Background: an optimization exercise with open tools, aiming at small area, a short achievable clock period and few clock cycles. Do not read the settings as production practice. In this exercise RTL edits were held to simulation tests only and were not proved equivalent to the original. Not every run is shown, and edits may drop behaviour that the tests do not exercise.

$ cat design.v
module JAM (
input CLK,
input RST,
output reg [2:0] W,
output reg [2:0] J,
input [6:0] Cost,
output reg [3:0] MatchCount,
output reg [9:0] MinCost,
output reg Valid );
reg [6:0] C;         
reg [2:0] row, t;    
reg pv;              
wire [7:0] rsel = pv ? (8'd1 << row) : 8'd0;
wire [7:0] tle;      
genvar gi;
generate for (gi=0; gi<8; gi=gi+1) begin : g_tle assign tle[gi] = (t <= gi); end endgenerate
reg [9:0] ac0; reg [3:0] an0;
reg [9:0] ac1; reg [3:0] an1;
reg [9:0] ac2; reg [3:0] an2;
reg [9:0] ac3; reg [3:0] an3;
reg [9:0] ac4; reg [3:0] an4;
reg [9:0] ac5; reg [3:0] an5;
reg [9:0] ac6; reg [3:0] an6;
reg [9:0] ac7; reg [3:0] an7;
reg [8:0] ac8; reg [3:0] an8;
reg [8:0] ac9; reg [3:0] an9;
reg [8:0] ac10; reg [3:0] an10;
reg [8:0] ac11; reg [3:0] an11;
reg [8:0] ac12; reg [3:0] an12;
reg [8:0] ac13; reg [3:0] an13;
reg [8:0] ac14; reg [3:0] an14;
reg [8:0] ac15; reg [3:0] an15;
reg [9:0] ac16; reg [3:0] an16;
reg [9:0] ac17; reg [3:0] an17;
reg [9:0] ac18; reg [3:0] an18;
reg [9:0] ac19; reg [3:0] an19;
reg [9:0] ac20; reg [3:0] an20;
reg [9:0] ac21; reg [3:0] an21;
reg [9:0] ac22; reg [3:0] an22;
reg [9:0] ac23; reg [3:0] an23;
reg [9:0] ac24; reg [3:0] an24;
reg [9:0] ac25; reg [3:0] an25;
reg [9:0] ac26; reg [3:0] an26;
reg [9:0] ac27; reg [3:0] an27;
reg [9:0] ac28; reg [3:0] an28;
reg [9:0] ac29; reg [3:0] an29;
reg [9:0] ac30; reg [3:0] an30;
reg [9:0] ac31; reg [3:0] an31;
reg [8:0] ac32; reg [3:0] an32;
reg [8:0] ac33; reg [3:0] an33;
reg [8:0] ac34; reg [3:0] an34;
reg [8:0] ac35; reg [3:0] an35;
reg [8:0] ac36; reg [3:0] an36;
reg [8:0] ac37; reg [3:0] an37;
reg [8:0] ac38; reg [3:0] an38;
reg [8:0] ac39; reg [3:0] an39;
reg [8:0] ac40; reg [3:0] an40;
reg [8:0] ac41; reg [3:0] an41;
reg [8:0] ac42; reg [3:0] an42;
reg [8:0] ac43; reg [3:0] an43;
reg [8:0] ac44; reg [3:0] an44;
reg [8:0] ac45; reg [3:0] an45;
reg [8:0] ac46; reg [3:0] an46;
reg [8:0] ac47; reg [3:0] an47;
reg [8:0] ac48; reg [3:0] an48;
reg [8:0] ac49; reg [3:0] an49;
reg [8:0] ac50; reg [3:0] an50;
reg [8:0] ac51; reg [3:0] an51;
reg [8:0] ac52; reg [3:0] an52;
reg [8:0] ac53; reg [3:0] an53;
reg [8:0] ac54; reg [3:0] an54;
reg [8:0] ac55; reg [3:0] an55;
reg [8:0] ac56; reg [3:0] an56;
reg [8:0] ac57; reg [3:0] an57;
reg [8:0] ac58; reg [3:0] an58;
reg [8:0] ac59; reg [3:0] an59;
reg [8:0] ac60; reg [3:0] an60;
reg [8:0] ac61; reg [3:0] an61;
reg [8:0] ac62; reg [3:0] an62;
reg [8:0] ac63; reg [3:0] an63;
reg [9:0] ac64; reg [3:0] an64;
reg [9:0] ac65; reg [3:0] an65;
reg [9:0] ac66; reg [3:0] an66;
reg [9:0] ac67; reg [3:0] an67;
reg [8:0] ac68; reg [3:0] an68;
reg [8:0] ac69; reg [3:0] an69;
reg [9:0] bc0; reg [3:0] bn0;
reg [9:0] bc1; reg [3:0] bn1;
reg [9:0] bc2; reg [3:0] bn2;
reg [9:0] bc3; reg [3:0] bn3;
reg [9:0] bc4; reg [3:0] bn4;
reg [9:0] bc5; reg [3:0] bn5;
reg [9:0] bc6; reg [3:0] bn6;
reg [9:0] bc7; reg [3:0] bn7;
reg [9:0] bc8; reg [3:0] bn8;
reg [9:0] bc9; reg [3:0] bn9;
reg [9:0] bc10; reg [3:0] bn10;
reg [9:0] bc11; reg [3:0] bn11;
reg [9:0] bc12; reg [3:0] bn12;
reg [9:0] bc13; reg [3:0] bn13;
reg [9:0] bc14; reg [3:0] bn14;
reg [9:0] bc15; reg [3:0] bn15;
reg [9:0] bc16; reg [3:0] bn16;
reg [9:0] bc17; reg [3:0] bn17;
reg [9:0] bc18; reg [3:0] bn18;
reg [9:0] bc19; reg [3:0] bn19;
reg [9:0] bc20; reg [3:0] bn20;
reg [9:0] bc21; reg [3:0] bn21;
reg [9:0] bc22; reg [3:0] bn22;
reg [9:0] bc23; reg [3:0] bn23;
reg [9:0] bc24; reg [3:0] bn24;
reg [9:0] bc25; reg [3:0] bn25;
reg [9:0] bc26; reg [3:0] bn26;
reg [9:0] bc27; reg [3:0] bn27;
reg [9:0] bc28; reg [3:0] bn28;
reg [9:0] bc29; reg [3:0] bn29;
reg [9:0] bc30; reg [3:0] bn30;
reg [9:0] bc31; reg [3:0] bn31;
reg [9:0] bc32; reg [3:0] bn32;
reg [9:0] bc33; reg [3:0] bn33;
reg [9:0] bc34; reg [3:0] bn34;
reg [9:0] bc35; reg [3:0] bn35;
reg [9:0] bc36; reg [3:0] bn36;
reg [9:0] bc37; reg [3:0] bn37;
reg [9:0] bc38; reg [3:0] bn38;
reg [9:0] bc39; reg [3:0] bn39;
reg [9:0] bc40; reg [3:0] bn40;
reg [9:0] bc41; reg [3:0] bn41;
reg [9:0] bc42; reg [3:0] bn42;
reg [9:0] bc43; reg [3:0] bn43;
reg [9:0] bc44; reg [3:0] bn44;
reg [9:0] bc45; reg [3:0] bn45;
reg [9:0] bc46; reg [3:0] bn46;
reg [9:0] bc47; reg [3:0] bn47;
reg [9:0] bc48; reg [3:0] bn48;
reg [9:0] bc49; reg [3:0] bn49;
reg [9:0] bc50; reg [3:0] bn50;
reg [9:0] bc51; reg [3:0] bn51;
reg [9:0] bc52; reg [3:0] bn52;
reg [9:0] bc53; reg [3:0] bn53;
reg [9:0] bc54; reg [3:0] bn54;
reg [9:0] bc55; reg [3:0] bn55;
reg [9:0] sc_a0; reg [3:0] sn_a0; reg act_a0, fst_a0;
always @* begin
  sc_a0 = 10'd0; sn_a0 = 4'd0; act_a0 = 1'b0; fst_a0 = 1'b0;
  if (rsel[5]) begin sc_a0 = bc21; sn_a0 = bn21; end
  if (rsel[5]) begin act_a0 = 1'b1; fst_a0 = tle[0]; end
end
wire [9:0] sum_a0 = sc_a0 + C;
wire lt_a0 = sum_a0 < ac0;
wire eq_a0 = sum_a0 == ac0;
wire tk_a0 = act_a0 & (fst_a0 | lt_a0);
wire [9:0] nc_a0 = tk_a0 ? sum_a0 : ac0;
wire [3:0] nn_a0 = tk_a0 ? sn_a0 : (act_a0 & eq_a0) ? an0 + sn_a0 : an0;
reg [9:0] sc_a1; reg [3:0] sn_a1; reg act_a1, fst_a1;
always @* begin
  sc_a1 = 10'd0; sn_a1 = 4'd0; act_a1 = 1'b0; fst_a1 = 1'b0;
  if (rsel[1] | rsel[3] | rsel[5]) begin sc_a1 = bc36; sn_a1 = bn36; end
  if (rsel[1]) begin act_a1 = 1'b1; fst_a1 = tle[2]; end
  if (rsel[3]) begin act_a1 = 1'b1; fst_a1 = tle[1]; end
  if (rsel[5]) begin act_a1 = 1'b1; fst_a1 = tle[0]; end
end
wire [9:0] sum_a1 = sc_a1 + C;
wire lt_a1 = sum_a1 < ac1;
wire eq_a1 = sum_a1 == ac1;
wire tk_a1 = act_a1 & (fst_a1 | lt_a1);
wire [9:0] nc_a1 = tk_a1 ? sum_a1 : ac1;
wire [3:0] nn_a1 = tk_a1 ? sn_a1 : (act_a1 & eq_a1) ? an1 + sn_a1 : an1;
reg [9:0] sc_a3; reg [3:0] sn_a3; reg act_a3, fst_a3;
always @* begin
  sc_a3 = 10'd0; sn_a3 = 4'd0; act_a3 = 1'b0; fst_a3 = 1'b0;
  if (rsel[3] | rsel[5]) begin sc_a3 = bc50; sn_a3 = bn50; end
  if (rsel[3]) begin act_a3 = 1'b1; fst_a3 = tle[1]; end
  if (rsel[5]) begin act_a3 = 1'b1; fst_a3 = tle[1]; end
end
wire [9:0] sum_a3 = sc_a3 + C;
wire lt_a3 = sum_a3 < ac3;
wire eq_a3 = sum_a3 == ac3;
wire tk_a3 = act_a3 & (fst_a3 | lt_a3);
wire [9:0] nc_a3 = tk_a3 ? sum_a3 : ac3;
wire [3:0] nn_a3 = tk_a3 ? sn_a3 : (act_a3 & eq_a3) ? an3 + sn_a3 : an3;
reg [9:0] sc_a4; reg [3:0] sn_a4; reg act_a4, fst_a4;
always @* begin
  sc_a4 = 10'd0; sn_a4 = 4'd0; act_a4 = 1'b0; fst_a4 = 1'b0;
  if (rsel[5]) begin sc_a4 = bc1; sn_a4 = bn1; end
  if (rsel[5]) begin act_a4 = 1'b1; fst_a4 = tle[0]; end
end
wire [9:0] sum_a4 = sc_a4 + C;
wire lt_a4 = sum_a4 < ac4;
wire eq_a4 = sum_a4 == ac4;
wire tk_a4 = act_a4 & (fst_a4 | lt_a4);
wire [9:0] nc_a4 = tk_a4 ? sum_a4 : ac4;
wire [3:0] nn_a4 = tk_a4 ? sn_a4 : (act_a4 & eq_a4) ? an4 + sn_a4 : an4;
reg [9:0] sc_a6; reg [3:0] sn_a6; reg act_a6, fst_a6;
always @* begin
  sc_a6 = 10'd0; sn_a6 = 4'd0; act_a6 = 1'b0; fst_a6 = 1'b0;
  if (rsel[1]) begin sc_a6 = bc38; sn_a6 = bn38; end
  if (rsel[3] | rsel[5]) begin sc_a6 = bc9; sn_a6 = bn9; end
  if (rsel[1]) begin act_a6 = 1'b1; fst_a6 = tle[4]; end
  if (rsel[3]) begin act_a6 = 1'b1; fst_a6 = tle[2]; end
  if (rsel[5]) begin act_a6 = 1'b1; fst_a6 = tle[1]; end
end
wire [9:0] sum_a6 = sc_a6 + C;
wire lt_a6 = sum_a6 < ac6;
wire eq_a6 = sum_a6 == ac6;
wire tk_a6 = act_a6 & (fst_a6 | lt_a6);
wire [9:0] nc_a6 = tk_a6 ? sum_a6 : ac6;
wire [3:0] nn_a6 = tk_a6 ? sn_a6 : (act_a6 & eq_a6) ? an6 + sn_a6 : an6;
reg [9:0] sc_a7; reg [3:0] sn_a7; reg act_a7, fst_a7;
always @* begin
  sc_a7 = 10'd0; sn_a7 = 4'd0; act_a7 = 1'b0; fst_a7 = 1'b0;
  if (rsel[3] | rsel[5]) begin sc_a7 = bc23; sn_a7 = bn23; end
  if (rsel[3]) begin act_a7 = 1'b1; fst_a7 = tle[0]; end
  if (rsel[5]) begin act_a7 = 1'b1; fst_a7 = tle[0]; end
end
wire [9:0] sum_a7 = sc_a7 + C;
wire lt_a7 = sum_a7 < ac7;
wire eq_a7 = sum_a7 == ac7;
wire tk_a7 = act_a7 & (fst_a7 | lt_a7);
wire [9:0] nc_a7 = tk_a7 ? sum_a7 : ac7;
wire [3:0] nn_a7 = tk_a7 ? sn_a7 : (act_a7 & eq_a7) ? an7 + sn_a7 : an7;
reg [9:0] sc_a11; reg [3:0] sn_a11; reg act_a11, fst_a11;
always @* begin
  sc_a11 = 10'd0; sn_a11 = 4'd0; act_a11 = 1'b0; fst_a11 = 1'b0;
  if (rsel[3]) begin sc_a11 = bc2; sn_a11 = bn2; end
  if (rsel[3]) begin act_a11 = 1'b1; fst_a11 = tle[3]; end
end
wire [9:0] sum_a11 = sc_a11 + C;
wire lt_a11 = sum_a11 < ac11;
wire eq_a11 = sum_a11 == ac11;
wire tk_a11 = act_a11 & (fst_a11 | lt_a11);
wire [9:0] nc_a11 = tk_a11 ? sum_a11 : ac11;
wire [3:0] nn_a11 = tk_a11 ? sn_a11 : (act_a11 & eq_a11) ? an11 + sn_a11 : an11;
reg [9:0] sc_a12; reg [3:0] sn_a12; reg act_a12, fst_a12;
always @* begin
  sc_a12 = 10'd0; sn_a12 = 4'd0; act_a12 = 1'b0; fst_a12 = 1'b0;
  if (rsel[3]) begin sc_a12 = bc39; sn_a12 = bn39; end
  if (rsel[3]) begin act_a12 = 1'b1; fst_a12 = tle[0]; end
end
wire [9:0] sum_a12 = sc_a12 + C;
wire lt_a12 = sum_a12 < ac12;
wire eq_a12 = sum_a12 == ac12;
wire tk_a12 = act_a12 & (fst_a12 | lt_a12);
wire [9:0] nc_a12 = tk_a12 ? sum_a12 : ac12;
wire [3:0] nn_a12 = tk_a12 ? sn_a12 : (act_a12 & eq_a12) ? an12 + sn_a12 : an12;
reg [9:0] sc_a14; reg [3:0] sn_a14; reg act_a14, fst_a14;
always @* begin
  sc_a14 = 10'd0; sn_a14 = 4'd0; act_a14 = 1'b0; fst_a14 = 1'b0;
  if (rsel[3]) begin sc_a14 = bc44; sn_a14 = bn44; end
  if (rsel[3]) begin act_a14 = 1'b1; fst_a14 = tle[1]; end
end
wire [9:0] sum_a14 = sc_a14 + C;
wire lt_a14 = sum_a14 < ac14;
wire eq_a14 = sum_a14 == ac14;
wire tk_a14 = act_a14 & (fst_a14 | lt_a14);
wire [9:0] nc_a14 = tk_a14 ? sum_a14 : ac14;
wire [3:0] nn_a14 = tk_a14 ? sn_a14 : (act_a14 & eq_a14) ? an14 + sn_a14 : an14;
reg [9:0] sc_a15; reg [3:0] sn_a15; reg act_a15, fst_a15;
always @* begin
  sc_a15 = 10'd0; sn_a15 = 4'd0; act_a15 = 1'b0; fst_a15 = 1'b0;
  if (rsel[3]) begin sc_a15 = bc49; sn_a15 = bn49; end
  if (rsel[3]) begin act_a15 = 1'b1; fst_a15 = tle[0]; end
end
wire [9:0] sum_a15 = sc_a15 + C;
wire lt_a15 = sum_a15 < ac15;
wire eq_a15 = sum_a15 == ac15;
wire tk_a15 = act_a15 & (fst_a15 | lt_a15);
wire [9:0] nc_a15 = tk_a15 ? sum_a15 : ac15;
wire [3:0] nn_a15 = tk_a15 ? sn_a15 : (act_a15 & eq_a15) ? an15 + sn_a15 : an15;
reg [9:0] sc_a16; reg [3:0] sn_a16; reg act_a16, fst_a16;
always @* begin
  sc_a16 = 10'd0; sn_a16 = 4'd0; act_a16 = 1'b0; fst_a16 = 1'b0;
  if (rsel[1]) begin sc_a16 = bc39; sn_a16 = bn39; end
  if (rsel[3] | rsel[5]) begin sc_a16 = bc40; sn_a16 = bn40; end
  if (rsel[1]) begin act_a16 = 1'b1; fst_a16 = tle[5]; end
  if (rsel[3]) begin act_a16 = 1'b1; fst_a16 = tle[2]; end
  if (rsel[5]) begin act_a16 = 1'b1; fst_a16 = tle[0]; end
end
wire [9:0] sum_a16 = sc_a16 + C;
wire lt_a16 = sum_a16 < ac16;
wire eq_a16 = sum_a16 == ac16;
wire tk_a16 = act_a16 & (fst_a16 | lt_a16);
wire [9:0] nc_a16 = tk_a16 ? sum_a16 : ac16;
wire [3:0] nn_a16 = tk_a16 ? sn_a16 : (act_a16 & eq_a16) ? an16 + sn_a16 : an16;
reg [9:0] sc_a17; reg [3:0] sn_a17; reg act_a17, fst_a17;
always @* begin
  sc_a17 = 10'd0; sn_a17 = 4'd0; act_a17 = 1'b0; fst_a17 = 1'b0;
  if (rsel[3] | rsel[5]) begin sc_a17 = bc18; sn_a17 = bn18; end
  if (rsel[3]) begin act_a17 = 1'b1; fst_a17 = tle[0]; end
  if (rsel[5]) begin act_a17 = 1'b1; fst_a17 = tle[0]; end
end
wire [9:0] sum_a17 = sc_a17 + C;
wire lt_a17 = sum_a17 < ac17;
wire eq_a17 = sum_a17 == ac17;
wire tk_a17 = act_a17 & (fst_a17 | lt_a17);
wire [9:0] nc_a17 = tk_a17 ? sum_a17 : ac17;
wire [3:0] nn_a17 = tk_a17 ? sn_a17 : (act_a17 & eq_a17) ? an17 + sn_a17 : an17;
reg [9:0] sc_a18; reg [3:0] sn_a18; reg act_a18, fst_a18;
always @* begin
  sc_a18 = 10'd0; sn_a18 = 4'd0; act_a18 = 1'b0; fst_a18 = 1'b0;
  if (rsel[1] | rsel[3]) begin sc_a18 = bc35; sn_a18 = bn35; end
  if (rsel[5]) begin sc_a18 = bc44; sn_a18 = bn44; end
  if (rsel[1]) begin act_a18 = 1'b1; fst_a18 = tle[1]; end
  if (rsel[3]) begin act_a18 = 1'b1; fst_a18 = tle[0]; end
  if (rsel[5]) begin act_a18 = 1'b1; fst_a18 = tle[0]; end
end
wire [9:0] sum_a18 = sc_a18 + C;
wire lt_a18 = sum_a18 < ac18;
wire eq_a18 = sum_a18 == ac18;
wire tk_a18 = act_a18 & (fst_a18 | lt_a18);
wire [9:0] nc_a18 = tk_a18 ? sum_a18 : ac18;
wire [3:0] nn_a18 = tk_a18 ? sn_a18 : (act_a18 & eq_a18) ? an18 + sn_a18 : an18;
reg [9:0] sc_a19; reg [3:0] sn_a19; reg act_a19, fst_a19;
always @* begin
  sc_a19 = 10'd0; sn_a19 = 4'd0; act_a19 = 1'b0; fst_a19 = 1'b0;
  if (rsel[5]) begin sc_a19 = bc49; sn_a19 = bn49; end
  if (rsel[5]) begin act_a19 = 1'b1; fst_a19 = tle[0]; end
end
wire [9:0] sum_a19 = sc_a19 + C;
wire lt_a19 = sum_a19 < ac19;
wire eq_a19 = sum_a19 == ac19;
wire tk_a19 = act_a19 & (fst_a19 | lt_a19);
wire [9:0] nc_a19 = tk_a19 ? sum_a19 : ac19;
wire [3:0] nn_a19 = tk_a19 ? sn_a19 : (act_a19 & eq_a19) ? an19 + sn_a19 : an19;
reg [9:0] sc_a21; reg [3:0] sn_a21; reg act_a21, fst_a21;
always @* begin
  sc_a21 = 10'd0; sn_a21 = 4'd0; act_a21 = 1'b0; fst_a21 = 1'b0;
  if (rsel[3] | rsel[5]) begin sc_a21 = bc28; sn_a21 = bn28; end
  if (rsel[3]) begin act_a21 = 1'b1; fst_a21 = tle[2]; end
  if (rsel[5]) begin act_a21 = 1'b1; fst_a21 = tle[1]; end
end
wire [9:0] sum_a21 = sc_a21 + C;
wire lt_a21 = sum_a21 < ac21;
wire eq_a21 = sum_a21 == ac21;
wire tk_a21 = act_a21 & (fst_a21 | lt_a21);
wire [9:0] nc_a21 = tk_a21 ? sum_a21 : ac21;
wire [3:0] nn_a21 = tk_a21 ? sn_a21 : (act_a21 & eq_a21) ? an21 + sn_a21 : an21;
reg [9:0] sc_a23; reg [3:0] sn_a23; reg act_a23, fst_a23;
always @* begin
  sc_a23 = 10'd0; sn_a23 = 4'd0; act_a23 = 1'b0; fst_a23 = 1'b0;
  if (rsel[5]) begin sc_a23 = bc2; sn_a23 = bn2; end
  if (rsel[5]) begin act_a23 = 1'b1; fst_a23 = tle[1]; end
end
wire [9:0] sum_a23 = sc_a23 + C;
wire lt_a23 = sum_a23 < ac23;
wire eq_a23 = sum_a23 == ac23;
wire tk_a23 = act_a23 & (fst_a23 | lt_a23);
wire [9:0] nc_a23 = tk_a23 ? sum_a23 : ac23;
wire [3:0] nn_a23 = tk_a23 ? sn_a23 : (act_a23 & eq_a23) ? an23 + sn_a23 : an23;
reg [9:0] sc_a24; reg [3:0] sn_a24; reg act_a24, fst_a24;
always @* begin
  sc_a24 = 10'd0; sn_a24 = 4'd0; act_a24 = 1'b0; fst_a24 = 1'b0;
  if (rsel[3] | rsel[5]) begin sc_a24 = bc7; sn_a24 = bn7; end
  if (rsel[3]) begin act_a24 = 1'b1; fst_a24 = tle[0]; end
  if (rsel[5]) begin act_a24 = 1'b1; fst_a24 = tle[0]; end
end
wire [9:0] sum_a24 = sc_a24 + C;
wire lt_a24 = sum_a24 < ac24;
wire eq_a24 = sum_a24 == ac24;
wire tk_a24 = act_a24 & (fst_a24 | lt_a24);
wire [9:0] nc_a24 = tk_a24 ? sum_a24 : ac24;
wire [3:0] nn_a24 = tk_a24 ? sn_a24 : (act_a24 & eq_a24) ? an24 + sn_a24 : an24;
reg [9:0] sc_a25; reg [3:0] sn_a25; reg act_a25, fst_a25;
always @* begin
  sc_a25 = 10'd0; sn_a25 = 4'd0; act_a25 = 1'b0; fst_a25 = 1'b0;
  if (rsel[5]) begin sc_a25 = bc27; sn_a25 = bn27; end
  if (rsel[5]) begin act_a25 = 1'b1; fst_a25 = tle[0]; end
end
wire [9:0] sum_a25 = sc_a25 + C;
wire lt_a25 = sum_a25 < ac25;
wire eq_a25 = sum_a25 == ac25;
wire tk_a25 = act_a25 & (fst_a25 | lt_a25);
wire [9:0] nc_a25 = tk_a25 ? sum_a25 : ac25;
wire [3:0] nn_a25 = tk_a25 ? sn_a25 : (act_a25 & eq_a25) ? an25 + sn_a25 : an25;
reg [9:0] sc_a28; reg [3:0] sn_a28; reg act_a28, fst_a28;
always @* begin
  sc_a28 = 10'd0; sn_a28 = 4'd0; act_a28 = 1'b0; fst_a28 = 1'b0;
  if (rsel[3] | rsel[5]) begin sc_a28 = bc29; sn_a28 = bn29; end
  if (rsel[3]) begin act_a28 = 1'b1; fst_a28 = tle[3]; end
  if (rsel[5]) begin act_a28 = 1'b1; fst_a28 = tle[2]; end
end
wire [9:0] sum_a28 = sc_a28 + C;
wire lt_a28 = sum_a28 < ac28;
wire eq_a28 = sum_a28 == ac28;
wire tk_a28 = act_a28 & (fst_a28 | lt_a28);
wire [9:0] nc_a28 = tk_a28 ? sum_a28 : ac28;
wire [3:0] nn_a28 = tk_a28 ? sn_a28 : (act_a28 & eq_a28) ? an28 + sn_a28 : an28;
reg [9:0] sc_a29; reg [3:0] sn_a29; reg act_a29, fst_a29;
always @* begin
  sc_a29 = 10'd0; sn_a29 = 4'd0; act_a29 = 1'b0; fst_a29 = 1'b0;
  if (rsel[5]) begin sc_a29 = bc52; sn_a29 = bn52; end
  if (rsel[5]) begin act_a29 = 1'b1; fst_a29 = tle[0]; end
end
wire [9:0] sum_a29 = sc_a29 + C;
wire lt_a29 = sum_a29 < ac29;
wire eq_a29 = sum_a29 == ac29;
wire tk_a29 = act_a29 & (fst_a29 | lt_a29);
wire [9:0] nc_a29 = tk_a29 ? sum_a29 : ac29;
wire [3:0] nn_a29 = tk_a29 ? sn_a29 : (act_a29 & eq_a29) ? an29 + sn_a29 : an29;
reg [9:0] sc_a30; reg [3:0] sn_a30; reg act_a30, fst_a30;
always @* begin
  sc_a30 = 10'd0; sn_a30 = 4'd0; act_a30 = 1'b0; fst_a30 = 1'b0;
  if (rsel[1] | rsel[3] | rsel[5]) begin sc_a30 = bc32; sn_a30 = bn32; end
  if (rsel[1]) begin act_a30 = 1'b1; fst_a30 = tle[6]; end
  if (rsel[3]) begin act_a30 = 1'b1; fst_a30 = tle[1]; end
  if (rsel[5]) begin act_a30 = 1'b1; fst_a30 = tle[0]; end
end
wire [9:0] sum_a30 = sc_a30 + C;
wire lt_a30 = sum_a30 < ac30;
wire eq_a30 = sum_a30 == ac30;
wire tk_a30 = act_a30 & (fst_a30 | lt_a30);
wire [9:0] nc_a30 = tk_a30 ? sum_a30 : ac30;
wire [3:0] nn_a30 = tk_a30 ? sn_a30 : (act_a30 & eq_a30) ? an30 + sn_a30 : an30;
reg [9:0] sc_a31; reg [3:0] sn_a31; reg act_a31, fst_a31;
always @* begin
  sc_a31 = 10'd0; sn_a31 = 4'd0; act_a31 = 1'b0; fst_a31 = 1'b0;
  if (rsel[1]) begin sc_a31 = bc34; sn_a31 = bn34; end
  if (rsel[3] | rsel[5]) begin sc_a31 = bc13; sn_a31 = bn13; end
  if (rsel[1]) begin act_a31 = 1'b1; fst_a31 = tle[0]; end
  if (rsel[3]) begin act_a31 = 1'b1; fst_a31 = tle[0]; end
  if (rsel[5]) begin act_a31 = 1'b1; fst_a31 = tle[0]; end
end
wire [9:0] sum_a31 = sc_a31 + C;
wire lt_a31 = sum_a31 < ac31;
wire eq_a31 = sum_a31 == ac31;
wire tk_a31 = act_a31 & (fst_a31 | lt_a31);
wire [9:0] nc_a31 = tk_a31 ? sum_a31 : ac31;
wire [3:0] nn_a31 = tk_a31 ? sn_a31 : (act_a31 & eq_a31) ? an31 + sn_a31 : an31;
reg [9:0] sc_a32; reg [3:0] sn_a32; reg act_a32, fst_a32;
always @* begin
  sc_a32 = 10'd0; sn_a32 = 4'd0; act_a32 = 1'b0; fst_a32 = 1'b0;
  if (rsel[3]) begin sc_a32 = bc16; sn_a32 = bn16; end
  if (rsel[3]) begin act_a32 = 1'b1; fst_a32 = tle[1]; end
end
wire [9:0] sum_a32 = sc_a32 + C;
wire lt_a32 = sum_a32 < ac32;
wire eq_a32 = sum_a32 == ac32;
wire tk_a32 = act_a32 & (fst_a32 | lt_a32);
wire [9:0] nc_a32 = tk_a32 ? sum_a32 : ac32;
wire [3:0] nn_a32 = tk_a32 ? sn_a32 : (act_a32 & eq_a32) ? an32 + sn_a32 : an32;
reg [9:0] sc_a33; reg [3:0] sn_a33; reg act_a33, fst_a33;
always @* begin
  sc_a33 = 10'd0; sn_a33 = 4'd0; act_a33 = 1'b0; fst_a33 = 1'b0;
  if (rsel[3]) begin sc_a33 = bc20; sn_a33 = bn20; end
  if (rsel[3]) begin act_a33 = 1'b1; fst_a33 = tle[0]; end
end
wire [9:0] sum_a33 = sc_a33 + C;
wire lt_a33 = sum_a33 < ac33;
wire eq_a33 = sum_a33 == ac33;
wire tk_a33 = act_a33 & (fst_a33 | lt_a33);
wire [9:0] nc_a33 = tk_a33 ? sum_a33 : ac33;
wire [3:0] nn_a33 = tk_a33 ? sn_a33 : (act_a33 & eq_a33) ? an33 + sn_a33 : an33;
reg [9:0] sc_a35; reg [3:0] sn_a35; reg act_a35, fst_a35;
always @* begin
  sc_a35 = 10'd0; sn_a35 = 4'd0; act_a35 = 1'b0; fst_a35 = 1'b0;
  if (rsel[3]) begin sc_a35 = bc0; sn_a35 = bn0; end
  if (rsel[3]) begin act_a35 = 1'b1; fst_a35 = tle[1]; end
end
wire [9:0] sum_a35 = sc_a35 + C;
wire lt_a35 = sum_a35 < ac35;
wire eq_a35 = sum_a35 == ac35;
wire tk_a35 = act_a35 & (fst_a35 | lt_a35);
wire [9:0] nc_a35 = tk_a35 ? sum_a35 : ac35;
wire [3:0] nn_a35 = tk_a35 ? sn_a35 : (act_a35 & eq_a35) ? an35 + sn_a35 : an35;
reg [9:0] sc_a38; reg [3:0] sn_a38; reg act_a38, fst_a38;
always @* begin
  sc_a38 = 10'd0; sn_a38 = 4'd0; act_a38 = 1'b0; fst_a38 = 1'b0;
  if (rsel[3]) begin sc_a38 = bc51; sn_a38 = bn51; end
  if (rsel[3]) begin act_a38 = 1'b1; fst_a38 = tle[2]; end
end
wire [9:0] sum_a38 = sc_a38 + C;
wire lt_a38 = sum_a38 < ac38;
wire eq_a38 = sum_a38 == ac38;
wire tk_a38 = act_a38 & (fst_a38 | lt_a38);
wire [9:0] nc_a38 = tk_a38 ? sum_a38 : ac38;
wire [3:0] nn_a38 = tk_a38 ? sn_a38 : (act_a38 & eq_a38) ? an38 + sn_a38 : an38;
reg [9:0] sc_a40; reg [3:0] sn_a40; reg act_a40, fst_a40;
always @* begin
  sc_a40 = 10'd0; sn_a40 = 4'd0; act_a40 = 1'b0; fst_a40 = 1'b0;
  if (rsel[3]) begin sc_a40 = bc26; sn_a40 = bn26; end
  if (rsel[3]) begin act_a40 = 1'b1; fst_a40 = tle[0]; end
end
wire [9:0] sum_a40 = sc_a40 + C;
wire lt_a40 = sum_a40 < ac40;
wire eq_a40 = sum_a40 == ac40;
wire tk_a40 = act_a40 & (fst_a40 | lt_a40);
wire [9:0] nc_a40 = tk_a40 ? sum_a40 : ac40;
wire [3:0] nn_a40 = tk_a40 ? sn_a40 : (act_a40 & eq_a40) ? an40 + sn_a40 : an40;
reg [9:0] sc_a45; reg [3:0] sn_a45; reg act_a45, fst_a45;
always @* begin
  sc_a45 = 10'd0; sn_a45 = 4'd0; act_a45 = 1'b0; fst_a45 = 1'b0;
  if (rsel[3]) begin sc_a45 = bc30; sn_a45 = bn30; end
  if (rsel[3]) begin act_a45 = 1'b1; fst_a45 = tle[4]; end
end
wire [9:0] sum_a45 = sc_a45 + C;
wire lt_a45 = sum_a45 < ac45;
wire eq_a45 = sum_a45 == ac45;
wire tk_a45 = act_a45 & (fst_a45 | lt_a45);
wire [9:0] nc_a45 = tk_a45 ? sum_a45 : ac45;
wire [3:0] nn_a45 = tk_a45 ? sn_a45 : (act_a45 & eq_a45) ? an45 + sn_a45 : an45;
reg [9:0] sc_a46; reg [3:0] sn_a46; reg act_a46, fst_a46;
always @* begin
  sc_a46 = 10'd0; sn_a46 = 4'd0; act_a46 = 1'b0; fst_a46 = 1'b0;
  if (rsel[3]) begin sc_a46 = bc4; sn_a46 = bn4; end
  if (rsel[3]) begin act_a46 = 1'b1; fst_a46 = tle[0]; end
end
wire [9:0] sum_a46 = sc_a46 + C;
wire lt_a46 = sum_a46 < ac46;
wire eq_a46 = sum_a46 == ac46;
wire tk_a46 = act_a46 & (fst_a46 | lt_a46);
wire [9:0] nc_a46 = tk_a46 ? sum_a46 : ac46;
wire [3:0] nn_a46 = tk_a46 ? sn_a46 : (act_a46 & eq_a46) ? an46 + sn_a46 : an46;
reg [9:0] sc_a47; reg [3:0] sn_a47; reg act_a47, fst_a47;
always @* begin
  sc_a47 = 10'd0; sn_a47 = 4'd0; act_a47 = 1'b0; fst_a47 = 1'b0;
  if (rsel[3]) begin sc_a47 = bc55; sn_a47 = bn55; end
  if (rsel[3]) begin act_a47 = 1'b1; fst_a47 = tle[0]; end
end
wire [9:0] sum_a47 = sc_a47 + C;
wire lt_a47 = sum_a47 < ac47;
wire eq_a47 = sum_a47 == ac47;
wire tk_a47 = act_a47 & (fst_a47 | lt_a47);
wire [9:0] nc_a47 = tk_a47 ? sum_a47 : ac47;
wire [3:0] nn_a47 = tk_a47 ? sn_a47 : (act_a47 & eq_a47) ? an47 + sn_a47 : an47;
reg [9:0] sc_a49; reg [3:0] sn_a49; reg act_a49, fst_a49;
always @* begin
  sc_a49 = 10'd0; sn_a49 = 4'd0; act_a49 = 1'b0; fst_a49 = 1'b0;
  if (rsel[3]) begin sc_a49 = bc52; sn_a49 = bn52; end
  if (rsel[3]) begin act_a49 = 1'b1; fst_a49 = tle[3]; end
end
wire [9:0] sum_a49 = sc_a49 + C;
wire lt_a49 = sum_a49 < ac49;
wire eq_a49 = sum_a49 == ac49;
wire tk_a49 = act_a49 & (fst_a49 | lt_a49);
wire [9:0] nc_a49 = tk_a49 ? sum_a49 : ac49;
wire [3:0] nn_a49 = tk_a49 ? sn_a49 : (act_a49 & eq_a49) ? an49 + sn_a49 : an49;
reg [9:0] sc_a50; reg [3:0] sn_a50; reg act_a50, fst_a50;
always @* begin
  sc_a50 = 10'd0; sn_a50 = 4'd0; act_a50 = 1'b0; fst_a50 = 1'b0;
  if (rsel[3]) begin sc_a50 = bc11; sn_a50 = bn11; end
  if (rsel[3]) begin act_a50 = 1'b1; fst_a50 = tle[0]; end
end
wire [9:0] sum_a50 = sc_a50 + C;
wire lt_a50 = sum_a50 < ac50;
wire eq_a50 = sum_a50 == ac50;
wire tk_a50 = act_a50 & (fst_a50 | lt_a50);
wire [9:0] nc_a50 = tk_a50 ? sum_a50 : ac50;
wire [3:0] nn_a50 = tk_a50 ? sn_a50 : (act_a50 & eq_a50) ? an50 + sn_a50 : an50;
reg [9:0] sc_a51; reg [3:0] sn_a51; reg act_a51, fst_a51;
always @* begin
  sc_a51 = 10'd0; sn_a51 = 4'd0; act_a51 = 1'b0; fst_a51 = 1'b0;
  if (rsel[3]) begin sc_a51 = bc43; sn_a51 = bn43; end
  if (rsel[3]) begin act_a51 = 1'b1; fst_a51 = tle[0]; end
end
wire [9:0] sum_a51 = sc_a51 + C;
wire lt_a51 = sum_a51 < ac51;
wire eq_a51 = sum_a51 == ac51;
wire tk_a51 = act_a51 & (fst_a51 | lt_a51);
wire [9:0] nc_a51 = tk_a51 ? sum_a51 : ac51;
wire [3:0] nn_a51 = tk_a51 ? sn_a51 : (act_a51 & eq_a51) ? an51 + sn_a51 : an51;
reg [9:0] sc_a53; reg [3:0] sn_a53; reg act_a53, fst_a53;
always @* begin
  sc_a53 = 10'd0; sn_a53 = 4'd0; act_a53 = 1'b0; fst_a53 = 1'b0;
  if (rsel[3]) begin sc_a53 = bc27; sn_a53 = bn27; end
  if (rsel[3]) begin act_a53 = 1'b1; fst_a53 = tle[1]; end
end
wire [9:0] sum_a53 = sc_a53 + C;
wire lt_a53 = sum_a53 < ac53;
wire eq_a53 = sum_a53 == ac53;
wire tk_a53 = act_a53 & (fst_a53 | lt_a53);
wire [9:0] nc_a53 = tk_a53 ? sum_a53 : ac53;
wire [3:0] nn_a53 = tk_a53 ? sn_a53 : (act_a53 & eq_a53) ? an53 + sn_a53 : an53;
reg [9:0] sc_a57; reg [3:0] sn_a57; reg act_a57, fst_a57;
always @* begin
  sc_a57 = 10'd0; sn_a57 = 4'd0; act_a57 = 1'b0; fst_a57 = 1'b0;
  if (rsel[3]) begin sc_a57 = bc47; sn_a57 = bn47; end
  if (rsel[3]) begin act_a57 = 1'b1; fst_a57 = tle[1]; end
end
wire [9:0] sum_a57 = sc_a57 + C;
wire lt_a57 = sum_a57 < ac57;
wire eq_a57 = sum_a57 == ac57;
wire tk_a57 = act_a57 & (fst_a57 | lt_a57);
wire [9:0] nc_a57 = tk_a57 ? sum_a57 : ac57;
wire [3:0] nn_a57 = tk_a57 ? sn_a57 : (act_a57 & eq_a57) ? an57 + sn_a57 : an57;
reg [9:0] sc_a59; reg [3:0] sn_a59; reg act_a59, fst_a59;
always @* begin
  sc_a59 = 10'd0; sn_a59 = 4'd0; act_a59 = 1'b0; fst_a59 = 1'b0;
  if (rsel[3]) begin sc_a59 = bc21; sn_a59 = bn21; end
  if (rsel[3]) begin act_a59 = 1'b1; fst_a59 = tle[1]; end
end
wire [9:0] sum_a59 = sc_a59 + C;
wire lt_a59 = sum_a59 < ac59;
wire eq_a59 = sum_a59 == ac59;
wire tk_a59 = act_a59 & (fst_a59 | lt_a59);
wire [9:0] nc_a59 = tk_a59 ? sum_a59 : ac59;
wire [3:0] nn_a59 = tk_a59 ? sn_a59 : (act_a59 & eq_a59) ? an59 + sn_a59 : an59;
reg [9:0] sc_a60; reg [3:0] sn_a60; reg act_a60, fst_a60;
always @* begin
  sc_a60 = 10'd0; sn_a60 = 4'd0; act_a60 = 1'b0; fst_a60 = 1'b0;
  if (rsel[3]) begin sc_a60 = bc15; sn_a60 = bn15; end
  if (rsel[3]) begin act_a60 = 1'b1; fst_a60 = tle[0]; end
end
wire [9:0] sum_a60 = sc_a60 + C;
wire lt_a60 = sum_a60 < ac60;
wire eq_a60 = sum_a60 == ac60;
wire tk_a60 = act_a60 & (fst_a60 | lt_a60);
wire [9:0] nc_a60 = tk_a60 ? sum_a60 : ac60;
wire [3:0] nn_a60 = tk_a60 ? sn_a60 : (act_a60 & eq_a60) ? an60 + sn_a60 : an60;
reg [9:0] sc_a63; reg [3:0] sn_a63; reg act_a63, fst_a63;
always @* begin
  sc_a63 = 10'd0; sn_a63 = 4'd0; act_a63 = 1'b0; fst_a63 = 1'b0;
  if (rsel[3]) begin sc_a63 = bc1; sn_a63 = bn1; end
  if (rsel[3]) begin act_a63 = 1'b1; fst_a63 = tle[2]; end
end
wire [9:0] sum_a63 = sc_a63 + C;
wire lt_a63 = sum_a63 < ac63;
wire eq_a63 = sum_a63 == ac63;
wire tk_a63 = act_a63 & (fst_a63 | lt_a63);
wire [9:0] nc_a63 = tk_a63 ? sum_a63 : ac63;
wire [3:0] nn_a63 = tk_a63 ? sn_a63 : (act_a63 & eq_a63) ? an63 + sn_a63 : an63;
reg [9:0] sc_a64; reg [3:0] sn_a64; reg act_a64, fst_a64;
always @* begin
  sc_a64 = 10'd0; sn_a64 = 4'd0; act_a64 = 1'b0; fst_a64 = 1'b0;
  if (rsel[1] | rsel[3] | rsel[5]) begin sc_a64 = bc37; sn_a64 = bn37; end
  if (rsel[1]) begin act_a64 = 1'b1; fst_a64 = tle[3]; end
  if (rsel[3]) begin act_a64 = 1'b1; fst_a64 = tle[2]; end
  if (rsel[5]) begin act_a64 = 1'b1; fst_a64 = tle[1]; end
end
wire [9:0] sum_a64 = sc_a64 + C;
wire lt_a64 = sum_a64 < ac64;
wire eq_a64 = sum_a64 == ac64;
wire tk_a64 = act_a64 & (fst_a64 | lt_a64);
wire [9:0] nc_a64 = tk_a64 ? sum_a64 : ac64;
wire [3:0] nn_a64 = tk_a64 ? sn_a64 : (act_a64 & eq_a64) ? an64 + sn_a64 : an64;
reg [9:0] sc_a65; reg [3:0] sn_a65; reg act_a65, fst_a65;
always @* begin
  sc_a65 = 10'd0; sn_a65 = 4'd0; act_a65 = 1'b0; fst_a65 = 1'b0;
  if (rsel[3] | rsel[5]) begin sc_a65 = bc46; sn_a65 = bn46; end
  if (rsel[3]) begin act_a65 = 1'b1; fst_a65 = tle[0]; end
  if (rsel[5]) begin act_a65 = 1'b1; fst_a65 = tle[0]; end
end
wire [9:0] sum_a65 = sc_a65 + C;
wire lt_a65 = sum_a65 < ac65;
wire eq_a65 = sum_a65 == ac65;
wire tk_a65 = act_a65 & (fst_a65 | lt_a65);
wire [9:0] nc_a65 = tk_a65 ? sum_a65 : ac65;
wire [3:0] nn_a65 = tk_a65 ? sn_a65 : (act_a65 & eq_a65) ? an65 + sn_a65 : an65;
reg [9:0] sc_a66; reg [3:0] sn_a66; reg act_a66, fst_a66;
always @* begin
  sc_a66 = 10'd0; sn_a66 = 4'd0; act_a66 = 1'b0; fst_a66 = 1'b0;
  if (rsel[5]) begin sc_a66 = bc8; sn_a66 = bn8; end
  if (rsel[5]) begin act_a66 = 1'b1; fst_a66 = tle[0]; end
end
wire [9:0] sum_a66 = sc_a66 + C;
wire lt_a66 = sum_a66 < ac66;
wire eq_a66 = sum_a66 == ac66;
wire tk_a66 = act_a66 & (fst_a66 | lt_a66);
wire [9:0] nc_a66 = tk_a66 ? sum_a66 : ac66;
wire [3:0] nn_a66 = tk_a66 ? sn_a66 : (act_a66 & eq_a66) ? an66 + sn_a66 : an66;
reg [9:0] sc_a68; reg [3:0] sn_a68; reg act_a68, fst_a68;
always @* begin
  sc_a68 = 10'd0; sn_a68 = 4'd0; act_a68 = 1'b0; fst_a68 = 1'b0;
  if (rsel[3]) begin sc_a68 = bc8; sn_a68 = bn8; end
  if (rsel[3]) begin act_a68 = 1'b1; fst_a68 = tle[1]; end
end
wire [9:0] sum_a68 = sc_a68 + C;
wire lt_a68 = sum_a68 < ac68;
wire eq_a68 = sum_a68 == ac68;
wire tk_a68 = act_a68 & (fst_a68 | lt_a68);
wire [9:0] nc_a68 = tk_a68 ? sum_a68 : ac68;
wire [3:0] nn_a68 = tk_a68 ? sn_a68 : (act_a68 & eq_a68) ? an68 + sn_a68 : an68;
reg [9:0] sc_b0; reg [3:0] sn_b0; reg act_b0, fst_b0;
always @* begin
  sc_b0 = 10'd0; sn_b0 = 4'd0; act_b0 = 1'b0; fst_b0 = 1'b0;
  if (rsel[4]) begin sc_b0 = {1'd0,ac42}; sn_b0 = an42; end
  if (rsel[4]) begin act_b0 = 1'b1; fst_b0 = tle[1]; end
end
wire [9:0] sum_b0 = sc_b0 + C;
wire lt_b0 = sum_b0 < bc0;
wire eq_b0 = sum_b0 == bc0;
wire tk_b0 = act_b0 & (fst_b0 | lt_b0);
wire [9:0] nc_b0 = tk_b0 ? sum_b0 : bc0;
wire [3:0] nn_b0 = tk_b0 ? sn_b0 : (act_b0 & eq_b0) ? bn0 + sn_b0 : bn0;
reg [9:0] sc_b3; reg [3:0] sn_b3; reg act_b3, fst_b3;
always @* begin
  sc_b3 = 10'd0; sn_b3 = 4'd0; act_b3 = 1'b0; fst_b3 = 1'b0;
  if (rsel[2]) begin sc_b3 = ac28; sn_b3 = an28; end
  if (rsel[4]) begin sc_b3 = {1'd0,ac48}; sn_b3 = an48; end
  if (rsel[2]) begin act_b3 = 1'b1; fst_b3 = tle[4]; end
  if (rsel[4]) begin act_b3 = 1'b1; fst_b3 = tle[2]; end
end
wire [9:0] sum_b3 = sc_b3 + C;
wire lt_b3 = sum_b3 < bc3;
wire eq_b3 = sum_b3 == bc3;
wire tk_b3 = act_b3 & (fst_b3 | lt_b3);
wire [9:0] nc_b3 = tk_b3 ? sum_b3 : bc3;
wire [3:0] nn_b3 = tk_b3 ? sn_b3 : (act_b3 & eq_b3) ? bn3 + sn_b3 : bn3;
reg [9:0] sc_b4; reg [3:0] sn_b4; reg act_b4, fst_b4;
always @* begin
  sc_b4 = 10'd0; sn_b4 = 4'd0; act_b4 = 1'b0; fst_b4 = 1'b0;
  if (rsel[4]) begin sc_b4 = {1'd0,ac39}; sn_b4 = an39; end
  if (rsel[4]) begin act_b4 = 1'b1; fst_b4 = tle[0]; end
end
wire [9:0] sum_b4 = sc_b4 + C;
wire lt_b4 = sum_b4 < bc4;
wire eq_b4 = sum_b4 == bc4;
wire tk_b4 = act_b4 & (fst_b4 | lt_b4);
wire [9:0] nc_b4 = tk_b4 ? sum_b4 : bc4;
wire [3:0] nn_b4 = tk_b4 ? sn_b4 : (act_b4 & eq_b4) ? bn4 + sn_b4 : bn4;
reg [9:0] sc_b5; reg [3:0] sn_b5; reg act_b5, fst_b5;
always @* begin
  sc_b5 = 10'd0; sn_b5 = 4'd0; act_b5 = 1'b0; fst_b5 = 1'b0;
  if (rsel[2] | rsel[4]) begin sc_b5 = ac0; sn_b5 = an0; end
  if (rsel[2]) begin act_b5 = 1'b1; fst_b5 = tle[1]; end
  if (rsel[4]) begin act_b5 = 1'b1; fst_b5 = tle[0]; end
end
wire [9:0] sum_b5 = sc_b5 + C;
wire lt_b5 = sum_b5 < bc5;
wire eq_b5 = sum_b5 == bc5;
wire tk_b5 = act_b5 & (fst_b5 | lt_b5);
wire [9:0] nc_b5 = tk_b5 ? sum_b5 : bc5;
wire [3:0] nn_b5 = tk_b5 ? sn_b5 : (act_b5 & eq_b5) ? bn5 + sn_b5 : bn5;
reg [9:0] sc_b6; reg [3:0] sn_b6; reg act_b6, fst_b6;
always @* begin
  sc_b6 = 10'd0; sn_b6 = 4'd0; act_b6 = 1'b0; fst_b6 = 1'b0;
  if (rsel[2] | rsel[4]) begin sc_b6 = ac19; sn_b6 = an19; end
  if (rsel[2]) begin act_b6 = 1'b1; fst_b6 = tle[0]; end
  if (rsel[4]) begin act_b6 = 1'b1; fst_b6 = tle[0]; end
end
wire [9:0] sum_b6 = sc_b6 + C;
wire lt_b6 = sum_b6 < bc6;
wire eq_b6 = sum_b6 == bc6;
wire tk_b6 = act_b6 & (fst_b6 | lt_b6);
wire [9:0] nc_b6 = tk_b6 ? sum_b6 : bc6;
wire [3:0] nn_b6 = tk_b6 ? sn_b6 : (act_b6 & eq_b6) ? bn6 + sn_b6 : bn6;
reg [9:0] sc_b10; reg [3:0] sn_b10; reg act_b10, fst_b10;
always @* begin
  sc_b10 = 10'd0; sn_b10 = 4'd0; act_b10 = 1'b0; fst_b10 = 1'b0;
  if (rsel[2]) begin sc_b10 = ac22; sn_b10 = an22; end
  if (rsel[4]) begin sc_b10 = {1'd0,ac10}; sn_b10 = an10; end
  if (rsel[2]) begin act_b10 = 1'b1; fst_b10 = tle[3]; end
  if (rsel[4]) begin act_b10 = 1'b1; fst_b10 = tle[2]; end
end
wire [9:0] sum_b10 = sc_b10 + C;
wire lt_b10 = sum_b10 < bc10;
wire eq_b10 = sum_b10 == bc10;
wire tk_b10 = act_b10 & (fst_b10 | lt_b10);
wire [9:0] nc_b10 = tk_b10 ? sum_b10 : bc10;
wire [3:0] nn_b10 = tk_b10 ? sn_b10 : (act_b10 & eq_b10) ? bn10 + sn_b10 : bn10;
reg [9:0] sc_b11; reg [3:0] sn_b11; reg act_b11, fst_b11;
always @* begin
  sc_b11 = 10'd0; sn_b11 = 4'd0; act_b11 = 1'b0; fst_b11 = 1'b0;
  if (rsel[4]) begin sc_b11 = {1'd0,ac56}; sn_b11 = an56; end
  if (rsel[4]) begin act_b11 = 1'b1; fst_b11 = tle[0]; end
end
wire [9:0] sum_b11 = sc_b11 + C;
wire lt_b11 = sum_b11 < bc11;
wire eq_b11 = sum_b11 == bc11;
wire tk_b11 = act_b11 & (fst_b11 | lt_b11);
wire [9:0] nc_b11 = tk_b11 ? sum_b11 : bc11;
wire [3:0] nn_b11 = tk_b11 ? sn_b11 : (act_b11 & eq_b11) ? bn11 + sn_b11 : bn11;
reg [9:0] sc_b12; reg [3:0] sn_b12; reg act_b12, fst_b12;
always @* begin
  sc_b12 = 10'd0; sn_b12 = 4'd0; act_b12 = 1'b0; fst_b12 = 1'b0;
  if (rsel[2] | rsel[4]) begin sc_b12 = ac66; sn_b12 = an66; end
  if (rsel[2]) begin act_b12 = 1'b1; fst_b12 = tle[1]; end
  if (rsel[4]) begin act_b12 = 1'b1; fst_b12 = tle[0]; end
end
wire [9:0] sum_b12 = sc_b12 + C;
wire lt_b12 = sum_b12 < bc12;
wire eq_b12 = sum_b12 == bc12;
wire tk_b12 = act_b12 & (fst_b12 | lt_b12);
wire [9:0] nc_b12 = tk_b12 ? sum_b12 : bc12;
wire [3:0] nn_b12 = tk_b12 ? sn_b12 : (act_b12 & eq_b12) ? bn12 + sn_b12 : bn12;
reg [9:0] sc_b14; reg [3:0] sn_b14; reg act_b14, fst_b14;
always @* begin
  sc_b14 = 10'd0; sn_b14 = 4'd0; act_b14 = 1'b0; fst_b14 = 1'b0;
  if (rsel[2] | rsel[4]) begin sc_b14 = ac20; sn_b14 = an20; end
  if (rsel[2]) begin act_b14 = 1'b1; fst_b14 = tle[1]; end
  if (rsel[4]) begin act_b14 = 1'b1; fst_b14 = tle[1]; end
end
wire [9:0] sum_b14 = sc_b14 + C;
wire lt_b14 = sum_b14 < bc14;
wire eq_b14 = sum_b14 == bc14;
wire tk_b14 = act_b14 & (fst_b14 | lt_b14);
wire [9:0] nc_b14 = tk_b14 ? sum_b14 : bc14;
wire [3:0] nn_b14 = tk_b14 ? sn_b14 : (act_b14 & eq_b14) ? bn14 + sn_b14 : bn14;
reg [9:0] sc_b15; reg [3:0] sn_b15; reg act_b15, fst_b15;
always @* begin
  sc_b15 = 10'd0; sn_b15 = 4'd0; act_b15 = 1'b0; fst_b15 = 1'b0;
  if (rsel[4]) begin sc_b15 = {1'd0,ac54}; sn_b15 = an54; end
  if (rsel[4]) begin act_b15 = 1'b1; fst_b15 = tle[0]; end
end
wire [9:0] sum_b15 = sc_b15 + C;
wire lt_b15 = sum_b15 < bc15;
wire eq_b15 = sum_b15 == bc15;
wire tk_b15 = act_b15 & (fst_b15 | lt_b15);
wire [9:0] nc_b15 = tk_b15 ? sum_b15 : bc15;
wire [3:0] nn_b15 = tk_b15 ? sn_b15 : (act_b15 & eq_b15) ? bn15 + sn_b15 : bn15;
reg [9:0] sc_b16; reg [3:0] sn_b16; reg act_b16, fst_b16;
always @* begin
  sc_b16 = 10'd0; sn_b16 = 4'd0; act_b16 = 1'b0; fst_b16 = 1'b0;
  if (rsel[4]) begin sc_b16 = {1'd0,ac37}; sn_b16 = an37; end
  if (rsel[4]) begin act_b16 = 1'b1; fst_b16 = tle[1]; end
end
wire [9:0] sum_b16 = sc_b16 + C;
wire lt_b16 = sum_b16 < bc16;
wire eq_b16 = sum_b16 == bc16;
wire tk_b16 = act_b16 & (fst_b16 | lt_b16);
wire [9:0] nc_b16 = tk_b16 ? sum_b16 : bc16;
wire [3:0] nn_b16 = tk_b16 ? sn_b16 : (act_b16 & eq_b16) ? bn16 + sn_b16 : bn16;
reg [9:0] sc_b17; reg [3:0] sn_b17; reg act_b17, fst_b17;
always @* begin
  sc_b17 = 10'd0; sn_b17 = 4'd0; act_b17 = 1'b0; fst_b17 = 1'b0;
  if (rsel[2] | rsel[4]) begin sc_b17 = ac4; sn_b17 = an4; end
  if (rsel[2]) begin act_b17 = 1'b1; fst_b17 = tle[2]; end
  if (rsel[4]) begin act_b17 = 1'b1; fst_b17 = tle[0]; end
end
wire [9:0] sum_b17 = sc_b17 + C;
wire lt_b17 = sum_b17 < bc17;
wire eq_b17 = sum_b17 == bc17;
wire tk_b17 = act_b17 & (fst_b17 | lt_b17);
wire [9:0] nc_b17 = tk_b17 ? sum_b17 : bc17;
wire [3:0] nn_b17 = tk_b17 ? sn_b17 : (act_b17 & eq_b17) ? bn17 + sn_b17 : bn17;
reg [9:0] sc_b19; reg [3:0] sn_b19; reg act_b19, fst_b19;
always @* begin
  sc_b19 = 10'd0; sn_b19 = 4'd0; act_b19 = 1'b0; fst_b19 = 1'b0;
  if (rsel[2]) begin sc_b19 = ac3; sn_b19 = an3; end
  if (rsel[4]) begin sc_b19 = {1'd0,ac62}; sn_b19 = an62; end
  if (rsel[2]) begin act_b19 = 1'b1; fst_b19 = tle[1]; end
  if (rsel[4]) begin act_b19 = 1'b1; fst_b19 = tle[1]; end
end
wire [9:0] sum_b19 = sc_b19 + C;
wire lt_b19 = sum_b19 < bc19;
wire eq_b19 = sum_b19 == bc19;
wire tk_b19 = act_b19 & (fst_b19 | lt_b19);
wire [9:0] nc_b19 = tk_b19 ? sum_b19 : bc19;
wire [3:0] nn_b19 = tk_b19 ? sn_b19 : (act_b19 & eq_b19) ? bn19 + sn_b19 : bn19;
reg [9:0] sc_b20; reg [3:0] sn_b20; reg act_b20, fst_b20;
always @* begin
  sc_b20 = 10'd0; sn_b20 = 4'd0; act_b20 = 1'b0; fst_b20 = 1'b0;
  if (rsel[4]) begin sc_b20 = {1'd0,ac36}; sn_b20 = an36; end
  if (rsel[4]) begin act_b20 = 1'b1; fst_b20 = tle[0]; end
end
wire [9:0] sum_b20 = sc_b20 + C;
wire lt_b20 = sum_b20 < bc20;
wire eq_b20 = sum_b20 == bc20;
wire tk_b20 = act_b20 & (fst_b20 | lt_b20);
wire [9:0] nc_b20 = tk_b20 ? sum_b20 : bc20;
wire [3:0] nn_b20 = tk_b20 ? sn_b20 : (act_b20 & eq_b20) ? bn20 + sn_b20 : bn20;
reg [9:0] sc_b22; reg [3:0] sn_b22; reg act_b22, fst_b22;
always @* begin
  sc_b22 = 10'd0; sn_b22 = 4'd0; act_b22 = 1'b0; fst_b22 = 1'b0;
  if (rsel[2]) begin sc_b22 = ac21; sn_b22 = an21; end
  if (rsel[4]) begin sc_b22 = {1'd0,ac9}; sn_b22 = an9; end
  if (rsel[2]) begin act_b22 = 1'b1; fst_b22 = tle[2]; end
  if (rsel[4]) begin act_b22 = 1'b1; fst_b22 = tle[1]; end
end
wire [9:0] sum_b22 = sc_b22 + C;
wire lt_b22 = sum_b22 < bc22;
wire eq_b22 = sum_b22 == bc22;
wire tk_b22 = act_b22 & (fst_b22 | lt_b22);
wire [9:0] nc_b22 = tk_b22 ? sum_b22 : bc22;
wire [3:0] nn_b22 = tk_b22 ? sn_b22 : (act_b22 & eq_b22) ? bn22 + sn_b22 : bn22;
reg [9:0] sc_b24; reg [3:0] sn_b24; reg act_b24, fst_b24;
always @* begin
  sc_b24 = 10'd0; sn_b24 = 4'd0; act_b24 = 1'b0; fst_b24 = 1'b0;
  if (rsel[2]) begin sc_b24 = ac17; sn_b24 = an17; end
  if (rsel[4]) begin sc_b24 = {1'd0,ac13}; sn_b24 = an13; end
  if (rsel[2]) begin act_b24 = 1'b1; fst_b24 = tle[0]; end
  if (rsel[4]) begin act_b24 = 1'b1; fst_b24 = tle[0]; end
end
wire [9:0] sum_b24 = sc_b24 + C;
wire lt_b24 = sum_b24 < bc24;
wire eq_b24 = sum_b24 == bc24;
wire tk_b24 = act_b24 & (fst_b24 | lt_b24);
wire [9:0] nc_b24 = tk_b24 ? sum_b24 : bc24;
wire [3:0] nn_b24 = tk_b24 ? sn_b24 : (act_b24 & eq_b24) ? bn24 + sn_b24 : bn24;
reg [9:0] sc_b25; reg [3:0] sn_b25; reg act_b25, fst_b25;
always @* begin
  sc_b25 = 10'd0; sn_b25 = 4'd0; act_b25 = 1'b0; fst_b25 = 1'b0;
  if (rsel[2]) begin sc_b25 = ac24; sn_b25 = an24; end
  if (rsel[4]) begin sc_b25 = {1'd0,ac52}; sn_b25 = an52; end
  if (rsel[2]) begin act_b25 = 1'b1; fst_b25 = tle[0]; end
  if (rsel[4]) begin act_b25 = 1'b1; fst_b25 = tle[0]; end
end
wire [9:0] sum_b25 = sc_b25 + C;
wire lt_b25 = sum_b25 < bc25;
wire eq_b25 = sum_b25 == bc25;
wire tk_b25 = act_b25 & (fst_b25 | lt_b25);
wire [9:0] nc_b25 = tk_b25 ? sum_b25 : bc25;
wire [3:0] nn_b25 = tk_b25 ? sn_b25 : (act_b25 & eq_b25) ? bn25 + sn_b25 : bn25;
reg [9:0] sc_b26; reg [3:0] sn_b26; reg act_b26, fst_b26;
always @* begin
  sc_b26 = 10'd0; sn_b26 = 4'd0; act_b26 = 1'b0; fst_b26 = 1'b0;
  if (rsel[4]) begin sc_b26 = {1'd0,ac41}; sn_b26 = an41; end
  if (rsel[4]) begin act_b26 = 1'b1; fst_b26 = tle[0]; end
end
wire [9:0] sum_b26 = sc_b26 + C;
wire lt_b26 = sum_b26 < bc26;
wire eq_b26 = sum_b26 == bc26;
wire tk_b26 = act_b26 & (fst_b26 | lt_b26);
wire [9:0] nc_b26 = tk_b26 ? sum_b26 : bc26;
wire [3:0] nn_b26 = tk_b26 ? sn_b26 : (act_b26 & eq_b26) ? bn26 + sn_b26 : bn26;
reg [9:0] sc_b30; reg [3:0] sn_b30; reg act_b30, fst_b30;
always @* begin
  sc_b30 = 10'd0; sn_b30 = 4'd0; act_b30 = 1'b0; fst_b30 = 1'b0;
  if (rsel[4]) begin sc_b30 = {1'd0,ac44}; sn_b30 = an44; end
  if (rsel[4]) begin act_b30 = 1'b1; fst_b30 = tle[3]; end
end
wire [9:0] sum_b30 = sc_b30 + C;
wire lt_b30 = sum_b30 < bc30;
wire eq_b30 = sum_b30 == bc30;
wire tk_b30 = act_b30 & (fst_b30 | lt_b30);
wire [9:0] nc_b30 = tk_b30 ? sum_b30 : bc30;
wire [3:0] nn_b30 = tk_b30 ? sn_b30 : (act_b30 & eq_b30) ? bn30 + sn_b30 : bn30;
reg [9:0] sc_b31; reg [3:0] sn_b31; reg act_b31, fst_b31;
always @* begin
  sc_b31 = 10'd0; sn_b31 = 4'd0; act_b31 = 1'b0; fst_b31 = 1'b0;
  if (rsel[2] | rsel[4]) begin sc_b31 = ac29; sn_b31 = an29; end
  if (rsel[2]) begin act_b31 = 1'b1; fst_b31 = tle[5]; end
  if (rsel[4]) begin act_b31 = 1'b1; fst_b31 = tle[0]; end
end
wire [9:0] sum_b31 = sc_b31 + C;
wire lt_b31 = sum_b31 < bc31;
wire eq_b31 = sum_b31 == bc31;
wire tk_b31 = act_b31 & (fst_b31 | lt_b31);
wire [9:0] nc_b31 = tk_b31 ? sum_b31 : bc31;
wire [3:0] nn_b31 = tk_b31 ? sn_b31 : (act_b31 & eq_b31) ? bn31 + sn_b31 : bn31;
reg [9:0] sc_b32; reg [3:0] sn_b32; reg act_b32, fst_b32;
always @* begin
  sc_b32 = 10'd0; sn_b32 = 4'd0; act_b32 = 1'b0; fst_b32 = 1'b0;
  if (rsel[6]) begin sc_b32 = ac5; sn_b32 = an5; end
  if (rsel[6]) begin act_b32 = 1'b1; fst_b32 = tle[0]; end
end
wire [9:0] sum_b32 = sc_b32 + C;
wire lt_b32 = sum_b32 < bc32;
wire eq_b32 = sum_b32 == bc32;
wire tk_b32 = act_b32 & (fst_b32 | lt_b32);
wire [9:0] nc_b32 = tk_b32 ? sum_b32 : bc32;
wire [3:0] nn_b32 = tk_b32 ? sn_b32 : (act_b32 & eq_b32) ? bn32 + sn_b32 : bn32;
reg [9:0] sc_b33; reg [3:0] sn_b33; reg act_b33, fst_b33;
always @* begin
  sc_b33 = 10'd0; sn_b33 = 4'd0; act_b33 = 1'b0; fst_b33 = 1'b0;
  if (rsel[0]) begin sc_b33 = 10'd0; sn_b33 = 4'd1; end
  if (rsel[2] | rsel[4] | rsel[6]) begin sc_b33 = ac67; sn_b33 = an67; end
  if (rsel[0]) begin act_b33 = 1'b1; fst_b33 = tle[7]; end
  if (rsel[2]) begin act_b33 = 1'b1; fst_b33 = tle[2]; end
  if (rsel[4]) begin act_b33 = 1'b1; fst_b33 = tle[1]; end
  if (rsel[6]) begin act_b33 = 1'b1; fst_b33 = tle[0]; end
end
wire [9:0] sum_b33 = sc_b33 + C;
wire lt_b33 = sum_b33 < bc33;
wire eq_b33 = sum_b33 == bc33;
wire tk_b33 = act_b33 & (fst_b33 | lt_b33);
wire [9:0] nc_b33 = tk_b33 ? sum_b33 : bc33;
wire [3:0] nn_b33 = tk_b33 ? sn_b33 : (act_b33 & eq_b33) ? bn33 + sn_b33 : bn33;
reg [9:0] sc_b34; reg [3:0] sn_b34; reg act_b34, fst_b34;
always @* begin
  sc_b34 = 10'd0; sn_b34 = 4'd0; act_b34 = 1'b0; fst_b34 = 1'b0;
  if (rsel[2] | rsel[4] | rsel[6]) begin sc_b34 = ac2; sn_b34 = an2; end
  if (rsel[2]) begin act_b34 = 1'b1; fst_b34 = tle[0]; end
  if (rsel[4]) begin act_b34 = 1'b1; fst_b34 = tle[0]; end
  if (rsel[6]) begin act_b34 = 1'b1; fst_b34 = tle[0]; end
end
wire [9:0] sum_b34 = sc_b34 + C;
wire lt_b34 = sum_b34 < bc34;
wire eq_b34 = sum_b34 == bc34;
wire tk_b34 = act_b34 & (fst_b34 | lt_b34);
wire [9:0] nc_b34 = tk_b34 ? sum_b34 : bc34;
wire [3:0] nn_b34 = tk_b34 ? sn_b34 : (act_b34 & eq_b34) ? bn34 + sn_b34 : bn34;
reg [9:0] sc_b35; reg [3:0] sn_b35; reg act_b35, fst_b35;
always @* begin
  sc_b35 = 10'd0; sn_b35 = 4'd0; act_b35 = 1'b0; fst_b35 = 1'b0;
  if (rsel[4]) begin sc_b35 = {1'd0,ac8}; sn_b35 = an8; end
  if (rsel[6]) begin sc_b35 = ac20; sn_b35 = an20; end
  if (rsel[4]) begin act_b35 = 1'b1; fst_b35 = tle[0]; end
  if (rsel[6]) begin act_b35 = 1'b1; fst_b35 = tle[0]; end
end
wire [9:0] sum_b35 = sc_b35 + C;
wire lt_b35 = sum_b35 < bc35;
wire eq_b35 = sum_b35 == bc35;
wire tk_b35 = act_b35 & (fst_b35 | lt_b35);
wire [9:0] nc_b35 = tk_b35 ? sum_b35 : bc35;
wire [3:0] nn_b35 = tk_b35 ? sn_b35 : (act_b35 & eq_b35) ? bn35 + sn_b35 : bn35;
reg [9:0] sc_b36; reg [3:0] sn_b36; reg act_b36, fst_b36;
always @* begin
  sc_b36 = 10'd0; sn_b36 = 4'd0; act_b36 = 1'b0; fst_b36 = 1'b0;
  if (rsel[6]) begin sc_b36 = ac26; sn_b36 = an26; end
  if (rsel[6]) begin act_b36 = 1'b1; fst_b36 = tle[0]; end
end
wire [9:0] sum_b36 = sc_b36 + C;
wire lt_b36 = sum_b36 < bc36;
wire eq_b36 = sum_b36 == bc36;
wire tk_b36 = act_b36 & (fst_b36 | lt_b36);
wire [9:0] nc_b36 = tk_b36 ? sum_b36 : bc36;
wire [3:0] nn_b36 = tk_b36 ? sn_b36 : (act_b36 & eq_b36) ? bn36 + sn_b36 : bn36;
reg [9:0] sc_b38; reg [3:0] sn_b38; reg act_b38, fst_b38;
always @* begin
  sc_b38 = 10'd0; sn_b38 = 4'd0; act_b38 = 1'b0; fst_b38 = 1'b0;
  if (rsel[2] | rsel[4] | rsel[6]) begin sc_b38 = ac27; sn_b38 = an27; end
  if (rsel[2]) begin act_b38 = 1'b1; fst_b38 = tle[3]; end
  if (rsel[4]) begin act_b38 = 1'b1; fst_b38 = tle[2]; end
  if (rsel[6]) begin act_b38 = 1'b1; fst_b38 = tle[1]; end
end
wire [9:0] sum_b38 = sc_b38 + C;
wire lt_b38 = sum_b38 < bc38;
wire eq_b38 = sum_b38 == bc38;
wire tk_b38 = act_b38 & (fst_b38 | lt_b38);
wire [9:0] nc_b38 = tk_b38 ? sum_b38 : bc38;
wire [3:0] nn_b38 = tk_b38 ? sn_b38 : (act_b38 & eq_b38) ? bn38 + sn_b38 : bn38;
reg [9:0] sc_b39; reg [3:0] sn_b39; reg act_b39, fst_b39;
always @* begin
  sc_b39 = 10'd0; sn_b39 = 4'd0; act_b39 = 1'b0; fst_b39 = 1'b0;
  if (rsel[4] | rsel[6]) begin sc_b39 = ac22; sn_b39 = an22; end
  if (rsel[4]) begin act_b39 = 1'b1; fst_b39 = tle[0]; end
  if (rsel[6]) begin act_b39 = 1'b1; fst_b39 = tle[0]; end
end
wire [9:0] sum_b39 = sc_b39 + C;
wire lt_b39 = sum_b39 < bc39;
wire eq_b39 = sum_b39 == bc39;
wire tk_b39 = act_b39 & (fst_b39 | lt_b39);
wire [9:0] nc_b39 = tk_b39 ? sum_b39 : bc39;
wire [3:0] nn_b39 = tk_b39 ? sn_b39 : (act_b39 & eq_b39) ? bn39 + sn_b39 : bn39;
reg [9:0] sc_b41; reg [3:0] sn_b41; reg act_b41, fst_b41;
always @* begin
  sc_b41 = 10'd0; sn_b41 = 4'd0; act_b41 = 1'b0; fst_b41 = 1'b0;
  if (rsel[2] | rsel[4]) begin sc_b41 = ac5; sn_b41 = an5; end
  if (rsel[2]) begin act_b41 = 1'b1; fst_b41 = tle[3]; end
  if (rsel[4]) begin act_b41 = 1'b1; fst_b41 = tle[1]; end
end
wire [9:0] sum_b41 = sc_b41 + C;
wire lt_b41 = sum_b41 < bc41;
wire eq_b41 = sum_b41 == bc41;
wire tk_b41 = act_b41 & (fst_b41 | lt_b41);
wire [9:0] nc_b41 = tk_b41 ? sum_b41 : bc41;
wire [3:0] nn_b41 = tk_b41 ? sn_b41 : (act_b41 & eq_b41) ? bn41 + sn_b41 : bn41;
reg [9:0] sc_b42; reg [3:0] sn_b42; reg act_b42, fst_b42;
always @* begin
  sc_b42 = 10'd0; sn_b42 = 4'd0; act_b42 = 1'b0; fst_b42 = 1'b0;
  if (rsel[2]) begin sc_b42 = ac65; sn_b42 = an65; end
  if (rsel[4]) begin sc_b42 = {1'd0,ac69}; sn_b42 = an69; end
  if (rsel[2]) begin act_b42 = 1'b1; fst_b42 = tle[0]; end
  if (rsel[4]) begin act_b42 = 1'b1; fst_b42 = tle[0]; end
end
wire [9:0] sum_b42 = sc_b42 + C;
wire lt_b42 = sum_b42 < bc42;
wire eq_b42 = sum_b42 == bc42;
wire tk_b42 = act_b42 & (fst_b42 | lt_b42);
wire [9:0] nc_b42 = tk_b42 ? sum_b42 : bc42;
wire [3:0] nn_b42 = tk_b42 ? sn_b42 : (act_b42 & eq_b42) ? bn42 + sn_b42 : bn42;
reg [9:0] sc_b43; reg [3:0] sn_b43; reg act_b43, fst_b43;
always @* begin
  sc_b43 = 10'd0; sn_b43 = 4'd0; act_b43 = 1'b0; fst_b43 = 1'b0;
  if (rsel[4]) begin sc_b43 = {1'd0,ac61}; sn_b43 = an61; end
  if (rsel[4]) begin act_b43 = 1'b1; fst_b43 = tle[0]; end
end
wire [9:0] sum_b43 = sc_b43 + C;
wire lt_b43 = sum_b43 < bc43;
wire eq_b43 = sum_b43 == bc43;
wire tk_b43 = act_b43 & (fst_b43 | lt_b43);
wire [9:0] nc_b43 = tk_b43 ? sum_b43 : bc43;
wire [3:0] nn_b43 = tk_b43 ? sn_b43 : (act_b43 & eq_b43) ? bn43 + sn_b43 : bn43;
reg [9:0] sc_b45; reg [3:0] sn_b45; reg act_b45, fst_b45;
always @* begin
  sc_b45 = 10'd0; sn_b45 = 4'd0; act_b45 = 1'b0; fst_b45 = 1'b0;
  if (rsel[2] | rsel[4]) begin sc_b45 = ac26; sn_b45 = an26; end
  if (rsel[2]) begin act_b45 = 1'b1; fst_b45 = tle[2]; end
  if (rsel[4]) begin act_b45 = 1'b1; fst_b45 = tle[1]; end
end
wire [9:0] sum_b45 = sc_b45 + C;
wire lt_b45 = sum_b45 < bc45;
wire eq_b45 = sum_b45 == bc45;
wire tk_b45 = act_b45 & (fst_b45 | lt_b45);
wire [9:0] nc_b45 = tk_b45 ? sum_b45 : bc45;
wire [3:0] nn_b45 = tk_b45 ? sn_b45 : (act_b45 & eq_b45) ? bn45 + sn_b45 : bn45;
reg [9:0] sc_b47; reg [3:0] sn_b47; reg act_b47, fst_b47;
always @* begin
  sc_b47 = 10'd0; sn_b47 = 4'd0; act_b47 = 1'b0; fst_b47 = 1'b0;
  if (rsel[4]) begin sc_b47 = {1'd0,ac55}; sn_b47 = an55; end
  if (rsel[4]) begin act_b47 = 1'b1; fst_b47 = tle[1]; end
end
wire [9:0] sum_b47 = sc_b47 + C;
wire lt_b47 = sum_b47 < bc47;
wire eq_b47 = sum_b47 == bc47;
wire tk_b47 = act_b47 & (fst_b47 | lt_b47);
wire [9:0] nc_b47 = tk_b47 ? sum_b47 : bc47;
wire [3:0] nn_b47 = tk_b47 ? sn_b47 : (act_b47 & eq_b47) ? bn47 + sn_b47 : bn47;
reg [9:0] sc_b48; reg [3:0] sn_b48; reg act_b48, fst_b48;
always @* begin
  sc_b48 = 10'd0; sn_b48 = 4'd0; act_b48 = 1'b0; fst_b48 = 1'b0;
  if (rsel[2] | rsel[4]) begin sc_b48 = ac25; sn_b48 = an25; end
  if (rsel[2]) begin act_b48 = 1'b1; fst_b48 = tle[1]; end
  if (rsel[4]) begin act_b48 = 1'b1; fst_b48 = tle[0]; end
end
wire [9:0] sum_b48 = sc_b48 + C;
wire lt_b48 = sum_b48 < bc48;
wire eq_b48 = sum_b48 == bc48;
wire tk_b48 = act_b48 & (fst_b48 | lt_b48);
wire [9:0] nc_b48 = tk_b48 ? sum_b48 : bc48;
wire [3:0] nn_b48 = tk_b48 ? sn_b48 : (act_b48 & eq_b48) ? bn48 + sn_b48 : bn48;
reg [9:0] sc_b51; reg [3:0] sn_b51; reg act_b51, fst_b51;
always @* begin
  sc_b51 = 10'd0; sn_b51 = 4'd0; act_b51 = 1'b0; fst_b51 = 1'b0;
  if (rsel[4]) begin sc_b51 = {1'd0,ac43}; sn_b51 = an43; end
  if (rsel[4]) begin act_b51 = 1'b1; fst_b51 = tle[2]; end
end
wire [9:0] sum_b51 = sc_b51 + C;
wire lt_b51 = sum_b51 < bc51;
wire eq_b51 = sum_b51 == bc51;
wire tk_b51 = act_b51 & (fst_b51 | lt_b51);
wire [9:0] nc_b51 = tk_b51 ? sum_b51 : bc51;
wire [3:0] nn_b51 = tk_b51 ? sn_b51 : (act_b51 & eq_b51) ? bn51 + sn_b51 : bn51;
reg [9:0] sc_b53; reg [3:0] sn_b53; reg act_b53, fst_b53;
always @* begin
  sc_b53 = 10'd0; sn_b53 = 4'd0; act_b53 = 1'b0; fst_b53 = 1'b0;
  if (rsel[2] | rsel[4]) begin sc_b53 = ac23; sn_b53 = an23; end
  if (rsel[2]) begin act_b53 = 1'b1; fst_b53 = tle[4]; end
  if (rsel[4]) begin act_b53 = 1'b1; fst_b53 = tle[1]; end
end
wire [9:0] sum_b53 = sc_b53 + C;
wire lt_b53 = sum_b53 < bc53;
wire eq_b53 = sum_b53 == bc53;
wire tk_b53 = act_b53 & (fst_b53 | lt_b53);
wire [9:0] nc_b53 = tk_b53 ? sum_b53 : bc53;
wire [3:0] nn_b53 = tk_b53 ? sn_b53 : (act_b53 & eq_b53) ? bn53 + sn_b53 : bn53;
reg [9:0] sc_b54; reg [3:0] sn_b54; reg act_b54, fst_b54;
always @* begin
  sc_b54 = 10'd0; sn_b54 = 4'd0; act_b54 = 1'b0; fst_b54 = 1'b0;
  if (rsel[2]) begin sc_b54 = ac7; sn_b54 = an7; end
  if (rsel[4]) begin sc_b54 = {1'd0,ac58}; sn_b54 = an58; end
  if (rsel[2]) begin act_b54 = 1'b1; fst_b54 = tle[0]; end
  if (rsel[4]) begin act_b54 = 1'b1; fst_b54 = tle[0]; end
end
wire [9:0] sum_b54 = sc_b54 + C;
wire lt_b54 = sum_b54 < bc54;
wire eq_b54 = sum_b54 == bc54;
wire tk_b54 = act_b54 & (fst_b54 | lt_b54);
wire [9:0] nc_b54 = tk_b54 ? sum_b54 : bc54;
wire [3:0] nn_b54 = tk_b54 ? sn_b54 : (act_b54 & eq_b54) ? bn54 + sn_b54 : bn54;
reg [9:0] sc_b55; reg [3:0] sn_b55; reg act_b55, fst_b55;
always @* begin
  sc_b55 = 10'd0; sn_b55 = 4'd0; act_b55 = 1'b0; fst_b55 = 1'b0;
  if (rsel[4]) begin sc_b55 = {1'd0,ac34}; sn_b55 = an34; end
  if (rsel[4]) begin act_b55 = 1'b1; fst_b55 = tle[0]; end
end
wire [9:0] sum_b55 = sc_b55 + C;
wire lt_b55 = sum_b55 < bc55;
wire eq_b55 = sum_b55 == bc55;
wire tk_b55 = act_b55 & (fst_b55 | lt_b55);
wire [9:0] nc_b55 = tk_b55 ? sum_b55 : bc55;
wire [3:0] nn_b55 = tk_b55 ? sn_b55 : (act_b55 & eq_b55) ? bn55 + sn_b55 : bn55;
always @(posedge CLK) begin
  ac1 <= nc_a0; an1 <= nn_a0;
  ac2 <= nc_a1; an2 <= nn_a1;
  ac3 <= ac2; an3 <= an2;
  ac4 <= nc_a3; an4 <= nn_a3;
  ac5 <= nc_a4; an5 <= nn_a4;
  ac6 <= ac5; an6 <= an5;
  ac7 <= nc_a6; an7 <= nn_a6;
  ac0 <= nc_a7; an0 <= nn_a7;
  ac9 <= ac8; an9 <= an8;
  ac10 <= ac9; an10 <= an9;
  ac11 <= ac10; an11 <= an10;
  ac12 <= nc_a11; an12 <= nn_a11;
  ac13 <= nc_a12; an13 <= nn_a12;
  ac14 <= ac13; an14 <= an13;
  ac15 <= nc_a14; an15 <= nn_a14;
  ac8 <= nc_a15; an8 <= nn_a15;
  ac17 <= nc_a16; an17 <= nn_a16;
  ac18 <= nc_a17; an18 <= nn_a17;
  ac19 <= nc_a18; an19 <= nn_a18;
  ac20 <= nc_a19; an20 <= nn_a19;
  ac21 <= ac20; an21 <= an20;
  ac22 <= nc_a21; an22 <= nn_a21;
  ac23 <= ac22; an23 <= an22;
  ac16 <= nc_a23; an16 <= nn_a23;
  ac25 <= nc_a24; an25 <= nn_a24;
  ac26 <= nc_a25; an26 <= nn_a25;
  ac27 <= ac26; an27 <= an26;
  ac28 <= ac27; an28 <= an27;
  ac29 <= nc_a28; an29 <= nn_a28;
  ac30 <= nc_a29; an30 <= nn_a29;
  ac31 <= nc_a30; an31 <= nn_a30;
  ac24 <= nc_a31; an24 <= nn_a31;
  ac33 <= nc_a32; an33 <= nn_a32;
  ac34 <= nc_a33; an34 <= nn_a33;
  ac35 <= ac34; an35 <= an34;
  ac36 <= nc_a35; an36 <= nn_a35;
  ac37 <= ac36; an37 <= an36;
  ac38 <= ac37; an38 <= an37;
  ac39 <= nc_a38; an39 <= nn_a38;
  ac32 <= ac39; an32 <= an39;
  ac41 <= nc_a40; an41 <= nn_a40;
  ac42 <= ac41; an42 <= an41;
  ac43 <= ac42; an43 <= an42;
  ac44 <= ac43; an44 <= an43;
  ac45 <= ac44; an45 <= an44;
  ac46 <= nc_a45; an46 <= nn_a45;
  ac47 <= nc_a46; an47 <= nn_a46;
  ac40 <= nc_a47; an40 <= nn_a47;
  ac49 <= ac48; an49 <= an48;
  ac50 <= nc_a49; an50 <= nn_a49;
  ac51 <= nc_a50; an51 <= nn_a50;
  ac52 <= nc_a51; an52 <= nn_a51;
  ac53 <= ac52; an53 <= an52;
  ac54 <= nc_a53; an54 <= nn_a53;
  ac55 <= ac54; an55 <= an54;
  ac48 <= ac55; an48 <= an55;
  ac57 <= ac56; an57 <= an56;
  ac58 <= nc_a57; an58 <= nn_a57;
  ac59 <= ac58; an59 <= an58;
  ac60 <= nc_a59; an60 <= nn_a59;
  ac61 <= nc_a60; an61 <= nn_a60;
  ac62 <= ac61; an62 <= an61;
  ac63 <= ac62; an63 <= an62;
  ac56 <= nc_a63; an56 <= nn_a63;
  ac65 <= nc_a64; an65 <= nn_a64;
  ac66 <= nc_a65; an66 <= nn_a65;
  ac67 <= nc_a66; an67 <= nn_a66;
  ac64 <= ac67; an64 <= an67;
  ac69 <= nc_a68; an69 <= nn_a68;
  ac68 <= ac69; an68 <= an69;
  bc1 <= nc_b0; bn1 <= nn_b0;
  bc2 <= bc1; bn2 <= bn1;
  bc3 <= bc2; bn3 <= bn2;
  bc4 <= nc_b3; bn4 <= nn_b3;
  bc5 <= nc_b4; bn5 <= nn_b4;
  bc6 <= nc_b5; bn6 <= nn_b5;
  bc7 <= nc_b6; bn7 <= nn_b6;
  bc0 <= bc7; bn0 <= bn7;
  bc9 <= bc8; bn9 <= bn8;
  bc10 <= bc9; bn10 <= bn9;
  bc11 <= nc_b10; bn11 <= nn_b10;
  bc12 <= nc_b11; bn12 <= nn_b11;
  bc13 <= nc_b12; bn13 <= nn_b12;
  bc14 <= bc13; bn14 <= bn13;
  bc15 <= nc_b14; bn15 <= nn_b14;
  bc8 <= nc_b15; bn8 <= nn_b15;
  bc17 <= nc_b16; bn17 <= nn_b16;
  bc18 <= nc_b17; bn18 <= nn_b17;
  bc19 <= bc18; bn19 <= bn18;
  bc20 <= nc_b19; bn20 <= nn_b19;
  bc21 <= nc_b20; bn21 <= nn_b20;
  bc22 <= bc21; bn22 <= bn21;
  bc23 <= nc_b22; bn23 <= nn_b22;
  bc16 <= bc23; bn16 <= bn23;
  bc25 <= nc_b24; bn25 <= nn_b24;
  bc26 <= nc_b25; bn26 <= nn_b25;
  bc27 <= nc_b26; bn27 <= nn_b26;
  bc28 <= bc27; bn28 <= bn27;
  bc29 <= bc28; bn29 <= bn28;
  bc30 <= bc29; bn30 <= bn29;
  bc31 <= nc_b30; bn31 <= nn_b30;
  bc24 <= nc_b31; bn24 <= nn_b31;
  bc33 <= nc_b32; bn33 <= nn_b32;
  bc34 <= nc_b33; bn34 <= nn_b33;
  bc35 <= nc_b34; bn35 <= nn_b34;
  bc36 <= nc_b35; bn36 <= nn_b35;
  bc37 <= nc_b36; bn37 <= nn_b36;
  bc38 <= bc37; bn38 <= bn37;
  bc39 <= nc_b38; bn39 <= nn_b38;
  bc32 <= nc_b39; bn32 <= nn_b39;
  bc41 <= bc40; bn41 <= bn40;
  bc42 <= nc_b41; bn42 <= nn_b41;
  bc43 <= nc_b42; bn43 <= nn_b42;
  bc44 <= nc_b43; bn44 <= nn_b43;
  bc45 <= bc44; bn45 <= bn44;
  bc46 <= nc_b45; bn46 <= nn_b45;
  bc47 <= bc46; bn47 <= bn46;
  bc40 <= nc_b47; bn40 <= nn_b47;
  bc49 <= nc_b48; bn49 <= nn_b48;
  bc50 <= bc49; bn50 <= bn49;
  bc51 <= bc50; bn51 <= bn50;
  bc52 <= nc_b51; bn52 <= nn_b51;
  bc53 <= bc52; bn53 <= bn52;
  bc54 <= nc_b53; bn54 <= nn_b53;
  bc55 <= nc_b54; bn55 <= nn_b54;
  bc48 <= nc_b55; bn48 <= nn_b55;
end
wire [9:0] fsum = bc37 + C;
wire ffirst = (t == 3'd0);
wire flt = fsum < MinCost;
wire feq = fsum == MinCost;
wire fen = rsel[7] & ~Valid;
always @(posedge CLK or posedge RST) begin
  if (RST) begin
    W <= 3'd0; J <= 3'd0; C <= 7'd0; row <= 3'd0; t <= 3'd0; pv <= 1'b0;
    Valid <= 1'b0; MinCost <= 10'd0; MatchCount <= 4'd0;
  end else begin
    C <= Cost;
    {W,J} <= {W,J} + 6'd1;
    {row,t} <= {W,J};
    if ({W,J} == 6'd0) pv <= ~pv & ~Valid;
    if (fen) begin
      if (ffirst | flt) begin MinCost <= fsum; MatchCount <= bn37; end
      else if (feq) MatchCount <= MatchCount + bn37;
      if (t == 3'd7) Valid <= 1'b1;
    end
  end
end
endmodule
$ cat run.sh
#!/bin/bash
# synth_recipe.tcl (not shown) runs the flow's synth.tcl, then flattens the netlist and writes it again
# the make line also repeats each setting of config.mk as NAME=value (left out here)
make -C /OpenROAD-flow-scripts/flow DESIGN_CONFIG=/design/flow/config.mk WORK_HOME=/design/flow/orfs CLKGATE_MAP_FILE= SYNTH_SCRIPT=/design/flow/synth_recipe.tcl finish
$ cat config.mk
export PLATFORM = sky130hd
export DESIGN_NAME = JAM
export DESIGN_NICKNAME = JAM
export VERILOG_FILES = /design/flow/design.v
export SDC_FILE = /design/flow/constraint.sdc
export NUM_CORES = 4
export LEC_CHECK = 0
export CAP_MARGIN = 20
export CORE_MARGIN = 2
export CORE_UTILIZATION = 40
export SLEW_MARGIN = 20
$ cat constraint.sdc
create_clock -name core_clock -period 8.0 [get_ports {CLK}]
set_input_delay 1.6000 -clock core_clock [delete_from_list [all_inputs] [get_ports {CLK}]]
set_output_delay 1.6000 -clock core_clock [all_outputs]
set_load 0.01 [all_outputs]
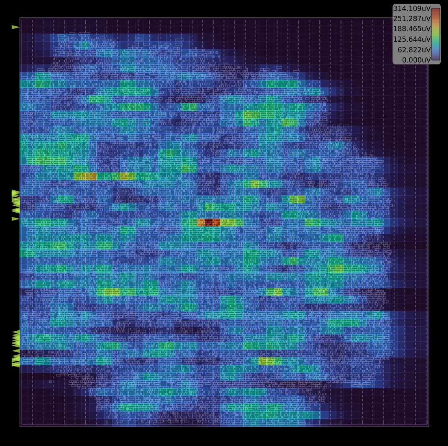
Fig. 1. IR drop over the die (run 1).

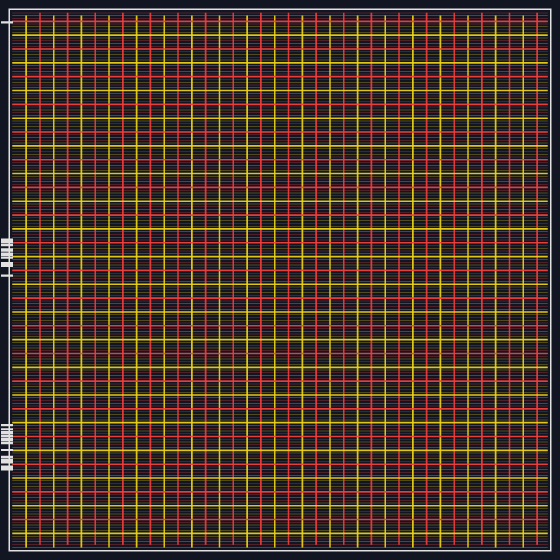
Fig. 2. Power grid (run 1).
Pins as bars on the die edge.
[red] VDD
[yellow] VSS
met5 straps: 38
rows: 193
met1 rails: 194

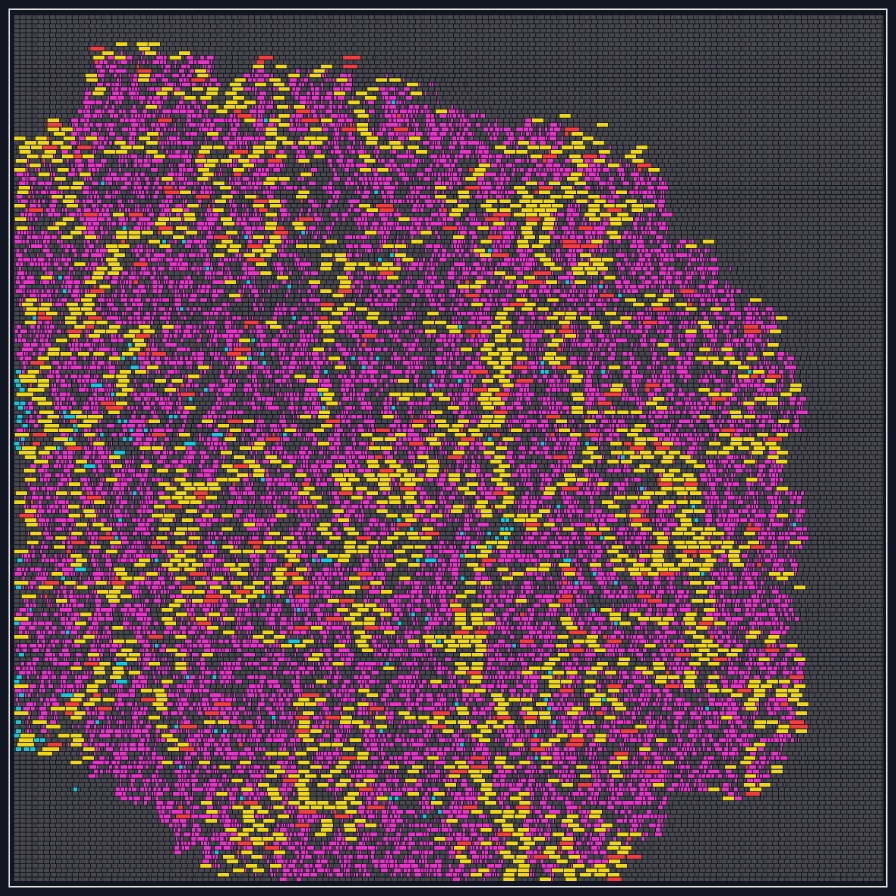
Fig. 3. Cells colored by class (run 1).
Fill, decap, tap and diode cells in gray.
[magenta] combinational and other logic | cells: 10605
[yellow] flops | cells: 1757
[red] clock drivers and dummy loads | cells: 366
[cyan] other buffers and delay cells | cells: 189

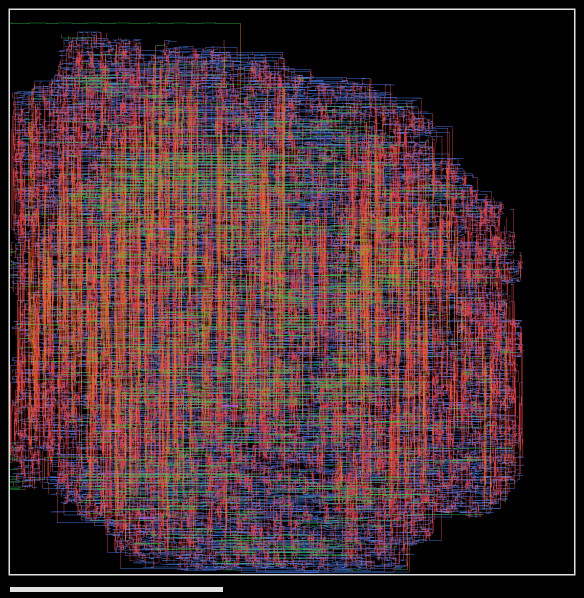
Fig. 4. Metal layers overlaid (run 1).
Bar = 200 um.
[green] metal 3 | wire length: 39.8 mm
[orange] metal 4 | wire length: 32.7 mm
[red] metal 2 | wire length: 182 mm
[purple] metal 5 | wire length: 69.0 um
[blue] metal 1 | wire length: 189 mm
Total Wirelength: 443 mm
Via Count: 92300
drt wl/cell: 26.6 um
gr usage total: 30.7%

==> impl_metrics.tcl, run 1 <==
set metrics [dict create \
    outcome "no timing/DRC/antenna violations" \
    ant_nets 0 \
    grt_max_degree 83 \
    arrival_ns 7.58 \
    taps 3705 \
    rows 193 \
    hold_class "reg -> reg" \
    whs_path_depth 0 \
    crit_path_frequent_cell "o21ai_0" \
    grt_pass1_vias 85400 \
    crit_required_ns 8.79 \
    regArea_um2 35400 \
    cp.buffers_inverters 1 \
    placed_area_um2 116000 \
    reg2reg_from "row[1]" \
    path_depth 19 \
    buffers 189 \
    r2r_cells 19 \
    slew_headroom_pct 12.3 \
    rr_endpoint "ac7[8]" \
    buf_share_pct 1.35 \
    crit_start "row[1]" \
    cts_buffers 194 \
    dr.first_iter.drc_count 10400 \
    synthSimpleGateAreaFrac_pct 14.5 \
    nets 14500 \
    setup_viol 0 \
    grt_pass1_wl_mm 615 \
    drive_gt1_share_pct 7.78 \
    final_common_cell "dfxtp_1" \
    first_pass_iters 9 \
    synth_top_area_share_pct 31.1 \
    slowest_delay_ns 0.89 \
    synth_warnings 1 \
    clk_pin_slew_ns 0.07 \
    setup_tns_ns 0 \
    drc 0 \
    seq_cell_count 1757 \
    wl_met1_mm 189 \
    ys.flop_type "dfxtp_1" \
    cpLargestDelayFamily "simple AND/OR/NAND/NOR gates" \
    antenna_found_initial 64 \
    synth-xor-area-share_pct 5.41 \
    min_from "ac2[1]" \
]
Testbench counts for the RTL of run 1, summed over its fixed seeds: cycles 3,120.
## run 1: synthesized netlist by cell type (all sizes together), types with 20 or more instances
cell type	instances
a21o	404
clkbuf	208
fa	160
a2111oi	22
ha	1582
or2	20
a22oi	57
mux2	373
a221oi	28
nand4	157
nor3	190
nor4	28
nand2b	125
and3	37
a22o	55
nand2	1000
o21ai	994
xor2	172
or3	27
mux2i	137
dfrtp	35
a211oi	99
nor2b	242
nand3	115
a21oi	839
o31ai	37
nor3b	27
nor2	869
buf	140
o21a	156
and2	422
o211ai	35
o21bai	22
inv	1341
dfxtp	1722
a31oi	77
xnor2	510
## run 1: per-layer routing
metal / GRT usage, % / up-vias
met2: 45.1 / 4012
met5: 0 / -
li1: - / 43800
met4: 19.6 / 10
met3: 6.15 / 931
met1: 40.9 / 43500
--- run 2: outline of the changes from run 1 ---
design.v: 1302 -> 1133 lines; modules unchanged: 0
  JAM: edited, 1302 -> 1133 lines
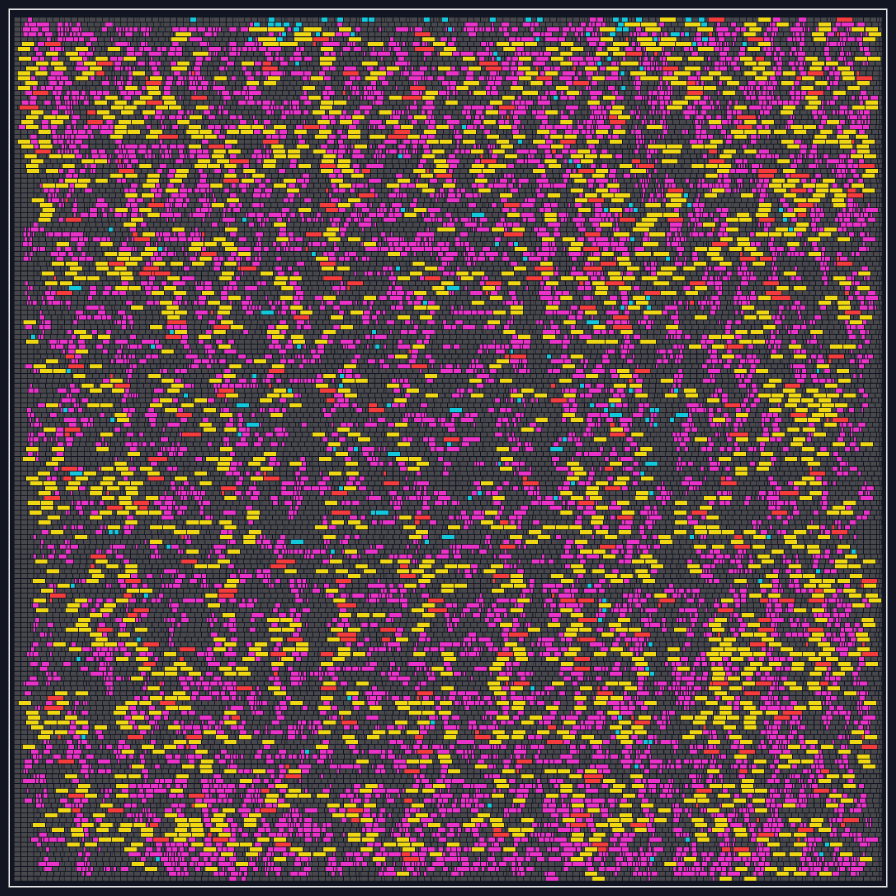
Fig. 5. Cells colored by class (run 2).
Fill, decap, tap and diode cells in gray.
[cyan] other buffers and delay cells | cells: 177
[magenta] combinational and other logic | cells: 6688
[yellow] flops | cells: 1800
[red] clock drivers and dummy loads | cells: 379
final core occ: 45.3%
# rows: 177

==> impl_metrics.tcl, run 2 <==
set metrics [dict create \
    wl_met1_mm 208 \
    ant_nets 0 \
    grt_pass1_wl_mm 687 \
    drc 0 \
    seq_cell_count 1800 \
    reg2reg_from "ss_l3[2]" \
    grt_pass1_vias 73300 \
    setup_tns_ns 0 \
    drive_gt1_share_pct 15.6 \
    final_common_cell "dfxtp_1" \
    first_pass_iters 11 \
    yosysMostFrequentCell "dfxtp_1" \
    hold_class "reg -> reg" \
    routed_wl_mm 530 \
    cp.buffers_inverters 3 \
    antenna_found_initial 32 \
    cpLargestDelayFamily "compound AO/OA/AOI/OAI gates" \
    taps 3132 \
    track_usage_pct 43.4 \
    arrival_ns 7.10 \
    grt_max_degree 129 \
    clk_latency_ns 0.90 \
    setup_viol 0 \
    num_vias 77400 \
    slew_headroom_pct 14.9 \
    regArea_um2 36500 \
    crit_required_ns 8.77 \
    cts_buffers 204 \
    wl_met2_mm 216 \
    synth_common_cells "1722 x dfxtp_1, 774 x ha_1, 759 x mux2_2" \
    grt_busiest_layer "met2" \
    synth_warnings 1 \
    nets 9969 \
    antenna_cells 37 \
    buf_share_pct 1.53 \
    clk_pin_slew_ns 0.06 \
    routabilityCongestion 1.08 \
    met1_usage_pct 54.7 \
    placed_area_um2 97900 \
    met2_usage_pct 61.7 \
    fill_cells 21900 \
    slowest_delay_ns 1.04 \
    synth_top_area_share_pct 36.8 \
    grt_use_met3_pct 8.65 \
    n_clock_buffer 281 \
    detail_route.wl_per_cell_um 43.4 \
    outcome "no timing/DRC/antenna violations" \
]
Testbench counts for the RTL of run 2, summed over its fixed seeds: cycles 3,120.
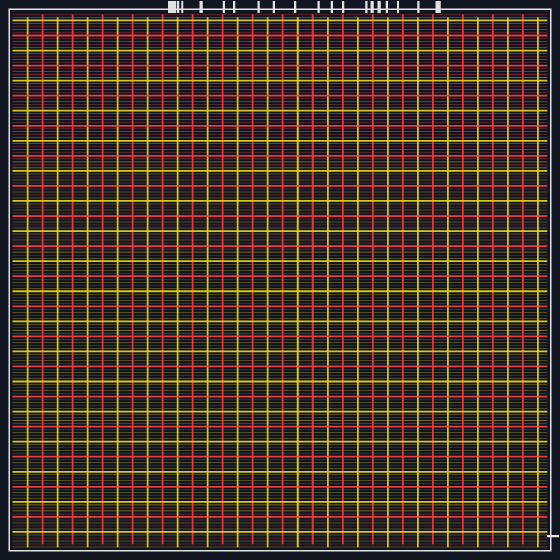
Fig. 6. Power grid (run 2).
Pins as bars on the die edge.
[red] VDD
[yellow] VSS
rows: 177
signal pins: 30
met1 rails: 178
met5 straps: 35
met4 straps: 35
width of the die: 488 um
CORE AREA: 233000 um^2
Die Span Y: 488 um

==> run 2: logic make-up (layout without fill, tap and decap cells) <==
kind of cell / after synthesis / in the layout / share of synthesized area (%)
AND/OR/NAND/NOR: 1461 / 1461 / 7.75
other: 0 / 37 / 0
AO/OA/AOI/OAI: 2276 / 2276 / 18.7
XOR/XNOR: 370 / 370 / 3.51
buffers and inverters: 1066 / 1238 / 4.42
flip-flops: 1800 / 1800 / 38.8
adder cells (fa/ha/maj): 1090 / 1090 / 17.1
multiplexers: 809 / 809 / 9.69
==> run 2: worst paths after layout <==
path	end	slack (ns)	cells past startpoint
setup reg to reg	bc1[8]	1.68	12
min in group asynchronous	MinCost[6]	1.00	2
setup / recovery	bc1[8]	1.68	12
hold reg to reg	ac28[9]	0.35	0
max in group asynchronous	ss_l31[1]	5.60	3
hold / removal	ac28[9]	0.35	0

## re-timing with driven ports
In the flow no input, the clock included, has a driving cell. The finished layouts below were timed again as built, in two steps.
Step 1 (the two cells are an assumption about what drives the block):
set clk [get_ports {CLK}]
set_driving_cell -lib_cell sky130_fd_sc_hd__clkbuf_16 $clk
set_driving_cell -lib_cell sky130_fd_sc_hd__buf_2 [delete_from_list [all_inputs] $clk]
Step 2 times the ports against the registers' clock, not the clock port: input delays grow and output delays shrink by t, the midpoint of the rising clock arrivals with the driver on.
Three values: ideal ports, drivers, drivers and shift; two values: the first two.
| run | shift t [ns] | slack for setup (ns) | slew at the worst register clock pin (ns) |
|---|---|---|---|
| run 1 | 0.983 | 1.207 / 1.207 / 1.207 | 0.07 / 0.07 |
| run 2 | 0.998 | 1.679 / 1.679 / 1.679 | 0.07 / 0.07 |
After both steps every run listed still meets setup and hold.
